Source: an optimization exercise on an open RTL-to-GDS flow (aim: small area and a short achievable clock period). Production flows keep margins and buffers that such runs may drop. The RTL of this run was laid out without a check of its function.

==> flow/design.v <==
module md5_radd #(parameter S = 7) (
  input  wire [31:0] B, X, F,
  output wire [31:0] Y);
  wire [31:0] Xr = (X << S) | (X >> (32 - S));
  wire [31:0] Fr = (F << S) | (F >> (32 - S));
  wire [31:0] t = B ^ Xr ^ Fr;
  wire [31:0] w = (B & Xr) | (B & Fr) | (Xr & Fr);
  wire [31:0] ws;
  wire [31:0] G [0:5];
  wire [31:0] P [0:5];
  wire [31:0] GX [0:5];
  wire [31:0] PX [0:5];
  genvar i, l;
  generate
    for (i = 0; i < 32; i = i + 1) begin : g_ws
      if (i == 0 || i == S) begin : z
        assign ws[i] = 1'b0;
      end else begin : nz
        assign ws[i] = w[i-1];
      end
    end
  endgenerate
  assign P[0] = t ^ ws;
  assign G[0] = t & ws;
  assign PX[0] = Xr ^ Fr;
  assign GX[0] = Xr & Fr;
  generate
    for (l = 0; l < 5; l = l + 1) begin : g_lvl
      for (i = 0; i < 32; i = i + 1) begin : g_bit
        if (i - (1 << l) >= ((i < S) ? 0 : S)) begin : comb
          assign G[l+1][i]  = G[l][i]  | (P[l][i]  & G[l][i - (1 << l)]);
          assign P[l+1][i]  = P[l][i]  & P[l][i - (1 << l)];
          assign GX[l+1][i] = GX[l][i] | (PX[l][i] & GX[l][i - (1 << l)]);
          assign PX[l+1][i] = PX[l][i] & PX[l][i - (1 << l)];
        end else begin : pass
          assign G[l+1][i]  = G[l][i];
          assign P[l+1][i]  = P[l][i];
          assign GX[l+1][i] = GX[l][i];
          assign PX[l+1][i] = PX[l][i];
        end
      end
    end
  endgenerate
  wire c1 = GX[5][31];
  wire c3_0 = w[S-1] ^ G[5][S-1] ^ GX[5][S-1];
  wire c3_1 = w[S-1] ^ (G[5][S-1] | P[5][S-1]) ^ (GX[5][S-1] | PX[5][S-1]);
  wire c3 = c1 ? c3_1 : c3_0;
  wire [31:0] cy;
  generate
    for (i = 0; i < 32; i = i + 1) begin : g_cy
      if (i == 0) begin : b0
        assign cy[i] = c1;
      end else if (i == S) begin : bs
        assign cy[i] = c3;
      end else if (i < S) begin : lo
        assign cy[i] = G[5][i-1] | (P[5][i-1] & c1);
      end else begin : hi
        assign cy[i] = G[5][i-1] | (P[5][i-1] & c3);
      end
    end
  endgenerate
  assign Y = P[0] ^ cy;
endmodule
module md5_fstep #(parameter R = 0, parameter S = 7) (
  input  wire [31:0] B, C, D, X,
  output wire [31:0] Y);
  wire [31:0] F = (R == 0) ? ((B & C) | (~B & D)) :
                  (R == 1) ? ((D & B) | (~D & C)) :
                  (R == 2) ? (B ^ C ^ D) : (C ^ (B | ~D));
  md5_radd #(.S(S)) u_add (.B(B), .X(X), .F(F), .Y(Y));
endmodule
module md5_step0 #(parameter S = 7, parameter [31:0] K = 32'h0) (
  input  wire [31:0] A, B, C, D, M,
  output wire [31:0] Y);
  wire [31:0] F = (B & C) | (~B & D);
  wire [31:0] xs = A ^ M ^ K;
  wire [31:0] xc = (A & M) | (A & K) | (M & K);
  wire [31:0] xc2 = {xc[30:0], 1'b0};
  wire [31:0] u = xs ^ xc2 ^ F;
  wire [31:0] v = (xs & xc2) | (xs & F) | (xc2 & F);
  md5_radd #(.S(S)) u_add (.B(B), .X(u), .F({v[30:0], 1'b0}), .Y(Y));
endmodule
module md5_xadd #(parameter [31:0] K = 32'h0) (
  input  wire [31:0] D, M,
  output wire [31:0] X);
  assign X = D + M + K;
endmodule
module Md5Core (
  input  wire clk,
  input  wire [511:0] wordChunk,
  input  wire [31:0] A0,
  input  wire [31:0] B0,
  input  wire [31:0] C0,
  input  wire [31:0] D0,
  output wire [31:0] A64,
  output wire [31:0] B64,
  output wire [31:0] C64,
  output wire [31:0] D64,
  output reg  [127:0] digestValue);
  reg [31:0] B1, C1, D1;
  reg [31:0] X1;
  reg [31:0] B2, C2, D2;
  reg [31:0] X2;
  reg [31:0] B3, C3, D3;
  reg [31:0] X3;
  reg [31:0] B4, C4, D4;
  reg [31:0] X4;
  reg [31:0] B5, C5, D5;
  reg [31:0] X5;
  reg [31:0] B6, C6, D6;
  reg [31:0] X6;
  reg [31:0] B7, C7, D7;
  reg [31:0] X7;
  reg [31:0] B8, C8, D8;
  reg [31:0] X8;
  reg [31:0] B9, C9, D9;
  reg [31:0] X9;
  reg [31:0] B10, C10, D10;
  reg [31:0] X10;
  reg [31:0] B11, C11, D11;
  reg [31:0] X11;
  reg [31:0] B12, C12, D12;
  reg [31:0] X12;
  reg [31:0] B13, C13, D13;
  reg [31:0] X13;
  reg [31:0] B14, C14, D14;
  reg [31:0] X14;
  reg [31:0] B15, C15, D15;
  reg [31:0] X15;
  reg [31:0] B16, C16, D16;
  reg [31:0] X16;
  reg [31:0] B17, C17, D17;
  reg [31:0] X17;
  reg [31:0] B18, C18, D18;
  reg [31:0] X18;
  reg [31:0] B19, C19, D19;
  reg [31:0] X19;
  reg [31:0] B20, C20, D20;
  reg [31:0] X20;
  reg [31:0] B21, C21, D21;
  reg [31:0] X21;
  reg [31:0] B22, C22, D22;
  reg [31:0] X22;
  reg [31:0] B23, C23, D23;
  reg [31:0] X23;
  reg [31:0] B24, C24, D24;
  reg [31:0] X24;
  reg [31:0] B25, C25, D25;
  reg [31:0] X25;
  reg [31:0] B26, C26, D26;
  reg [31:0] X26;
  reg [31:0] B27, C27, D27;
  reg [31:0] X27;
  reg [31:0] B28, C28, D28;
  reg [31:0] X28;
  reg [31:0] B29, C29, D29;
  reg [31:0] X29;
  reg [31:0] B30, C30, D30;
  reg [31:0] X30;
  reg [31:0] B31, C31, D31;
  reg [31:0] X31;
  reg [31:0] B32, C32, D32;
  reg [31:0] X32;
  reg [31:0] B33, C33, D33;
  reg [31:0] X33;
  reg [31:0] B34, C34, D34;
  reg [31:0] X34;
  reg [31:0] B35, C35, D35;
  reg [31:0] X35;
  reg [31:0] B36, C36, D36;
  reg [31:0] X36;
  reg [31:0] B37, C37, D37;
  reg [31:0] X37;
  reg [31:0] B38, C38, D38;
  reg [31:0] X38;
  reg [31:0] B39, C39, D39;
  reg [31:0] X39;
  reg [31:0] B40, C40, D40;
  reg [31:0] X40;
  reg [31:0] B41, C41, D41;
  reg [31:0] X41;
  reg [31:0] B42, C42, D42;
  reg [31:0] X42;
  reg [31:0] B43, C43, D43;
  reg [31:0] X43;
  reg [31:0] B44, C44, D44;
  reg [31:0] X44;
  reg [31:0] B45, C45, D45;
  reg [31:0] X45;
  reg [31:0] B46, C46, D46;
  reg [31:0] X46;
  reg [31:0] B47, C47, D47;
  reg [31:0] X47;
  reg [31:0] B48, C48, D48;
  reg [31:0] X48;
  reg [31:0] B49, C49, D49;
  reg [31:0] X49;
  reg [31:0] B50, C50, D50;
  reg [31:0] X50;
  reg [31:0] B51, C51, D51;
  reg [31:0] X51;
  reg [31:0] B52, C52, D52;
  reg [31:0] X52;
  reg [31:0] B53, C53, D53;
  reg [31:0] X53;
  reg [31:0] B54, C54, D54;
  reg [31:0] X54;
  reg [31:0] B55, C55, D55;
  reg [31:0] X55;
  reg [31:0] B56, C56, D56;
  reg [31:0] X56;
  reg [31:0] B57, C57, D57;
  reg [31:0] X57;
  reg [31:0] B58, C58, D58;
  reg [31:0] X58;
  reg [31:0] B59, C59, D59;
  reg [31:0] X59;
  reg [31:0] B60, C60, D60;
  reg [31:0] X60;
  reg [31:0] B61, C61, D61;
  reg [31:0] X61;
  reg [31:0] B62, C62, D62;
  reg [31:0] X62;
  reg [31:0] B63, C63, D63;
  reg [31:0] X63;
  reg [31:0] B64r, C64r, D64r;
  reg [31:0] A64r;
  reg [31:0] m1_0;
  reg [31:0] m2_0;
  reg [31:0] m3_0;
  reg [31:0] m4_0;
  reg [31:0] m5_0;
  reg [31:0] m6_0;
  reg [31:0] m7_0;
  reg [31:0] m8_0;
  reg [31:0] m9_0;
  reg [31:0] m10_0;
  reg [31:0] m11_0;
  reg [31:0] m12_0;
  reg [31:0] m13_0;
  reg [31:0] m14_0;
  reg [31:0] m15_0;
  reg [31:0] m16_0;
  reg [31:0] m17_0;
  reg [31:0] m18_0;
  reg [31:0] m19_0;
  reg [31:0] m20_0;
  reg [31:0] m21_0;
  reg [31:0] m22_0;
  reg [31:0] m23_0;
  reg [31:0] m24_0;
  reg [31:0] m25_0;
  reg [31:0] m26_0;
  reg [31:0] m27_0;
  reg [31:0] m28_0;
  reg [31:0] m29_0;
  reg [31:0] m30_0;
  reg [31:0] m31_0;
  reg [31:0] m32_0;
  reg [31:0] m33_0;
  reg [31:0] m34_0;
  reg [31:0] m35_0;
  reg [31:0] m36_0;
  reg [31:0] m37_0;
  reg [31:0] m38_0;
  reg [31:0] m39_0;
  reg [31:0] m40_0;
  reg [31:0] m41_0;
  reg [31:0] m42_0;
  reg [31:0] m43_0;
  reg [31:0] m44_0;
  reg [31:0] m45_0;
  reg [31:0] m46_0;
  reg [31:0] m47_0;
  reg [31:0] m1_1;
  reg [31:0] m2_1;
  reg [31:0] m3_1;
  reg [31:0] m4_1;
  reg [31:0] m5_1;
  reg [31:0] m6_1;
  reg [31:0] m7_1;
  reg [31:0] m8_1;
  reg [31:0] m9_1;
  reg [31:0] m10_1;
  reg [31:0] m11_1;
  reg [31:0] m12_1;
  reg [31:0] m13_1;
  reg [31:0] m14_1;
  reg [31:0] m15_1;
  reg [31:0] m16_1;
  reg [31:0] m17_1;
  reg [31:0] m18_1;
  reg [31:0] m19_1;
  reg [31:0] m20_1;
  reg [31:0] m21_1;
  reg [31:0] m22_1;
  reg [31:0] m23_1;
  reg [31:0] m24_1;
  reg [31:0] m25_1;
  reg [31:0] m26_1;
  reg [31:0] m27_1;
  reg [31:0] m28_1;
  reg [31:0] m29_1;
  reg [31:0] m30_1;
  reg [31:0] m31_1;
  reg [31:0] m32_1;
  reg [31:0] m33_1;
  reg [31:0] m34_1;
  reg [31:0] m35_1;
  reg [31:0] m36_1;
  reg [31:0] m37_1;
  reg [31:0] m38_1;
  reg [31:0] m39_1;
  reg [31:0] m40_1;
  reg [31:0] m41_1;
  reg [31:0] m42_1;
  reg [31:0] m43_1;
  reg [31:0] m44_1;
  reg [31:0] m45_1;
  reg [31:0] m46_1;
  reg [31:0] m47_1;
  reg [31:0] m48_1;
  reg [31:0] m49_1;
  reg [31:0] m50_1;
  reg [31:0] m51_1;
  reg [31:0] m52_1;
  reg [31:0] m53_1;
  reg [31:0] m54_1;
  reg [31:0] m1_2;
  reg [31:0] m2_2;
  reg [31:0] m3_2;
  reg [31:0] m4_2;
  reg [31:0] m5_2;
  reg [31:0] m6_2;
  reg [31:0] m7_2;
  reg [31:0] m8_2;
  reg [31:0] m9_2;
  reg [31:0] m10_2;
  reg [31:0] m11_2;
  reg [31:0] m12_2;
  reg [31:0] m13_2;
  reg [31:0] m14_2;
  reg [31:0] m15_2;
  reg [31:0] m16_2;
  reg [31:0] m17_2;
  reg [31:0] m18_2;
  reg [31:0] m19_2;
  reg [31:0] m20_2;
  reg [31:0] m21_2;
  reg [31:0] m22_2;
  reg [31:0] m23_2;
  reg [31:0] m24_2;
  reg [31:0] m25_2;
  reg [31:0] m26_2;
  reg [31:0] m27_2;
  reg [31:0] m28_2;
  reg [31:0] m29_2;
  reg [31:0] m30_2;
  reg [31:0] m31_2;
  reg [31:0] m32_2;
  reg [31:0] m33_2;
  reg [31:0] m34_2;
  reg [31:0] m35_2;
  reg [31:0] m36_2;
  reg [31:0] m37_2;
  reg [31:0] m38_2;
  reg [31:0] m39_2;
  reg [31:0] m40_2;
  reg [31:0] m41_2;
  reg [31:0] m42_2;
  reg [31:0] m43_2;
  reg [31:0] m44_2;
  reg [31:0] m45_2;
  reg [31:0] m46_2;
  reg [31:0] m47_2;
  reg [31:0] m48_2;
  reg [31:0] m49_2;
  reg [31:0] m50_2;
  reg [31:0] m51_2;
  reg [31:0] m52_2;
  reg [31:0] m53_2;
  reg [31:0] m54_2;
  reg [31:0] m55_2;
  reg [31:0] m56_2;
  reg [31:0] m57_2;
  reg [31:0] m58_2;
  reg [31:0] m59_2;
  reg [31:0] m60_2;
  reg [31:0] m61_2;
  reg [31:0] m1_3;
  reg [31:0] m2_3;
  reg [31:0] m3_3;
  reg [31:0] m4_3;
  reg [31:0] m5_3;
  reg [31:0] m6_3;
  reg [31:0] m7_3;
  reg [31:0] m8_3;
  reg [31:0] m9_3;
  reg [31:0] m10_3;
  reg [31:0] m11_3;
  reg [31:0] m12_3;
  reg [31:0] m13_3;
  reg [31:0] m14_3;
  reg [31:0] m15_3;
  reg [31:0] m16_3;
  reg [31:0] m17_3;
  reg [31:0] m18_3;
  reg [31:0] m19_3;
  reg [31:0] m20_3;
  reg [31:0] m21_3;
  reg [31:0] m22_3;
  reg [31:0] m23_3;
  reg [31:0] m24_3;
  reg [31:0] m25_3;
  reg [31:0] m26_3;
  reg [31:0] m27_3;
  reg [31:0] m28_3;
  reg [31:0] m29_3;
  reg [31:0] m30_3;
  reg [31:0] m31_3;
  reg [31:0] m32_3;
  reg [31:0] m33_3;
  reg [31:0] m34_3;
  reg [31:0] m35_3;
  reg [31:0] m36_3;
  reg [31:0] m37_3;
  reg [31:0] m38_3;
  reg [31:0] m39_3;
  reg [31:0] m40_3;
  reg [31:0] m41_3;
  reg [31:0] m42_3;
  reg [31:0] m43_3;
  reg [31:0] m44_3;
  reg [31:0] m45_3;
  reg [31:0] m46_3;
  reg [31:0] m47_3;
  reg [31:0] m48_3;
  reg [31:0] m49_3;
  reg [31:0] m50_3;
  reg [31:0] m51_3;
  reg [31:0] m52_3;
  reg [31:0] m1_4;
  reg [31:0] m2_4;
  reg [31:0] m3_4;
  reg [31:0] m4_4;
  reg [31:0] m5_4;
  reg [31:0] m6_4;
  reg [31:0] m7_4;
  reg [31:0] m8_4;
  reg [31:0] m9_4;
  reg [31:0] m10_4;
  reg [31:0] m11_4;
  reg [31:0] m12_4;
  reg [31:0] m13_4;
  reg [31:0] m14_4;
  reg [31:0] m15_4;
  reg [31:0] m16_4;
  reg [31:0] m17_4;
  reg [31:0] m18_4;
  reg [31:0] m19_4;
  reg [31:0] m20_4;
  reg [31:0] m21_4;
  reg [31:0] m22_4;
  reg [31:0] m23_4;
  reg [31:0] m24_4;
  reg [31:0] m25_4;
  reg [31:0] m26_4;
  reg [31:0] m27_4;
  reg [31:0] m28_4;
  reg [31:0] m29_4;
  reg [31:0] m30_4;
  reg [31:0] m31_4;
  reg [31:0] m32_4;
  reg [31:0] m33_4;
  reg [31:0] m34_4;
  reg [31:0] m35_4;
  reg [31:0] m36_4;
  reg [31:0] m37_4;
  reg [31:0] m38_4;
  reg [31:0] m39_4;
  reg [31:0] m40_4;
  reg [31:0] m41_4;
  reg [31:0] m42_4;
  reg [31:0] m43_4;
  reg [31:0] m44_4;
  reg [31:0] m45_4;
  reg [31:0] m46_4;
  reg [31:0] m47_4;
  reg [31:0] m48_4;
  reg [31:0] m49_4;
  reg [31:0] m50_4;
  reg [31:0] m51_4;
  reg [31:0] m52_4;
  reg [31:0] m53_4;
  reg [31:0] m54_4;
  reg [31:0] m55_4;
  reg [31:0] m56_4;
  reg [31:0] m57_4;
  reg [31:0] m58_4;
  reg [31:0] m59_4;
  reg [31:0] m1_5;
  reg [31:0] m2_5;
  reg [31:0] m3_5;
  reg [31:0] m4_5;
  reg [31:0] m5_5;
  reg [31:0] m6_5;
  reg [31:0] m7_5;
  reg [31:0] m8_5;
  reg [31:0] m9_5;
  reg [31:0] m10_5;
  reg [31:0] m11_5;
  reg [31:0] m12_5;
  reg [31:0] m13_5;
  reg [31:0] m14_5;
  reg [31:0] m15_5;
  reg [31:0] m16_5;
  reg [31:0] m17_5;
  reg [31:0] m18_5;
  reg [31:0] m19_5;
  reg [31:0] m20_5;
  reg [31:0] m21_5;
  reg [31:0] m22_5;
  reg [31:0] m23_5;
  reg [31:0] m24_5;
  reg [31:0] m25_5;
  reg [31:0] m26_5;
  reg [31:0] m27_5;
  reg [31:0] m28_5;
  reg [31:0] m29_5;
  reg [31:0] m30_5;
  reg [31:0] m31_5;
  reg [31:0] m32_5;
  reg [31:0] m33_5;
  reg [31:0] m34_5;
  reg [31:0] m35_5;
  reg [31:0] m36_5;
  reg [31:0] m37_5;
  reg [31:0] m38_5;
  reg [31:0] m39_5;
  reg [31:0] m40_5;
  reg [31:0] m41_5;
  reg [31:0] m42_5;
  reg [31:0] m43_5;
  reg [31:0] m44_5;
  reg [31:0] m45_5;
  reg [31:0] m46_5;
  reg [31:0] m47_5;
  reg [31:0] m48_5;
  reg [31:0] m49_5;
  reg [31:0] m50_5;
  reg [31:0] m1_6;
  reg [31:0] m2_6;
  reg [31:0] m3_6;
  reg [31:0] m4_6;
  reg [31:0] m5_6;
  reg [31:0] m6_6;
  reg [31:0] m7_6;
  reg [31:0] m8_6;
  reg [31:0] m9_6;
  reg [31:0] m10_6;
  reg [31:0] m11_6;
  reg [31:0] m12_6;
  reg [31:0] m13_6;
  reg [31:0] m14_6;
  reg [31:0] m15_6;
  reg [31:0] m16_6;
  reg [31:0] m17_6;
  reg [31:0] m18_6;
  reg [31:0] m19_6;
  reg [31:0] m20_6;
  reg [31:0] m21_6;
  reg [31:0] m22_6;
  reg [31:0] m23_6;
  reg [31:0] m24_6;
  reg [31:0] m25_6;
  reg [31:0] m26_6;
  reg [31:0] m27_6;
  reg [31:0] m28_6;
  reg [31:0] m29_6;
  reg [31:0] m30_6;
  reg [31:0] m31_6;
  reg [31:0] m32_6;
  reg [31:0] m33_6;
  reg [31:0] m34_6;
  reg [31:0] m35_6;
  reg [31:0] m36_6;
  reg [31:0] m37_6;
  reg [31:0] m38_6;
  reg [31:0] m39_6;
  reg [31:0] m40_6;
  reg [31:0] m41_6;
  reg [31:0] m42_6;
  reg [31:0] m43_6;
  reg [31:0] m44_6;
  reg [31:0] m45_6;
  reg [31:0] m46_6;
  reg [31:0] m47_6;
  reg [31:0] m48_6;
  reg [31:0] m49_6;
  reg [31:0] m50_6;
  reg [31:0] m51_6;
  reg [31:0] m52_6;
  reg [31:0] m53_6;
  reg [31:0] m54_6;
  reg [31:0] m55_6;
  reg [31:0] m56_6;
  reg [31:0] m57_6;
  reg [31:0] m1_7;
  reg [31:0] m2_7;
  reg [31:0] m3_7;
  reg [31:0] m4_7;
  reg [31:0] m5_7;
  reg [31:0] m6_7;
  reg [31:0] m7_7;
  reg [31:0] m8_7;
  reg [31:0] m9_7;
  reg [31:0] m10_7;
  reg [31:0] m11_7;
  reg [31:0] m12_7;
  reg [31:0] m13_7;
  reg [31:0] m14_7;
  reg [31:0] m15_7;
  reg [31:0] m16_7;
  reg [31:0] m17_7;
  reg [31:0] m18_7;
  reg [31:0] m19_7;
  reg [31:0] m20_7;
  reg [31:0] m21_7;
  reg [31:0] m22_7;
  reg [31:0] m23_7;
  reg [31:0] m24_7;
  reg [31:0] m25_7;
  reg [31:0] m26_7;
  reg [31:0] m27_7;
  reg [31:0] m28_7;
  reg [31:0] m29_7;
  reg [31:0] m30_7;
  reg [31:0] m31_7;
  reg [31:0] m32_7;
  reg [31:0] m33_7;
  reg [31:0] m34_7;
  reg [31:0] m35_7;
  reg [31:0] m36_7;
  reg [31:0] m37_7;
  reg [31:0] m38_7;
  reg [31:0] m39_7;
  reg [31:0] m40_7;
  reg [31:0] m41_7;
  reg [31:0] m42_7;
  reg [31:0] m43_7;
  reg [31:0] m44_7;
  reg [31:0] m45_7;
  reg [31:0] m46_7;
  reg [31:0] m47_7;
  reg [31:0] m48_7;
  reg [31:0] m1_8;
  reg [31:0] m2_8;
  reg [31:0] m3_8;
  reg [31:0] m4_8;
  reg [31:0] m5_8;
  reg [31:0] m6_8;
  reg [31:0] m7_8;
  reg [31:0] m8_8;
  reg [31:0] m9_8;
  reg [31:0] m10_8;
  reg [31:0] m11_8;
  reg [31:0] m12_8;
  reg [31:0] m13_8;
  reg [31:0] m14_8;
  reg [31:0] m15_8;
  reg [31:0] m16_8;
  reg [31:0] m17_8;
  reg [31:0] m18_8;
  reg [31:0] m19_8;
  reg [31:0] m20_8;
  reg [31:0] m21_8;
  reg [31:0] m22_8;
  reg [31:0] m23_8;
  reg [31:0] m24_8;
  reg [31:0] m25_8;
  reg [31:0] m26_8;
  reg [31:0] m27_8;
  reg [31:0] m28_8;
  reg [31:0] m29_8;
  reg [31:0] m30_8;
  reg [31:0] m31_8;
  reg [31:0] m32_8;
  reg [31:0] m33_8;
  reg [31:0] m34_8;
  reg [31:0] m35_8;
  reg [31:0] m36_8;
  reg [31:0] m37_8;
  reg [31:0] m38_8;
  reg [31:0] m39_8;
  reg [31:0] m40_8;
  reg [31:0] m41_8;
  reg [31:0] m42_8;
  reg [31:0] m43_8;
  reg [31:0] m44_8;
  reg [31:0] m45_8;
  reg [31:0] m46_8;
  reg [31:0] m47_8;
  reg [31:0] m48_8;
  reg [31:0] m49_8;
  reg [31:0] m50_8;
  reg [31:0] m51_8;
  reg [31:0] m52_8;
  reg [31:0] m53_8;
  reg [31:0] m54_8;
  reg [31:0] m55_8;
  reg [31:0] m1_9;
  reg [31:0] m2_9;
  reg [31:0] m3_9;
  reg [31:0] m4_9;
  reg [31:0] m5_9;
  reg [31:0] m6_9;
  reg [31:0] m7_9;
  reg [31:0] m8_9;
  reg [31:0] m9_9;
  reg [31:0] m10_9;
  reg [31:0] m11_9;
  reg [31:0] m12_9;
  reg [31:0] m13_9;
  reg [31:0] m14_9;
  reg [31:0] m15_9;
  reg [31:0] m16_9;
  reg [31:0] m17_9;
  reg [31:0] m18_9;
  reg [31:0] m19_9;
  reg [31:0] m20_9;
  reg [31:0] m21_9;
  reg [31:0] m22_9;
  reg [31:0] m23_9;
  reg [31:0] m24_9;
  reg [31:0] m25_9;
  reg [31:0] m26_9;
  reg [31:0] m27_9;
  reg [31:0] m28_9;
  reg [31:0] m29_9;
  reg [31:0] m30_9;
  reg [31:0] m31_9;
  reg [31:0] m32_9;
  reg [31:0] m33_9;
  reg [31:0] m34_9;
  reg [31:0] m35_9;
  reg [31:0] m36_9;
  reg [31:0] m37_9;
  reg [31:0] m38_9;
  reg [31:0] m39_9;
  reg [31:0] m40_9;
  reg [31:0] m41_9;
  reg [31:0] m42_9;
  reg [31:0] m43_9;
  reg [31:0] m44_9;
  reg [31:0] m45_9;
  reg [31:0] m46_9;
  reg [31:0] m47_9;
  reg [31:0] m48_9;
  reg [31:0] m49_9;
  reg [31:0] m50_9;
  reg [31:0] m51_9;
  reg [31:0] m52_9;
  reg [31:0] m53_9;
  reg [31:0] m54_9;
  reg [31:0] m55_9;
  reg [31:0] m56_9;
  reg [31:0] m57_9;
  reg [31:0] m58_9;
  reg [31:0] m59_9;
  reg [31:0] m60_9;
  reg [31:0] m61_9;
  reg [31:0] m62_9;
  reg [31:0] m1_10;
  reg [31:0] m2_10;
  reg [31:0] m3_10;
  reg [31:0] m4_10;
  reg [31:0] m5_10;
  reg [31:0] m6_10;
  reg [31:0] m7_10;
  reg [31:0] m8_10;
  reg [31:0] m9_10;
  reg [31:0] m10_10;
  reg [31:0] m11_10;
  reg [31:0] m12_10;
  reg [31:0] m13_10;
  reg [31:0] m14_10;
  reg [31:0] m15_10;
  reg [31:0] m16_10;
  reg [31:0] m17_10;
  reg [31:0] m18_10;
  reg [31:0] m19_10;
  reg [31:0] m20_10;
  reg [31:0] m21_10;
  reg [31:0] m22_10;
  reg [31:0] m23_10;
  reg [31:0] m24_10;
  reg [31:0] m25_10;
  reg [31:0] m26_10;
  reg [31:0] m27_10;
  reg [31:0] m28_10;
  reg [31:0] m29_10;
  reg [31:0] m30_10;
  reg [31:0] m31_10;
  reg [31:0] m32_10;
  reg [31:0] m33_10;
  reg [31:0] m34_10;
  reg [31:0] m35_10;
  reg [31:0] m36_10;
  reg [31:0] m37_10;
  reg [31:0] m38_10;
  reg [31:0] m39_10;
  reg [31:0] m40_10;
  reg [31:0] m41_10;
  reg [31:0] m42_10;
  reg [31:0] m43_10;
  reg [31:0] m44_10;
  reg [31:0] m45_10;
  reg [31:0] m46_10;
  reg [31:0] m47_10;
  reg [31:0] m48_10;
  reg [31:0] m49_10;
  reg [31:0] m50_10;
  reg [31:0] m51_10;
  reg [31:0] m52_10;
  reg [31:0] m53_10;
  reg [31:0] m1_11;
  reg [31:0] m2_11;
  reg [31:0] m3_11;
  reg [31:0] m4_11;
  reg [31:0] m5_11;
  reg [31:0] m6_11;
  reg [31:0] m7_11;
  reg [31:0] m8_11;
  reg [31:0] m9_11;
  reg [31:0] m10_11;
  reg [31:0] m11_11;
  reg [31:0] m12_11;
  reg [31:0] m13_11;
  reg [31:0] m14_11;
  reg [31:0] m15_11;
  reg [31:0] m16_11;
  reg [31:0] m17_11;
  reg [31:0] m18_11;
  reg [31:0] m19_11;
  reg [31:0] m20_11;
  reg [31:0] m21_11;
  reg [31:0] m22_11;
  reg [31:0] m23_11;
  reg [31:0] m24_11;
  reg [31:0] m25_11;
  reg [31:0] m26_11;
  reg [31:0] m27_11;
  reg [31:0] m28_11;
  reg [31:0] m29_11;
  reg [31:0] m30_11;
  reg [31:0] m31_11;
  reg [31:0] m32_11;
  reg [31:0] m33_11;
  reg [31:0] m34_11;
  reg [31:0] m35_11;
  reg [31:0] m36_11;
  reg [31:0] m37_11;
  reg [31:0] m38_11;
  reg [31:0] m39_11;
  reg [31:0] m40_11;
  reg [31:0] m41_11;
  reg [31:0] m42_11;
  reg [31:0] m43_11;
  reg [31:0] m44_11;
  reg [31:0] m45_11;
  reg [31:0] m46_11;
  reg [31:0] m47_11;
  reg [31:0] m48_11;
  reg [31:0] m49_11;
  reg [31:0] m50_11;
  reg [31:0] m51_11;
  reg [31:0] m52_11;
  reg [31:0] m53_11;
  reg [31:0] m54_11;
  reg [31:0] m55_11;
  reg [31:0] m56_11;
  reg [31:0] m57_11;
  reg [31:0] m58_11;
  reg [31:0] m59_11;
  reg [31:0] m60_11;
  reg [31:0] m1_12;
  reg [31:0] m2_12;
  reg [31:0] m3_12;
  reg [31:0] m4_12;
  reg [31:0] m5_12;
  reg [31:0] m6_12;
  reg [31:0] m7_12;
  reg [31:0] m8_12;
  reg [31:0] m9_12;
  reg [31:0] m10_12;
  reg [31:0] m11_12;
  reg [31:0] m12_12;
  reg [31:0] m13_12;
  reg [31:0] m14_12;
  reg [31:0] m15_12;
  reg [31:0] m16_12;
  reg [31:0] m17_12;
  reg [31:0] m18_12;
  reg [31:0] m19_12;
  reg [31:0] m20_12;
  reg [31:0] m21_12;
  reg [31:0] m22_12;
  reg [31:0] m23_12;
  reg [31:0] m24_12;
  reg [31:0] m25_12;
  reg [31:0] m26_12;
  reg [31:0] m27_12;
  reg [31:0] m28_12;
  reg [31:0] m29_12;
  reg [31:0] m30_12;
  reg [31:0] m31_12;
  reg [31:0] m32_12;
  reg [31:0] m33_12;
  reg [31:0] m34_12;
  reg [31:0] m35_12;
  reg [31:0] m36_12;
  reg [31:0] m37_12;
  reg [31:0] m38_12;
  reg [31:0] m39_12;
  reg [31:0] m40_12;
  reg [31:0] m41_12;
  reg [31:0] m42_12;
  reg [31:0] m43_12;
  reg [31:0] m44_12;
  reg [31:0] m45_12;
  reg [31:0] m46_12;
  reg [31:0] m47_12;
  reg [31:0] m48_12;
  reg [31:0] m49_12;
  reg [31:0] m50_12;
  reg [31:0] m51_12;
  reg [31:0] m1_13;
  reg [31:0] m2_13;
  reg [31:0] m3_13;
  reg [31:0] m4_13;
  reg [31:0] m5_13;
  reg [31:0] m6_13;
  reg [31:0] m7_13;
  reg [31:0] m8_13;
  reg [31:0] m9_13;
  reg [31:0] m10_13;
  reg [31:0] m11_13;
  reg [31:0] m12_13;
  reg [31:0] m13_13;
  reg [31:0] m14_13;
  reg [31:0] m15_13;
  reg [31:0] m16_13;
  reg [31:0] m17_13;
  reg [31:0] m18_13;
  reg [31:0] m19_13;
  reg [31:0] m20_13;
  reg [31:0] m21_13;
  reg [31:0] m22_13;
  reg [31:0] m23_13;
  reg [31:0] m24_13;
  reg [31:0] m25_13;
  reg [31:0] m26_13;
  reg [31:0] m27_13;
  reg [31:0] m28_13;
  reg [31:0] m29_13;
  reg [31:0] m30_13;
  reg [31:0] m31_13;
  reg [31:0] m32_13;
  reg [31:0] m33_13;
  reg [31:0] m34_13;
  reg [31:0] m35_13;
  reg [31:0] m36_13;
  reg [31:0] m37_13;
  reg [31:0] m38_13;
  reg [31:0] m39_13;
  reg [31:0] m40_13;
  reg [31:0] m41_13;
  reg [31:0] m42_13;
  reg [31:0] m43_13;
  reg [31:0] m44_13;
  reg [31:0] m45_13;
  reg [31:0] m46_13;
  reg [31:0] m47_13;
  reg [31:0] m48_13;
  reg [31:0] m49_13;
  reg [31:0] m50_13;
  reg [31:0] m51_13;
  reg [31:0] m52_13;
  reg [31:0] m53_13;
  reg [31:0] m54_13;
  reg [31:0] m55_13;
  reg [31:0] m56_13;
  reg [31:0] m57_13;
  reg [31:0] m58_13;
  reg [31:0] m1_14;
  reg [31:0] m2_14;
  reg [31:0] m3_14;
  reg [31:0] m4_14;
  reg [31:0] m5_14;
  reg [31:0] m6_14;
  reg [31:0] m7_14;
  reg [31:0] m8_14;
  reg [31:0] m9_14;
  reg [31:0] m10_14;
  reg [31:0] m11_14;
  reg [31:0] m12_14;
  reg [31:0] m13_14;
  reg [31:0] m14_14;
  reg [31:0] m15_14;
  reg [31:0] m16_14;
  reg [31:0] m17_14;
  reg [31:0] m18_14;
  reg [31:0] m19_14;
  reg [31:0] m20_14;
  reg [31:0] m21_14;
  reg [31:0] m22_14;
  reg [31:0] m23_14;
  reg [31:0] m24_14;
  reg [31:0] m25_14;
  reg [31:0] m26_14;
  reg [31:0] m27_14;
  reg [31:0] m28_14;
  reg [31:0] m29_14;
  reg [31:0] m30_14;
  reg [31:0] m31_14;
  reg [31:0] m32_14;
  reg [31:0] m33_14;
  reg [31:0] m34_14;
  reg [31:0] m35_14;
  reg [31:0] m36_14;
  reg [31:0] m37_14;
  reg [31:0] m38_14;
  reg [31:0] m39_14;
  reg [31:0] m40_14;
  reg [31:0] m41_14;
  reg [31:0] m42_14;
  reg [31:0] m43_14;
  reg [31:0] m44_14;
  reg [31:0] m45_14;
  reg [31:0] m46_14;
  reg [31:0] m47_14;
  reg [31:0] m48_14;
  reg [31:0] m49_14;
  reg [31:0] m1_15;
  reg [31:0] m2_15;
  reg [31:0] m3_15;
  reg [31:0] m4_15;
  reg [31:0] m5_15;
  reg [31:0] m6_15;
  reg [31:0] m7_15;
  reg [31:0] m8_15;
  reg [31:0] m9_15;
  reg [31:0] m10_15;
  reg [31:0] m11_15;
  reg [31:0] m12_15;
  reg [31:0] m13_15;
  reg [31:0] m14_15;
  reg [31:0] m15_15;
  reg [31:0] m16_15;
  reg [31:0] m17_15;
  reg [31:0] m18_15;
  reg [31:0] m19_15;
  reg [31:0] m20_15;
  reg [31:0] m21_15;
  reg [31:0] m22_15;
  reg [31:0] m23_15;
  reg [31:0] m24_15;
  reg [31:0] m25_15;
  reg [31:0] m26_15;
  reg [31:0] m27_15;
  reg [31:0] m28_15;
  reg [31:0] m29_15;
  reg [31:0] m30_15;
  reg [31:0] m31_15;
  reg [31:0] m32_15;
  reg [31:0] m33_15;
  reg [31:0] m34_15;
  reg [31:0] m35_15;
  reg [31:0] m36_15;
  reg [31:0] m37_15;
  reg [31:0] m38_15;
  reg [31:0] m39_15;
  reg [31:0] m40_15;
  reg [31:0] m41_15;
  reg [31:0] m42_15;
  reg [31:0] m43_15;
  reg [31:0] m44_15;
  reg [31:0] m45_15;
  reg [31:0] m46_15;
  reg [31:0] m47_15;
  reg [31:0] m48_15;
  reg [31:0] m49_15;
  reg [31:0] m50_15;
  reg [31:0] m51_15;
  reg [31:0] m52_15;
  reg [31:0] m53_15;
  reg [31:0] m54_15;
  reg [31:0] m55_15;
  reg [31:0] m56_15;
  reg [31:0] dA, dB, dC, dD;
  wire [31:0] M0 = wordChunk[31:0];
  wire [31:0] M1 = wordChunk[63:32];
  wire [31:0] M2 = wordChunk[95:64];
  wire [31:0] M3 = wordChunk[127:96];
  wire [31:0] M4 = wordChunk[159:128];
  wire [31:0] M5 = wordChunk[191:160];
  wire [31:0] M6 = wordChunk[223:192];
  wire [31:0] M7 = wordChunk[255:224];
  wire [31:0] M8 = wordChunk[287:256];
  wire [31:0] M9 = wordChunk[319:288];
  wire [31:0] M10 = wordChunk[351:320];
  wire [31:0] M11 = wordChunk[383:352];
  wire [31:0] M12 = wordChunk[415:384];
  wire [31:0] M13 = wordChunk[447:416];
  wire [31:0] M14 = wordChunk[479:448];
  wire [31:0] M15 = wordChunk[511:480];
  wire [31:0] Y0;
  md5_step0 #(.S(7), .K(32'hd76aa478)) st0 (.A(A0), .B(B0), .C(C0), .D(D0), .M(M0), .Y(Y0));
  wire [31:0] X1n;
  md5_xadd #(.K(32'he8c7b756)) xa1 (.D(D0), .M(M1), .X(X1n));
  wire [31:0] X2n;
  md5_xadd #(.K(32'h242070db)) xa2 (.D(D1), .M(m1_2), .X(X2n));
  wire [31:0] X3n;
  md5_xadd #(.K(32'hc1bdceee)) xa3 (.D(D2), .M(m2_3), .X(X3n));
  wire [31:0] X4n;
  md5_xadd #(.K(32'hf57c0faf)) xa4 (.D(D3), .M(m3_4), .X(X4n));
  wire [31:0] X5n;
  md5_xadd #(.K(32'h4787c62a)) xa5 (.D(D4), .M(m4_5), .X(X5n));
  wire [31:0] X6n;
  md5_xadd #(.K(32'ha8304613)) xa6 (.D(D5), .M(m5_6), .X(X6n));
  wire [31:0] X7n;
  md5_xadd #(.K(32'hfd469501)) xa7 (.D(D6), .M(m6_7), .X(X7n));
  wire [31:0] X8n;
  md5_xadd #(.K(32'h698098d8)) xa8 (.D(D7), .M(m7_8), .X(X8n));
  wire [31:0] X9n;
  md5_xadd #(.K(32'h8b44f7af)) xa9 (.D(D8), .M(m8_9), .X(X9n));
  wire [31:0] X10n;
  md5_xadd #(.K(32'hffff5bb1)) xa10 (.D(D9), .M(m9_10), .X(X10n));
  wire [31:0] X11n;
  md5_xadd #(.K(32'h895cd7be)) xa11 (.D(D10), .M(m10_11), .X(X11n));
  wire [31:0] X12n;
  md5_xadd #(.K(32'h6b901122)) xa12 (.D(D11), .M(m11_12), .X(X12n));
  wire [31:0] X13n;
  md5_xadd #(.K(32'hfd987193)) xa13 (.D(D12), .M(m12_13), .X(X13n));
  wire [31:0] X14n;
  md5_xadd #(.K(32'ha679438e)) xa14 (.D(D13), .M(m13_14), .X(X14n));
  wire [31:0] X15n;
  md5_xadd #(.K(32'h49b40821)) xa15 (.D(D14), .M(m14_15), .X(X15n));
  wire [31:0] X16n;
  md5_xadd #(.K(32'hf61e2562)) xa16 (.D(D15), .M(m15_1), .X(X16n));
  wire [31:0] X17n;
  md5_xadd #(.K(32'hc040b340)) xa17 (.D(D16), .M(m16_6), .X(X17n));
  wire [31:0] X18n;
  md5_xadd #(.K(32'h265e5a51)) xa18 (.D(D17), .M(m17_11), .X(X18n));
  wire [31:0] X19n;
  md5_xadd #(.K(32'he9b6c7aa)) xa19 (.D(D18), .M(m18_0), .X(X19n));
  wire [31:0] X20n;
  md5_xadd #(.K(32'hd62f105d)) xa20 (.D(D19), .M(m19_5), .X(X20n));
  wire [31:0] X21n;
  md5_xadd #(.K(32'h02441453)) xa21 (.D(D20), .M(m20_10), .X(X21n));
  wire [31:0] X22n;
  md5_xadd #(.K(32'hd8a1e681)) xa22 (.D(D21), .M(m21_15), .X(X22n));
  wire [31:0] X23n;
  md5_xadd #(.K(32'he7d3fbc8)) xa23 (.D(D22), .M(m22_4), .X(X23n));
  wire [31:0] X24n;
  md5_xadd #(.K(32'h21e1cde6)) xa24 (.D(D23), .M(m23_9), .X(X24n));
  wire [31:0] X25n;
  md5_xadd #(.K(32'hc33707d6)) xa25 (.D(D24), .M(m24_14), .X(X25n));
  wire [31:0] X26n;
  md5_xadd #(.K(32'hf4d50d87)) xa26 (.D(D25), .M(m25_3), .X(X26n));
  wire [31:0] X27n;
  md5_xadd #(.K(32'h455a14ed)) xa27 (.D(D26), .M(m26_8), .X(X27n));
  wire [31:0] X28n;
  md5_xadd #(.K(32'ha9e3e905)) xa28 (.D(D27), .M(m27_13), .X(X28n));
  wire [31:0] X29n;
  md5_xadd #(.K(32'hfcefa3f8)) xa29 (.D(D28), .M(m28_2), .X(X29n));
  wire [31:0] X30n;
  md5_xadd #(.K(32'h676f02d9)) xa30 (.D(D29), .M(m29_7), .X(X30n));
  wire [31:0] X31n;
  md5_xadd #(.K(32'h8d2a4c8a)) xa31 (.D(D30), .M(m30_12), .X(X31n));
  wire [31:0] X32n;
  md5_xadd #(.K(32'hfffa3942)) xa32 (.D(D31), .M(m31_5), .X(X32n));
  wire [31:0] X33n;
  md5_xadd #(.K(32'h8771f681)) xa33 (.D(D32), .M(m32_8), .X(X33n));
  wire [31:0] X34n;
  md5_xadd #(.K(32'h6d9d6122)) xa34 (.D(D33), .M(m33_11), .X(X34n));
  wire [31:0] X35n;
  md5_xadd #(.K(32'hfde5380c)) xa35 (.D(D34), .M(m34_14), .X(X35n));
  wire [31:0] X36n;
  md5_xadd #(.K(32'ha4beea44)) xa36 (.D(D35), .M(m35_1), .X(X36n));
  wire [31:0] X37n;
  md5_xadd #(.K(32'h4bdecfa9)) xa37 (.D(D36), .M(m36_4), .X(X37n));
  wire [31:0] X38n;
  md5_xadd #(.K(32'hf6bb4b60)) xa38 (.D(D37), .M(m37_7), .X(X38n));
  wire [31:0] X39n;
  md5_xadd #(.K(32'hbebfbc70)) xa39 (.D(D38), .M(m38_10), .X(X39n));
  wire [31:0] X40n;
  md5_xadd #(.K(32'h289b7ec6)) xa40 (.D(D39), .M(m39_13), .X(X40n));
  wire [31:0] X41n;
  md5_xadd #(.K(32'heaa127fa)) xa41 (.D(D40), .M(m40_0), .X(X41n));
  wire [31:0] X42n;
  md5_xadd #(.K(32'hd4ef3085)) xa42 (.D(D41), .M(m41_3), .X(X42n));
  wire [31:0] X43n;
  md5_xadd #(.K(32'h04881d05)) xa43 (.D(D42), .M(m42_6), .X(X43n));
  wire [31:0] X44n;
  md5_xadd #(.K(32'hd9d4d039)) xa44 (.D(D43), .M(m43_9), .X(X44n));
  wire [31:0] X45n;
  md5_xadd #(.K(32'he6db99e5)) xa45 (.D(D44), .M(m44_12), .X(X45n));
  wire [31:0] X46n;
  md5_xadd #(.K(32'h1fa27cf8)) xa46 (.D(D45), .M(m45_15), .X(X46n));
  wire [31:0] X47n;
  md5_xadd #(.K(32'hc4ac5665)) xa47 (.D(D46), .M(m46_2), .X(X47n));
  wire [31:0] X48n;
  md5_xadd #(.K(32'hf4292244)) xa48 (.D(D47), .M(m47_0), .X(X48n));
  wire [31:0] X49n;
  md5_xadd #(.K(32'h432aff97)) xa49 (.D(D48), .M(m48_7), .X(X49n));
  wire [31:0] X50n;
  md5_xadd #(.K(32'hab9423a7)) xa50 (.D(D49), .M(m49_14), .X(X50n));
  wire [31:0] X51n;
  md5_xadd #(.K(32'hfc93a039)) xa51 (.D(D50), .M(m50_5), .X(X51n));
  wire [31:0] X52n;
  md5_xadd #(.K(32'h655b59c3)) xa52 (.D(D51), .M(m51_12), .X(X52n));
  wire [31:0] X53n;
  md5_xadd #(.K(32'h8f0ccc92)) xa53 (.D(D52), .M(m52_3), .X(X53n));
  wire [31:0] X54n;
  md5_xadd #(.K(32'hffeff47d)) xa54 (.D(D53), .M(m53_10), .X(X54n));
  wire [31:0] X55n;
  md5_xadd #(.K(32'h85845dd1)) xa55 (.D(D54), .M(m54_1), .X(X55n));
  wire [31:0] X56n;
  md5_xadd #(.K(32'h6fa87e4f)) xa56 (.D(D55), .M(m55_8), .X(X56n));
  wire [31:0] X57n;
  md5_xadd #(.K(32'hfe2ce6e0)) xa57 (.D(D56), .M(m56_15), .X(X57n));
  wire [31:0] X58n;
  md5_xadd #(.K(32'ha3014314)) xa58 (.D(D57), .M(m57_6), .X(X58n));
  wire [31:0] X59n;
  md5_xadd #(.K(32'h4e0811a1)) xa59 (.D(D58), .M(m58_13), .X(X59n));
  wire [31:0] X60n;
  md5_xadd #(.K(32'hf7537e82)) xa60 (.D(D59), .M(m59_4), .X(X60n));
  wire [31:0] X61n;
  md5_xadd #(.K(32'hbd3af235)) xa61 (.D(D60), .M(m60_11), .X(X61n));
  wire [31:0] X62n;
  md5_xadd #(.K(32'h2ad7d2bb)) xa62 (.D(D61), .M(m61_2), .X(X62n));
  wire [31:0] X63n;
  md5_xadd #(.K(32'heb86d391)) xa63 (.D(D62), .M(m62_9), .X(X63n));
  wire [31:0] Y1;
  md5_fstep #(.R(0), .S(12)) st1 (.B(B1), .C(C1), .D(D1), .X(X1), .Y(Y1));
  wire [31:0] Y2;
  md5_fstep #(.R(0), .S(17)) st2 (.B(B2), .C(C2), .D(D2), .X(X2), .Y(Y2));
  wire [31:0] Y3;
  md5_fstep #(.R(0), .S(22)) st3 (.B(B3), .C(C3), .D(D3), .X(X3), .Y(Y3));
  wire [31:0] Y4;
  md5_fstep #(.R(0), .S(7)) st4 (.B(B4), .C(C4), .D(D4), .X(X4), .Y(Y4));
  wire [31:0] Y5;
  md5_fstep #(.R(0), .S(12)) st5 (.B(B5), .C(C5), .D(D5), .X(X5), .Y(Y5));
  wire [31:0] Y6;
  md5_fstep #(.R(0), .S(17)) st6 (.B(B6), .C(C6), .D(D6), .X(X6), .Y(Y6));
  wire [31:0] Y7;
  md5_fstep #(.R(0), .S(22)) st7 (.B(B7), .C(C7), .D(D7), .X(X7), .Y(Y7));
  wire [31:0] Y8;
  md5_fstep #(.R(0), .S(7)) st8 (.B(B8), .C(C8), .D(D8), .X(X8), .Y(Y8));
  wire [31:0] Y9;
  md5_fstep #(.R(0), .S(12)) st9 (.B(B9), .C(C9), .D(D9), .X(X9), .Y(Y9));
  wire [31:0] Y10;
  md5_fstep #(.R(0), .S(17)) st10 (.B(B10), .C(C10), .D(D10), .X(X10), .Y(Y10));
  wire [31:0] Y11;
  md5_fstep #(.R(0), .S(22)) st11 (.B(B11), .C(C11), .D(D11), .X(X11), .Y(Y11));
  wire [31:0] Y12;
  md5_fstep #(.R(0), .S(7)) st12 (.B(B12), .C(C12), .D(D12), .X(X12), .Y(Y12));
  wire [31:0] Y13;
  md5_fstep #(.R(0), .S(12)) st13 (.B(B13), .C(C13), .D(D13), .X(X13), .Y(Y13));
  wire [31:0] Y14;
  md5_fstep #(.R(0), .S(17)) st14 (.B(B14), .C(C14), .D(D14), .X(X14), .Y(Y14));
  wire [31:0] Y15;
  md5_fstep #(.R(0), .S(22)) st15 (.B(B15), .C(C15), .D(D15), .X(X15), .Y(Y15));
  wire [31:0] Y16;
  md5_fstep #(.R(1), .S(5)) st16 (.B(B16), .C(C16), .D(D16), .X(X16), .Y(Y16));
  wire [31:0] Y17;
  md5_fstep #(.R(1), .S(9)) st17 (.B(B17), .C(C17), .D(D17), .X(X17), .Y(Y17));
  wire [31:0] Y18;
  md5_fstep #(.R(1), .S(14)) st18 (.B(B18), .C(C18), .D(D18), .X(X18), .Y(Y18));
  wire [31:0] Y19;
  md5_fstep #(.R(1), .S(20)) st19 (.B(B19), .C(C19), .D(D19), .X(X19), .Y(Y19));
  wire [31:0] Y20;
  md5_fstep #(.R(1), .S(5)) st20 (.B(B20), .C(C20), .D(D20), .X(X20), .Y(Y20));
  wire [31:0] Y21;
  md5_fstep #(.R(1), .S(9)) st21 (.B(B21), .C(C21), .D(D21), .X(X21), .Y(Y21));
  wire [31:0] Y22;
  md5_fstep #(.R(1), .S(14)) st22 (.B(B22), .C(C22), .D(D22), .X(X22), .Y(Y22));
  wire [31:0] Y23;
  md5_fstep #(.R(1), .S(20)) st23 (.B(B23), .C(C23), .D(D23), .X(X23), .Y(Y23));
  wire [31:0] Y24;
  md5_fstep #(.R(1), .S(5)) st24 (.B(B24), .C(C24), .D(D24), .X(X24), .Y(Y24));
  wire [31:0] Y25;
  md5_fstep #(.R(1), .S(9)) st25 (.B(B25), .C(C25), .D(D25), .X(X25), .Y(Y25));
  wire [31:0] Y26;
  md5_fstep #(.R(1), .S(14)) st26 (.B(B26), .C(C26), .D(D26), .X(X26), .Y(Y26));
  wire [31:0] Y27;
  md5_fstep #(.R(1), .S(20)) st27 (.B(B27), .C(C27), .D(D27), .X(X27), .Y(Y27));
  wire [31:0] Y28;
  md5_fstep #(.R(1), .S(5)) st28 (.B(B28), .C(C28), .D(D28), .X(X28), .Y(Y28));
  wire [31:0] Y29;
  md5_fstep #(.R(1), .S(9)) st29 (.B(B29), .C(C29), .D(D29), .X(X29), .Y(Y29));
  wire [31:0] Y30;
  md5_fstep #(.R(1), .S(14)) st30 (.B(B30), .C(C30), .D(D30), .X(X30), .Y(Y30));
  wire [31:0] Y31;
  md5_fstep #(.R(1), .S(20)) st31 (.B(B31), .C(C31), .D(D31), .X(X31), .Y(Y31));
  wire [31:0] Y32;
  md5_fstep #(.R(2), .S(4)) st32 (.B(B32), .C(C32), .D(D32), .X(X32), .Y(Y32));
  wire [31:0] Y33;
  md5_fstep #(.R(2), .S(11)) st33 (.B(B33), .C(C33), .D(D33), .X(X33), .Y(Y33));
  wire [31:0] Y34;
  md5_fstep #(.R(2), .S(16)) st34 (.B(B34), .C(C34), .D(D34), .X(X34), .Y(Y34));
  wire [31:0] Y35;
  md5_fstep #(.R(2), .S(23)) st35 (.B(B35), .C(C35), .D(D35), .X(X35), .Y(Y35));
  wire [31:0] Y36;
  md5_fstep #(.R(2), .S(4)) st36 (.B(B36), .C(C36), .D(D36), .X(X36), .Y(Y36));
  wire [31:0] Y37;
  md5_fstep #(.R(2), .S(11)) st37 (.B(B37), .C(C37), .D(D37), .X(X37), .Y(Y37));
  wire [31:0] Y38;
  md5_fstep #(.R(2), .S(16)) st38 (.B(B38), .C(C38), .D(D38), .X(X38), .Y(Y38));
  wire [31:0] Y39;
  md5_fstep #(.R(2), .S(23)) st39 (.B(B39), .C(C39), .D(D39), .X(X39), .Y(Y39));
  wire [31:0] Y40;
  md5_fstep #(.R(2), .S(4)) st40 (.B(B40), .C(C40), .D(D40), .X(X40), .Y(Y40));
  wire [31:0] Y41;
  md5_fstep #(.R(2), .S(11)) st41 (.B(B41), .C(C41), .D(D41), .X(X41), .Y(Y41));
  wire [31:0] Y42;
  md5_fstep #(.R(2), .S(16)) st42 (.B(B42), .C(C42), .D(D42), .X(X42), .Y(Y42));
  wire [31:0] Y43;
  md5_fstep #(.R(2), .S(23)) st43 (.B(B43), .C(C43), .D(D43), .X(X43), .Y(Y43));
  wire [31:0] Y44;
  md5_fstep #(.R(2), .S(4)) st44 (.B(B44), .C(C44), .D(D44), .X(X44), .Y(Y44));
  wire [31:0] Y45;
  md5_fstep #(.R(2), .S(11)) st45 (.B(B45), .C(C45), .D(D45), .X(X45), .Y(Y45));
  wire [31:0] Y46;
  md5_fstep #(.R(2), .S(16)) st46 (.B(B46), .C(C46), .D(D46), .X(X46), .Y(Y46));
  wire [31:0] Y47;
  md5_fstep #(.R(2), .S(23)) st47 (.B(B47), .C(C47), .D(D47), .X(X47), .Y(Y47));
  wire [31:0] Y48;
  md5_fstep #(.R(3), .S(6)) st48 (.B(B48), .C(C48), .D(D48), .X(X48), .Y(Y48));
  wire [31:0] Y49;
  md5_fstep #(.R(3), .S(10)) st49 (.B(B49), .C(C49), .D(D49), .X(X49), .Y(Y49));
  wire [31:0] Y50;
  md5_fstep #(.R(3), .S(15)) st50 (.B(B50), .C(C50), .D(D50), .X(X50), .Y(Y50));
  wire [31:0] Y51;
  md5_fstep #(.R(3), .S(21)) st51 (.B(B51), .C(C51), .D(D51), .X(X51), .Y(Y51));
  wire [31:0] Y52;
  md5_fstep #(.R(3), .S(6)) st52 (.B(B52), .C(C52), .D(D52), .X(X52), .Y(Y52));
  wire [31:0] Y53;
  md5_fstep #(.R(3), .S(10)) st53 (.B(B53), .C(C53), .D(D53), .X(X53), .Y(Y53));
  wire [31:0] Y54;
  md5_fstep #(.R(3), .S(15)) st54 (.B(B54), .C(C54), .D(D54), .X(X54), .Y(Y54));
  wire [31:0] Y55;
  md5_fstep #(.R(3), .S(21)) st55 (.B(B55), .C(C55), .D(D55), .X(X55), .Y(Y55));
  wire [31:0] Y56;
  md5_fstep #(.R(3), .S(6)) st56 (.B(B56), .C(C56), .D(D56), .X(X56), .Y(Y56));
  wire [31:0] Y57;
  md5_fstep #(.R(3), .S(10)) st57 (.B(B57), .C(C57), .D(D57), .X(X57), .Y(Y57));
  wire [31:0] Y58;
  md5_fstep #(.R(3), .S(15)) st58 (.B(B58), .C(C58), .D(D58), .X(X58), .Y(Y58));
  wire [31:0] Y59;
  md5_fstep #(.R(3), .S(21)) st59 (.B(B59), .C(C59), .D(D59), .X(X59), .Y(Y59));
  wire [31:0] Y60;
  md5_fstep #(.R(3), .S(6)) st60 (.B(B60), .C(C60), .D(D60), .X(X60), .Y(Y60));
  wire [31:0] Y61;
  md5_fstep #(.R(3), .S(10)) st61 (.B(B61), .C(C61), .D(D61), .X(X61), .Y(Y61));
  wire [31:0] Y62;
  md5_fstep #(.R(3), .S(15)) st62 (.B(B62), .C(C62), .D(D62), .X(X62), .Y(Y62));
  wire [31:0] Y63;
  md5_fstep #(.R(3), .S(21)) st63 (.B(B63), .C(C63), .D(D63), .X(X63), .Y(Y63));
  always @(posedge clk) begin
    B1 <= Y0; C1 <= B0; D1 <= C0; X1 <= X1n;
    m1_0 <= M0;
    m1_1 <= M1;
    m1_2 <= M2;
    m1_3 <= M3;
    m1_4 <= M4;
    m1_5 <= M5;
    m1_6 <= M6;
    m1_7 <= M7;
    m1_8 <= M8;
    m1_9 <= M9;
    m1_10 <= M10;
    m1_11 <= M11;
    m1_12 <= M12;
    m1_13 <= M13;
    m1_14 <= M14;
    m1_15 <= M15;
    B2 <= Y1; C2 <= B1; D2 <= C1;
    X2 <= X2n;
    m2_0 <= m1_0;
    m2_1 <= m1_1;
    m2_2 <= m1_2;
    m2_3 <= m1_3;
    m2_4 <= m1_4;
    m2_5 <= m1_5;
    m2_6 <= m1_6;
    m2_7 <= m1_7;
    m2_8 <= m1_8;
    m2_9 <= m1_9;
    m2_10 <= m1_10;
    m2_11 <= m1_11;
    m2_12 <= m1_12;
    m2_13 <= m1_13;
    m2_14 <= m1_14;
    m2_15 <= m1_15;
    B3 <= Y2; C3 <= B2; D3 <= C2;
    X3 <= X3n;
    m3_0 <= m2_0;
    m3_1 <= m2_1;
    m3_2 <= m2_2;
    m3_3 <= m2_3;
    m3_4 <= m2_4;
    m3_5 <= m2_5;
    m3_6 <= m2_6;
    m3_7 <= m2_7;
    m3_8 <= m2_8;
    m3_9 <= m2_9;
    m3_10 <= m2_10;
    m3_11 <= m2_11;
    m3_12 <= m2_12;
    m3_13 <= m2_13;
    m3_14 <= m2_14;
    m3_15 <= m2_15;
    B4 <= Y3; C4 <= B3; D4 <= C3;
    X4 <= X4n;
    m4_0 <= m3_0;
    m4_1 <= m3_1;
    m4_2 <= m3_2;
    m4_3 <= m3_3;
    m4_4 <= m3_4;
    m4_5 <= m3_5;
    m4_6 <= m3_6;
    m4_7 <= m3_7;
    m4_8 <= m3_8;
    m4_9 <= m3_9;
    m4_10 <= m3_10;
    m4_11 <= m3_11;
    m4_12 <= m3_12;
    m4_13 <= m3_13;
    m4_14 <= m3_14;
    m4_15 <= m3_15;
    B5 <= Y4; C5 <= B4; D5 <= C4;
    X5 <= X5n;
    m5_0 <= m4_0;
    m5_1 <= m4_1;
    m5_2 <= m4_2;
    m5_3 <= m4_3;
    m5_4 <= m4_4;
    m5_5 <= m4_5;
    m5_6 <= m4_6;
    m5_7 <= m4_7;
    m5_8 <= m4_8;
    m5_9 <= m4_9;
    m5_10 <= m4_10;
    m5_11 <= m4_11;
    m5_12 <= m4_12;
    m5_13 <= m4_13;
    m5_14 <= m4_14;
    m5_15 <= m4_15;
    B6 <= Y5; C6 <= B5; D6 <= C5;
    X6 <= X6n;
    m6_0 <= m5_0;
    m6_1 <= m5_1;
    m6_2 <= m5_2;
    m6_3 <= m5_3;
    m6_4 <= m5_4;
    m6_5 <= m5_5;
    m6_6 <= m5_6;
    m6_7 <= m5_7;
    m6_8 <= m5_8;
    m6_9 <= m5_9;
    m6_10 <= m5_10;
    m6_11 <= m5_11;
    m6_12 <= m5_12;
    m6_13 <= m5_13;
    m6_14 <= m5_14;
    m6_15 <= m5_15;
    B7 <= Y6; C7 <= B6; D7 <= C6;
    X7 <= X7n;
    m7_0 <= m6_0;
    m7_1 <= m6_1;
    m7_2 <= m6_2;
    m7_3 <= m6_3;
    m7_4 <= m6_4;
    m7_5 <= m6_5;
    m7_6 <= m6_6;
    m7_7 <= m6_7;
    m7_8 <= m6_8;
    m7_9 <= m6_9;
    m7_10 <= m6_10;
    m7_11 <= m6_11;
    m7_12 <= m6_12;
    m7_13 <= m6_13;
    m7_14 <= m6_14;
    m7_15 <= m6_15;
    B8 <= Y7; C8 <= B7; D8 <= C7;
    X8 <= X8n;
    m8_0 <= m7_0;
    m8_1 <= m7_1;
    m8_2 <= m7_2;
    m8_3 <= m7_3;
    m8_4 <= m7_4;
    m8_5 <= m7_5;
    m8_6 <= m7_6;
    m8_7 <= m7_7;
    m8_8 <= m7_8;
    m8_9 <= m7_9;
    m8_10 <= m7_10;
    m8_11 <= m7_11;
    m8_12 <= m7_12;
    m8_13 <= m7_13;
    m8_14 <= m7_14;
    m8_15 <= m7_15;
    B9 <= Y8; C9 <= B8; D9 <= C8;
    X9 <= X9n;
    m9_0 <= m8_0;
    m9_1 <= m8_1;
    m9_2 <= m8_2;
    m9_3 <= m8_3;
    m9_4 <= m8_4;
    m9_5 <= m8_5;
    m9_6 <= m8_6;
    m9_7 <= m8_7;
    m9_8 <= m8_8;
    m9_9 <= m8_9;
    m9_10 <= m8_10;
    m9_11 <= m8_11;
    m9_12 <= m8_12;
    m9_13 <= m8_13;
    m9_14 <= m8_14;
    m9_15 <= m8_15;
    B10 <= Y9; C10 <= B9; D10 <= C9;
    X10 <= X10n;
    m10_0 <= m9_0;
    m10_1 <= m9_1;
    m10_2 <= m9_2;
    m10_3 <= m9_3;
    m10_4 <= m9_4;
    m10_5 <= m9_5;
    m10_6 <= m9_6;
    m10_7 <= m9_7;
    m10_8 <= m9_8;
    m10_9 <= m9_9;
    m10_10 <= m9_10;
    m10_11 <= m9_11;
    m10_12 <= m9_12;
    m10_13 <= m9_13;
    m10_14 <= m9_14;
    m10_15 <= m9_15;
    B11 <= Y10; C11 <= B10; D11 <= C10;
    X11 <= X11n;
    m11_0 <= m10_0;
    m11_1 <= m10_1;
    m11_2 <= m10_2;
    m11_3 <= m10_3;
    m11_4 <= m10_4;
    m11_5 <= m10_5;
    m11_6 <= m10_6;
    m11_7 <= m10_7;
    m11_8 <= m10_8;
    m11_9 <= m10_9;
    m11_10 <= m10_10;
    m11_11 <= m10_11;
    m11_12 <= m10_12;
    m11_13 <= m10_13;
    m11_14 <= m10_14;
    m11_15 <= m10_15;
    B12 <= Y11; C12 <= B11; D12 <= C11;
    X12 <= X12n;
    m12_0 <= m11_0;
    m12_1 <= m11_1;
    m12_2 <= m11_2;
    m12_3 <= m11_3;
    m12_4 <= m11_4;
    m12_5 <= m11_5;
    m12_6 <= m11_6;
    m12_7 <= m11_7;
    m12_8 <= m11_8;
    m12_9 <= m11_9;
    m12_10 <= m11_10;
    m12_11 <= m11_11;
    m12_12 <= m11_12;
    m12_13 <= m11_13;
    m12_14 <= m11_14;
    m12_15 <= m11_15;
    B13 <= Y12; C13 <= B12; D13 <= C12;
    X13 <= X13n;
    m13_0 <= m12_0;
    m13_1 <= m12_1;
    m13_2 <= m12_2;
    m13_3 <= m12_3;
    m13_4 <= m12_4;
    m13_5 <= m12_5;
    m13_6 <= m12_6;
    m13_7 <= m12_7;
    m13_8 <= m12_8;
    m13_9 <= m12_9;
    m13_10 <= m12_10;
    m13_11 <= m12_11;
    m13_12 <= m12_12;
    m13_13 <= m12_13;
    m13_14 <= m12_14;
    m13_15 <= m12_15;
    B14 <= Y13; C14 <= B13; D14 <= C13;
    X14 <= X14n;
    m14_0 <= m13_0;
    m14_1 <= m13_1;
    m14_2 <= m13_2;
    m14_3 <= m13_3;
    m14_4 <= m13_4;
    m14_5 <= m13_5;
    m14_6 <= m13_6;
    m14_7 <= m13_7;
    m14_8 <= m13_8;
    m14_9 <= m13_9;
    m14_10 <= m13_10;
    m14_11 <= m13_11;
    m14_12 <= m13_12;
    m14_13 <= m13_13;
    m14_14 <= m13_14;
    m14_15 <= m13_15;
    B15 <= Y14; C15 <= B14; D15 <= C14;
    X15 <= X15n;
    m15_0 <= m14_0;
    m15_1 <= m14_1;
    m15_2 <= m14_2;
    m15_3 <= m14_3;
    m15_4 <= m14_4;
    m15_5 <= m14_5;
    m15_6 <= m14_6;
    m15_7 <= m14_7;
    m15_8 <= m14_8;
    m15_9 <= m14_9;
    m15_10 <= m14_10;
    m15_11 <= m14_11;
    m15_12 <= m14_12;
    m15_13 <= m14_13;
    m15_14 <= m14_14;
    m15_15 <= m14_15;
    B16 <= Y15; C16 <= B15; D16 <= C15;
    X16 <= X16n;
    m16_0 <= m15_0;
    m16_1 <= m15_1;
    m16_2 <= m15_2;
    m16_3 <= m15_3;
    m16_4 <= m15_4;
    m16_5 <= m15_5;
    m16_6 <= m15_6;
    m16_7 <= m15_7;
    m16_8 <= m15_8;
    m16_9 <= m15_9;
    m16_10 <= m15_10;
    m16_11 <= m15_11;
    m16_12 <= m15_12;
    m16_13 <= m15_13;
    m16_14 <= m15_14;
    m16_15 <= m15_15;
    B17 <= Y16; C17 <= B16; D17 <= C16;
    X17 <= X17n;
    m17_0 <= m16_0;
    m17_1 <= m16_1;
    m17_2 <= m16_2;
    m17_3 <= m16_3;
    m17_4 <= m16_4;
    m17_5 <= m16_5;
    m17_6 <= m16_6;
    m17_7 <= m16_7;
    m17_8 <= m16_8;
    m17_9 <= m16_9;
    m17_10 <= m16_10;
    m17_11 <= m16_11;
    m17_12 <= m16_12;
    m17_13 <= m16_13;
    m17_14 <= m16_14;
    m17_15 <= m16_15;
    B18 <= Y17; C18 <= B17; D18 <= C17;
    X18 <= X18n;
    m18_0 <= m17_0;
    m18_1 <= m17_1;
    m18_2 <= m17_2;
    m18_3 <= m17_3;
    m18_4 <= m17_4;
    m18_5 <= m17_5;
    m18_6 <= m17_6;
    m18_7 <= m17_7;
    m18_8 <= m17_8;
    m18_9 <= m17_9;
    m18_10 <= m17_10;
    m18_11 <= m17_11;
    m18_12 <= m17_12;
    m18_13 <= m17_13;
    m18_14 <= m17_14;
    m18_15 <= m17_15;
    B19 <= Y18; C19 <= B18; D19 <= C18;
    X19 <= X19n;
    m19_0 <= m18_0;
    m19_1 <= m18_1;
    m19_2 <= m18_2;
    m19_3 <= m18_3;
    m19_4 <= m18_4;
    m19_5 <= m18_5;
    m19_6 <= m18_6;
    m19_7 <= m18_7;
    m19_8 <= m18_8;
    m19_9 <= m18_9;
    m19_10 <= m18_10;
    m19_11 <= m18_11;
    m19_12 <= m18_12;
    m19_13 <= m18_13;
    m19_14 <= m18_14;
    m19_15 <= m18_15;
    B20 <= Y19; C20 <= B19; D20 <= C19;
    X20 <= X20n;
    m20_0 <= m19_0;
    m20_1 <= m19_1;
    m20_2 <= m19_2;
    m20_3 <= m19_3;
    m20_4 <= m19_4;
    m20_5 <= m19_5;
    m20_6 <= m19_6;
    m20_7 <= m19_7;
    m20_8 <= m19_8;
    m20_9 <= m19_9;
    m20_10 <= m19_10;
    m20_11 <= m19_11;
    m20_12 <= m19_12;
    m20_13 <= m19_13;
    m20_14 <= m19_14;
    m20_15 <= m19_15;
    B21 <= Y20; C21 <= B20; D21 <= C20;
    X21 <= X21n;
    m21_0 <= m20_0;
    m21_1 <= m20_1;
    m21_2 <= m20_2;
    m21_3 <= m20_3;
    m21_4 <= m20_4;
    m21_5 <= m20_5;
    m21_6 <= m20_6;
    m21_7 <= m20_7;
    m21_8 <= m20_8;
    m21_9 <= m20_9;
    m21_10 <= m20_10;
    m21_11 <= m20_11;
    m21_12 <= m20_12;
    m21_13 <= m20_13;
    m21_14 <= m20_14;
    m21_15 <= m20_15;
    B22 <= Y21; C22 <= B21; D22 <= C21;
    X22 <= X22n;
    m22_0 <= m21_0;
    m22_1 <= m21_1;
    m22_2 <= m21_2;
    m22_3 <= m21_3;
    m22_4 <= m21_4;
    m22_5 <= m21_5;
    m22_6 <= m21_6;
    m22_7 <= m21_7;
    m22_8 <= m21_8;
    m22_9 <= m21_9;
    m22_10 <= m21_10;
    m22_11 <= m21_11;
    m22_12 <= m21_12;
    m22_13 <= m21_13;
    m22_14 <= m21_14;
    m22_15 <= m21_15;
    B23 <= Y22; C23 <= B22; D23 <= C22;
    X23 <= X23n;
    m23_0 <= m22_0;
    m23_1 <= m22_1;
    m23_2 <= m22_2;
    m23_3 <= m22_3;
    m23_4 <= m22_4;
    m23_5 <= m22_5;
    m23_6 <= m22_6;
    m23_7 <= m22_7;
    m23_8 <= m22_8;
    m23_9 <= m22_9;
    m23_10 <= m22_10;
    m23_11 <= m22_11;
    m23_12 <= m22_12;
    m23_13 <= m22_13;
    m23_14 <= m22_14;
    m23_15 <= m22_15;
    B24 <= Y23; C24 <= B23; D24 <= C23;
    X24 <= X24n;
    m24_0 <= m23_0;
    m24_1 <= m23_1;
    m24_2 <= m23_2;
    m24_3 <= m23_3;
    m24_4 <= m23_4;
    m24_5 <= m23_5;
    m24_6 <= m23_6;
    m24_7 <= m23_7;
    m24_8 <= m23_8;
    m24_9 <= m23_9;
    m24_10 <= m23_10;
    m24_11 <= m23_11;
    m24_12 <= m23_12;
    m24_13 <= m23_13;
    m24_14 <= m23_14;
    m24_15 <= m23_15;
    B25 <= Y24; C25 <= B24; D25 <= C24;
    X25 <= X25n;
    m25_0 <= m24_0;
    m25_1 <= m24_1;
    m25_2 <= m24_2;
    m25_3 <= m24_3;
    m25_4 <= m24_4;
    m25_5 <= m24_5;
    m25_6 <= m24_6;
    m25_7 <= m24_7;
    m25_8 <= m24_8;
    m25_9 <= m24_9;
    m25_10 <= m24_10;
    m25_11 <= m24_11;
    m25_12 <= m24_12;
    m25_13 <= m24_13;
    m25_14 <= m24_14;
    m25_15 <= m24_15;
    B26 <= Y25; C26 <= B25; D26 <= C25;
    X26 <= X26n;
    m26_0 <= m25_0;
    m26_1 <= m25_1;
    m26_2 <= m25_2;
    m26_3 <= m25_3;
    m26_4 <= m25_4;
    m26_5 <= m25_5;
    m26_6 <= m25_6;
    m26_7 <= m25_7;
    m26_8 <= m25_8;
    m26_9 <= m25_9;
    m26_10 <= m25_10;
    m26_11 <= m25_11;
    m26_12 <= m25_12;
    m26_13 <= m25_13;
    m26_14 <= m25_14;
    m26_15 <= m25_15;
    B27 <= Y26; C27 <= B26; D27 <= C26;
    X27 <= X27n;
    m27_0 <= m26_0;
    m27_1 <= m26_1;
    m27_2 <= m26_2;
    m27_3 <= m26_3;
    m27_4 <= m26_4;
    m27_5 <= m26_5;
    m27_6 <= m26_6;
    m27_7 <= m26_7;
    m27_8 <= m26_8;
    m27_9 <= m26_9;
    m27_10 <= m26_10;
    m27_11 <= m26_11;
    m27_12 <= m26_12;
    m27_13 <= m26_13;
    m27_14 <= m26_14;
    m27_15 <= m26_15;
    B28 <= Y27; C28 <= B27; D28 <= C27;
    X28 <= X28n;
    m28_0 <= m27_0;
    m28_1 <= m27_1;
    m28_2 <= m27_2;
    m28_3 <= m27_3;
    m28_4 <= m27_4;
    m28_5 <= m27_5;
    m28_6 <= m27_6;
    m28_7 <= m27_7;
    m28_8 <= m27_8;
    m28_9 <= m27_9;
    m28_10 <= m27_10;
    m28_11 <= m27_11;
    m28_12 <= m27_12;
    m28_13 <= m27_13;
    m28_14 <= m27_14;
    m28_15 <= m27_15;
    B29 <= Y28; C29 <= B28; D29 <= C28;
    X29 <= X29n;
    m29_0 <= m28_0;
    m29_1 <= m28_1;
    m29_2 <= m28_2;
    m29_3 <= m28_3;
    m29_4 <= m28_4;
    m29_5 <= m28_5;
    m29_6 <= m28_6;
    m29_7 <= m28_7;
    m29_8 <= m28_8;
    m29_9 <= m28_9;
    m29_10 <= m28_10;
    m29_11 <= m28_11;
    m29_12 <= m28_12;
    m29_13 <= m28_13;
    m29_14 <= m28_14;
    m29_15 <= m28_15;
    B30 <= Y29; C30 <= B29; D30 <= C29;
    X30 <= X30n;
    m30_0 <= m29_0;
    m30_1 <= m29_1;
    m30_2 <= m29_2;
    m30_3 <= m29_3;
    m30_4 <= m29_4;
    m30_5 <= m29_5;
    m30_6 <= m29_6;
    m30_7 <= m29_7;
    m30_8 <= m29_8;
    m30_9 <= m29_9;
    m30_10 <= m29_10;
    m30_11 <= m29_11;
    m30_12 <= m29_12;
    m30_13 <= m29_13;
    m30_14 <= m29_14;
    m30_15 <= m29_15;
    B31 <= Y30; C31 <= B30; D31 <= C30;
    X31 <= X31n;
    m31_0 <= m30_0;
    m31_1 <= m30_1;
    m31_2 <= m30_2;
    m31_3 <= m30_3;
    m31_4 <= m30_4;
    m31_5 <= m30_5;
    m31_6 <= m30_6;
    m31_7 <= m30_7;
    m31_8 <= m30_8;
    m31_9 <= m30_9;
    m31_10 <= m30_10;
    m31_11 <= m30_11;
    m31_12 <= m30_12;
    m31_13 <= m30_13;
    m31_14 <= m30_14;
    m31_15 <= m30_15;
    B32 <= Y31; C32 <= B31; D32 <= C31;
    X32 <= X32n;
    m32_0 <= m31_0;
    m32_1 <= m31_1;
    m32_2 <= m31_2;
    m32_3 <= m31_3;
    m32_4 <= m31_4;
    m32_5 <= m31_5;
    m32_6 <= m31_6;
    m32_7 <= m31_7;
    m32_8 <= m31_8;
    m32_9 <= m31_9;
    m32_10 <= m31_10;
    m32_11 <= m31_11;
    m32_12 <= m31_12;
    m32_13 <= m31_13;
    m32_14 <= m31_14;
    m32_15 <= m31_15;
    B33 <= Y32; C33 <= B32; D33 <= C32;
    X33 <= X33n;
    m33_0 <= m32_0;
    m33_1 <= m32_1;
    m33_2 <= m32_2;
    m33_3 <= m32_3;
    m33_4 <= m32_4;
    m33_5 <= m32_5;
    m33_6 <= m32_6;
    m33_7 <= m32_7;
    m33_8 <= m32_8;
    m33_9 <= m32_9;
    m33_10 <= m32_10;
    m33_11 <= m32_11;
    m33_12 <= m32_12;
    m33_13 <= m32_13;
    m33_14 <= m32_14;
    m33_15 <= m32_15;
    B34 <= Y33; C34 <= B33; D34 <= C33;
    X34 <= X34n;
    m34_0 <= m33_0;
    m34_1 <= m33_1;
    m34_2 <= m33_2;
    m34_3 <= m33_3;
    m34_4 <= m33_4;
    m34_5 <= m33_5;
    m34_6 <= m33_6;
    m34_7 <= m33_7;
    m34_8 <= m33_8;
    m34_9 <= m33_9;
    m34_10 <= m33_10;
    m34_11 <= m33_11;
    m34_12 <= m33_12;
    m34_13 <= m33_13;
    m34_14 <= m33_14;
    m34_15 <= m33_15;
    B35 <= Y34; C35 <= B34; D35 <= C34;
    X35 <= X35n;
    m35_0 <= m34_0;
    m35_1 <= m34_1;
    m35_2 <= m34_2;
    m35_3 <= m34_3;
    m35_4 <= m34_4;
    m35_5 <= m34_5;
    m35_6 <= m34_6;
    m35_7 <= m34_7;
    m35_8 <= m34_8;
    m35_9 <= m34_9;
    m35_10 <= m34_10;
    m35_11 <= m34_11;
    m35_12 <= m34_12;
    m35_13 <= m34_13;
    m35_14 <= m34_14;
    m35_15 <= m34_15;
    B36 <= Y35; C36 <= B35; D36 <= C35;
    X36 <= X36n;
    m36_0 <= m35_0;
    m36_1 <= m35_1;
    m36_2 <= m35_2;
    m36_3 <= m35_3;
    m36_4 <= m35_4;
    m36_5 <= m35_5;
    m36_6 <= m35_6;
    m36_7 <= m35_7;
    m36_8 <= m35_8;
    m36_9 <= m35_9;
    m36_10 <= m35_10;
    m36_11 <= m35_11;
    m36_12 <= m35_12;
    m36_13 <= m35_13;
    m36_14 <= m35_14;
    m36_15 <= m35_15;
    B37 <= Y36; C37 <= B36; D37 <= C36;
    X37 <= X37n;
    m37_0 <= m36_0;
    m37_1 <= m36_1;
    m37_2 <= m36_2;
    m37_3 <= m36_3;
    m37_4 <= m36_4;
    m37_5 <= m36_5;
    m37_6 <= m36_6;
    m37_7 <= m36_7;
    m37_8 <= m36_8;
    m37_9 <= m36_9;
    m37_10 <= m36_10;
    m37_11 <= m36_11;
    m37_12 <= m36_12;
    m37_13 <= m36_13;
    m37_14 <= m36_14;
    m37_15 <= m36_15;
    B38 <= Y37; C38 <= B37; D38 <= C37;
    X38 <= X38n;
    m38_0 <= m37_0;
    m38_1 <= m37_1;
    m38_2 <= m37_2;
    m38_3 <= m37_3;
    m38_4 <= m37_4;
    m38_5 <= m37_5;
    m38_6 <= m37_6;
    m38_7 <= m37_7;
    m38_8 <= m37_8;
    m38_9 <= m37_9;
    m38_10 <= m37_10;
    m38_11 <= m37_11;
    m38_12 <= m37_12;
    m38_13 <= m37_13;
    m38_14 <= m37_14;
    m38_15 <= m37_15;
    B39 <= Y38; C39 <= B38; D39 <= C38;
    X39 <= X39n;
    m39_0 <= m38_0;
    m39_1 <= m38_1;
    m39_2 <= m38_2;
    m39_3 <= m38_3;
    m39_4 <= m38_4;
    m39_5 <= m38_5;
    m39_6 <= m38_6;
    m39_7 <= m38_7;
    m39_8 <= m38_8;
    m39_9 <= m38_9;
    m39_10 <= m38_10;
    m39_11 <= m38_11;
    m39_12 <= m38_12;
    m39_13 <= m38_13;
    m39_14 <= m38_14;
    m39_15 <= m38_15;
    B40 <= Y39; C40 <= B39; D40 <= C39;
    X40 <= X40n;
    m40_0 <= m39_0;
    m40_1 <= m39_1;
    m40_2 <= m39_2;
    m40_3 <= m39_3;
    m40_4 <= m39_4;
    m40_5 <= m39_5;
    m40_6 <= m39_6;
    m40_7 <= m39_7;
    m40_8 <= m39_8;
    m40_9 <= m39_9;
    m40_10 <= m39_10;
    m40_11 <= m39_11;
    m40_12 <= m39_12;
    m40_13 <= m39_13;
    m40_14 <= m39_14;
    m40_15 <= m39_15;
    B41 <= Y40; C41 <= B40; D41 <= C40;
    X41 <= X41n;
    m41_0 <= m40_0;
    m41_1 <= m40_1;
    m41_2 <= m40_2;
    m41_3 <= m40_3;
    m41_4 <= m40_4;
    m41_5 <= m40_5;
    m41_6 <= m40_6;
    m41_7 <= m40_7;
    m41_8 <= m40_8;
    m41_9 <= m40_9;
    m41_10 <= m40_10;
    m41_11 <= m40_11;
    m41_12 <= m40_12;
    m41_13 <= m40_13;
    m41_14 <= m40_14;
    m41_15 <= m40_15;
    B42 <= Y41; C42 <= B41; D42 <= C41;
    X42 <= X42n;
    m42_0 <= m41_0;
    m42_1 <= m41_1;
    m42_2 <= m41_2;
    m42_3 <= m41_3;
    m42_4 <= m41_4;
    m42_5 <= m41_5;
    m42_6 <= m41_6;
    m42_7 <= m41_7;
    m42_8 <= m41_8;
    m42_9 <= m41_9;
    m42_10 <= m41_10;
    m42_11 <= m41_11;
    m42_12 <= m41_12;
    m42_13 <= m41_13;
    m42_14 <= m41_14;
    m42_15 <= m41_15;
    B43 <= Y42; C43 <= B42; D43 <= C42;
    X43 <= X43n;
    m43_0 <= m42_0;
    m43_1 <= m42_1;
    m43_2 <= m42_2;
    m43_3 <= m42_3;
    m43_4 <= m42_4;
    m43_5 <= m42_5;
    m43_6 <= m42_6;
    m43_7 <= m42_7;
    m43_8 <= m42_8;
    m43_9 <= m42_9;
    m43_10 <= m42_10;
    m43_11 <= m42_11;
    m43_12 <= m42_12;
    m43_13 <= m42_13;
    m43_14 <= m42_14;
    m43_15 <= m42_15;
    B44 <= Y43; C44 <= B43; D44 <= C43;
    X44 <= X44n;
    m44_0 <= m43_0;
    m44_1 <= m43_1;
    m44_2 <= m43_2;
    m44_3 <= m43_3;
    m44_4 <= m43_4;
    m44_5 <= m43_5;
    m44_6 <= m43_6;
    m44_7 <= m43_7;
    m44_8 <= m43_8;
    m44_9 <= m43_9;
    m44_10 <= m43_10;
    m44_11 <= m43_11;
    m44_12 <= m43_12;
    m44_13 <= m43_13;
    m44_14 <= m43_14;
    m44_15 <= m43_15;
    B45 <= Y44; C45 <= B44; D45 <= C44;
    X45 <= X45n;
    m45_0 <= m44_0;
    m45_1 <= m44_1;
    m45_2 <= m44_2;
    m45_3 <= m44_3;
    m45_4 <= m44_4;
    m45_5 <= m44_5;
    m45_6 <= m44_6;
    m45_7 <= m44_7;
    m45_8 <= m44_8;
    m45_9 <= m44_9;
    m45_10 <= m44_10;
    m45_11 <= m44_11;
    m45_12 <= m44_12;
    m45_13 <= m44_13;
    m45_14 <= m44_14;
    m45_15 <= m44_15;
    B46 <= Y45; C46 <= B45; D46 <= C45;
    X46 <= X46n;
    m46_0 <= m45_0;
    m46_1 <= m45_1;
    m46_2 <= m45_2;
    m46_3 <= m45_3;
    m46_4 <= m45_4;
    m46_5 <= m45_5;
    m46_6 <= m45_6;
    m46_7 <= m45_7;
    m46_8 <= m45_8;
    m46_9 <= m45_9;
    m46_10 <= m45_10;
    m46_11 <= m45_11;
    m46_12 <= m45_12;
    m46_13 <= m45_13;
    m46_14 <= m45_14;
    m46_15 <= m45_15;
    B47 <= Y46; C47 <= B46; D47 <= C46;
    X47 <= X47n;
    m47_0 <= m46_0;
    m47_1 <= m46_1;
    m47_2 <= m46_2;
    m47_3 <= m46_3;
    m47_4 <= m46_4;
    m47_5 <= m46_5;
    m47_6 <= m46_6;
    m47_7 <= m46_7;
    m47_8 <= m46_8;
    m47_9 <= m46_9;
    m47_10 <= m46_10;
    m47_11 <= m46_11;
    m47_12 <= m46_12;
    m47_13 <= m46_13;
    m47_14 <= m46_14;
    m47_15 <= m46_15;
    B48 <= Y47; C48 <= B47; D48 <= C47;
    X48 <= X48n;
    m48_1 <= m47_1;
    m48_2 <= m47_2;
    m48_3 <= m47_3;
    m48_4 <= m47_4;
    m48_5 <= m47_5;
    m48_6 <= m47_6;
    m48_7 <= m47_7;
    m48_8 <= m47_8;
    m48_9 <= m47_9;
    m48_10 <= m47_10;
    m48_11 <= m47_11;
    m48_12 <= m47_12;
    m48_13 <= m47_13;
    m48_14 <= m47_14;
    m48_15 <= m47_15;
    B49 <= Y48; C49 <= B48; D49 <= C48;
    X49 <= X49n;
    m49_1 <= m48_1;
    m49_2 <= m48_2;
    m49_3 <= m48_3;
    m49_4 <= m48_4;
    m49_5 <= m48_5;
    m49_6 <= m48_6;
    m49_8 <= m48_8;
    m49_9 <= m48_9;
    m49_10 <= m48_10;
    m49_11 <= m48_11;
    m49_12 <= m48_12;
    m49_13 <= m48_13;
    m49_14 <= m48_14;
    m49_15 <= m48_15;
    B50 <= Y49; C50 <= B49; D50 <= C49;
    X50 <= X50n;
    m50_1 <= m49_1;
    m50_2 <= m49_2;
    m50_3 <= m49_3;
    m50_4 <= m49_4;
    m50_5 <= m49_5;
    m50_6 <= m49_6;
    m50_8 <= m49_8;
    m50_9 <= m49_9;
    m50_10 <= m49_10;
    m50_11 <= m49_11;
    m50_12 <= m49_12;
    m50_13 <= m49_13;
    m50_15 <= m49_15;
    B51 <= Y50; C51 <= B50; D51 <= C50;
    X51 <= X51n;
    m51_1 <= m50_1;
    m51_2 <= m50_2;
    m51_3 <= m50_3;
    m51_4 <= m50_4;
    m51_6 <= m50_6;
    m51_8 <= m50_8;
    m51_9 <= m50_9;
    m51_10 <= m50_10;
    m51_11 <= m50_11;
    m51_12 <= m50_12;
    m51_13 <= m50_13;
    m51_15 <= m50_15;
    B52 <= Y51; C52 <= B51; D52 <= C51;
    X52 <= X52n;
    m52_1 <= m51_1;
    m52_2 <= m51_2;
    m52_3 <= m51_3;
    m52_4 <= m51_4;
    m52_6 <= m51_6;
    m52_8 <= m51_8;
    m52_9 <= m51_9;
    m52_10 <= m51_10;
    m52_11 <= m51_11;
    m52_13 <= m51_13;
    m52_15 <= m51_15;
    B53 <= Y52; C53 <= B52; D53 <= C52;
    X53 <= X53n;
    m53_1 <= m52_1;
    m53_2 <= m52_2;
    m53_4 <= m52_4;
    m53_6 <= m52_6;
    m53_8 <= m52_8;
    m53_9 <= m52_9;
    m53_10 <= m52_10;
    m53_11 <= m52_11;
    m53_13 <= m52_13;
    m53_15 <= m52_15;
    B54 <= Y53; C54 <= B53; D54 <= C53;
    X54 <= X54n;
    m54_1 <= m53_1;
    m54_2 <= m53_2;
    m54_4 <= m53_4;
    m54_6 <= m53_6;
    m54_8 <= m53_8;
    m54_9 <= m53_9;
    m54_11 <= m53_11;
    m54_13 <= m53_13;
    m54_15 <= m53_15;
    B55 <= Y54; C55 <= B54; D55 <= C54;
    X55 <= X55n;
    m55_2 <= m54_2;
    m55_4 <= m54_4;
    m55_6 <= m54_6;
    m55_8 <= m54_8;
    m55_9 <= m54_9;
    m55_11 <= m54_11;
    m55_13 <= m54_13;
    m55_15 <= m54_15;
    B56 <= Y55; C56 <= B55; D56 <= C55;
    X56 <= X56n;
    m56_2 <= m55_2;
    m56_4 <= m55_4;
    m56_6 <= m55_6;
    m56_9 <= m55_9;
    m56_11 <= m55_11;
    m56_13 <= m55_13;
    m56_15 <= m55_15;
    B57 <= Y56; C57 <= B56; D57 <= C56;
    X57 <= X57n;
    m57_2 <= m56_2;
    m57_4 <= m56_4;
    m57_6 <= m56_6;
    m57_9 <= m56_9;
    m57_11 <= m56_11;
    m57_13 <= m56_13;
    B58 <= Y57; C58 <= B57; D58 <= C57;
    X58 <= X58n;
    m58_2 <= m57_2;
    m58_4 <= m57_4;
    m58_9 <= m57_9;
    m58_11 <= m57_11;
    m58_13 <= m57_13;
    B59 <= Y58; C59 <= B58; D59 <= C58;
    X59 <= X59n;
    m59_2 <= m58_2;
    m59_4 <= m58_4;
    m59_9 <= m58_9;
    m59_11 <= m58_11;
    B60 <= Y59; C60 <= B59; D60 <= C59;
    X60 <= X60n;
    m60_2 <= m59_2;
    m60_9 <= m59_9;
    m60_11 <= m59_11;
    B61 <= Y60; C61 <= B60; D61 <= C60;
    X61 <= X61n;
    m61_2 <= m60_2;
    m61_9 <= m60_9;
    B62 <= Y61; C62 <= B61; D62 <= C61;
    X62 <= X62n;
    m62_9 <= m61_9;
    B63 <= Y62; C63 <= B62; D63 <= C62;
    X63 <= X63n;
    B64r <= Y63; C64r <= B63; D64r <= C63;
    A64r <= D63;
    dA <= A64r + 32'h67452301; dB <= B64 + 32'hefcdab89; dC <= C64 + 32'h98badcfe; dD <= D64 + 32'h10325476;
    digestValue <= {dA, dB, dC, dD};
  end
  assign A64 = A64r;
  assign B64 = B64r;
  assign C64 = C64r;
  assign D64 = D64r;
endmodule
==> flow/run.sh <==
#!/bin/bash
# synth_recipe.tcl (not shown) runs the flow's synth.tcl, then flattens the netlist and writes it again
# the make line also repeats each setting of config.mk as NAME=value (left out here)
make -C /OpenROAD-flow-scripts/flow DESIGN_CONFIG=/design/flow/config.mk WORK_HOME=/design/flow/orfs CLKGATE_MAP_FILE= SYNTH_SCRIPT=/design/flow/synth_recipe.tcl finish
==> flow/config.mk <==
export PLATFORM = sky130hd
export DESIGN_NAME = Md5Core
export DESIGN_NICKNAME = Md5Core
export VERILOG_FILES = /design/flow/design.v
export SDC_FILE = /design/flow/constraint.sdc
export NUM_CORES = 8
export LEC_CHECK = 0
export CAP_MARGIN = 20
export CORE_MARGIN = 2
export CORE_UTILIZATION = 55
export PLACE_DENSITY = 0.65
export SETUP_SLACK_MARGIN = 4.5
export SLEW_MARGIN = 20
export SYNTH_HIERARCHICAL = 1
==> flow/constraint.sdc <==
create_clock -name core_clock -period 8.5 [get_ports {clk}]
set_input_delay 1.7000 -clock core_clock [delete_from_list [all_inputs] [get_ports {clk}]]
set_output_delay 1.7000 -clock core_clock [all_outputs]
set_load 0.01 [all_outputs]
==> results.json <==
{
  "status": "failed layout checks",
  "violations": "antenna violations, max-capacitance violations, max-slew violations",
  "crit_path_end_kind": "flop",
  "drt-total-wl_mm": 3860,
  "first_iter_violations": 52600,
  "drv_slew": 71,
  "cts.clk_slew.worst_paths_ps": 80,
  "grt_max_degree": 26,
  "fillCellCount": 142000,
  "vias": 618000,
  "drive_above_1_share_pct": 15.1,
  "cap_violations": 2,
  "layout_commonest_cell": "dfxtp_1",
  "cts_buffers": 3213,
  "post_drt_wl_per_cell_um": 33.1,
  "drcViolationCount": 0,
  "arrival_ps": 5720,
  "cts_tree": "built",
  "max_stage_delay_ps": 880,
  "grt.total_usage_pct": 36.5,
  "crit_path_start_kind": "flop",
  "gr-total-overflow": 0,
  "final_cell_mix": "dfxtp_1, ha_1, inv_1",
  "drt_first_pass_iters": 10,
  "cp_data_required_time_ps": 10010,
  "grt_pass1_vias": 615000,
  "syn_avg_cell_area_um2": 13.7,
  "grt_pass1_wl_mm": 4980,
  "yosysWarnings": 23,
  "die_w_mm": 1.41,
  "layout_min_cycle_time_ps": 4210,
  "path_cells": "inv_1 -> ha_1 -> inv_1 -> ha_1 -> fa_1 -> nand3_1 -> a31oi_2 -> o311ai_4 -> o21ai_2 -> and4bb_1 -> nor4_2",
  "hold_viol": 0,
  "clock_sinks": 36400,
  "io_pins": 897,
  "htreeDepth": 8,
  "rsz0062_at_grt": "true",
  "clk_latency_ps": 1710,
  "synth.cell_area_mm2": 1.09,
  "area_delta_synth_final_pct": 16.9,
  "largest_register": "digestValue",
  "cpLargestDelayFamily": "adder cells",
  "die_h_mm": 1.41,
  "final_nets": 94700,
  "cts_hold_buf": 0,
  "critPathKind": "reg2reg",
  "start_util_pct": 55.0,
  "setup_viol": 0,
  "period_share_pct": 49.5,
  "fp.dieArea_mm2": 2.00,
  "port_buffers": 896,
  "clock.fmax_mhz": 238,
  "via_per_inst": 5.30,
  "synthCells": 79600,
  "worstMarginPinSlew_ps": 1720,
  "antenna_found_initial": 1041,
  "place_congestion": 1.04,
  "skew_ps": 171,
  "dp_hpwl_mm": 2970,
  "max_slew_margin_pct": -15.0,
  "path_max_fanout": 8,
  "cts.path.max_buffers": 6,
  "crit_buf_inv": 2,
  "root_buffer": "clkbuf_16",
  "ant_nets": 1,
  "tns_ps": 0,
  "cpMaxStageDelayCell": "dfxtp_1",
  "largest_register_ffs": 128,
  "holdCritPathClass": "in2reg"
}
## worst register-to-register path, cell delays in order (launching register included)
cell and delay (ps):
dfxtp_1 880, inv_1 200, ha_1 370, inv_1 60, ha_1 270, fa_1 550
nand3_1 150, a31oi_2 150, o311ai_4 530, o21ai_2 300, and4bb_1 290, nor4_2 260
## per-stage QoR
stage	area [um^2]	std cells	worst slack, ps	hold WS, ps
final	1280000	116000	4290	170
after global routing	1280000	116000	4170	122
after CTS	1260000	113000	4390	62.6
after detailed placement	1130000	107000	1470	312
after global placement	1130000	107000	1390	309
after floorplan	1090000	79600	3330	310
## layer usage
layer,track usage [%],wire length [um],up-vias
li1,-,-,282000
met1,40.3,1370000,302000
met2,60.3,1840000,24500
met3,5.91,225000,8980
met4,34.7,421000,210
met5,0,1420,-
## area by class of cell
type                    instances  area (um^2)  area share [%]
clock buffers                4417        91900            7.19
diodes                       3169         7930           0.621
multi-input cells           37700       358000            28.0
inverters                    5043        19000            1.48
repair buffers               1740        14900            1.16
flip-flops and latches      36400       731000            57.2
well taps                   26500        33200            2.60
clock inverters              1513        21900            1.72
## final timing paths
kind	cells past startpoint	startpoint	endpoint	slack [ps]
worst max register to register	11	m15_1[1]	X16[31]	4290
worst max-delay path	11	m15_1[1]	X16[31]	4290
worst min register to register	0	m5_4[13]	m6_4[13]	180
worst min-delay path	1	C0[27]	D1[27]	170
## what timing repair did
action                                  CTS  global route
gates resized for setup                3780          1955
endpoints found under the hold margin     0             0
pin swaps                               497           834
setup endpoints to repair              1232           781
buffers inserted                        332           346
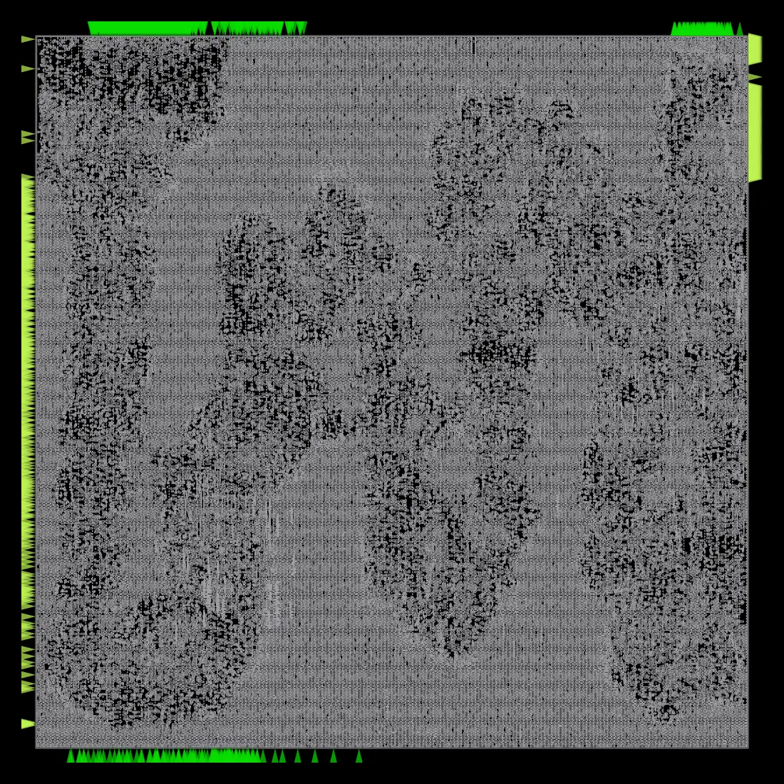
**Above:** placed standard cells.
Layout Utilization: 64.3%
num sequential: 36400
row cnt: 518
Core ar.: 1.99 mm^2
Seq area share: 57.2%

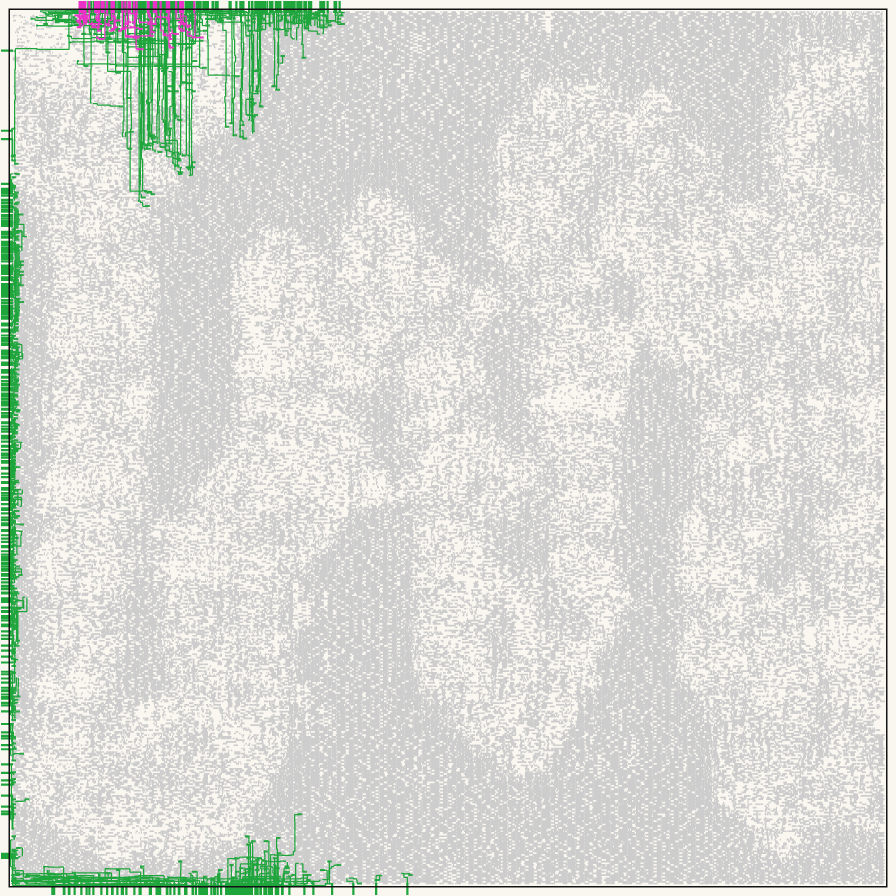
**Above:** wires at chosen ports, followed through buffers.
green -> wordChunk  # bits 512, direction input, end cells 576, wire 33.2 mm
magenta -> C0  # bits 32, direction input, end cells 64, wire 1500 um

## re-timing with driven ports
The flow's constraints put no driver on any port. The routed layout listed below was extracted and timed again, unchanged, in two steps.
Step 1 assumes that a clkbuf_16 drives the clock port and a buf_2 every other input.
Step 2, shift: input delay + t, output delay - t, t = (earliest + latest rising clock arrival at the registers) / 2. This alone moves slack from input paths to output paths.
Three values: ideal ports, drivers, drivers and shift; two values: the first two.
t, ns: 1.857
setup slack, ns: 4.290 / 4.290 / 2.637
worst setup path at the end: input to register
The setup slack of this run moves by 0.000 ns with the drivers and by -1.653 ns with both steps.
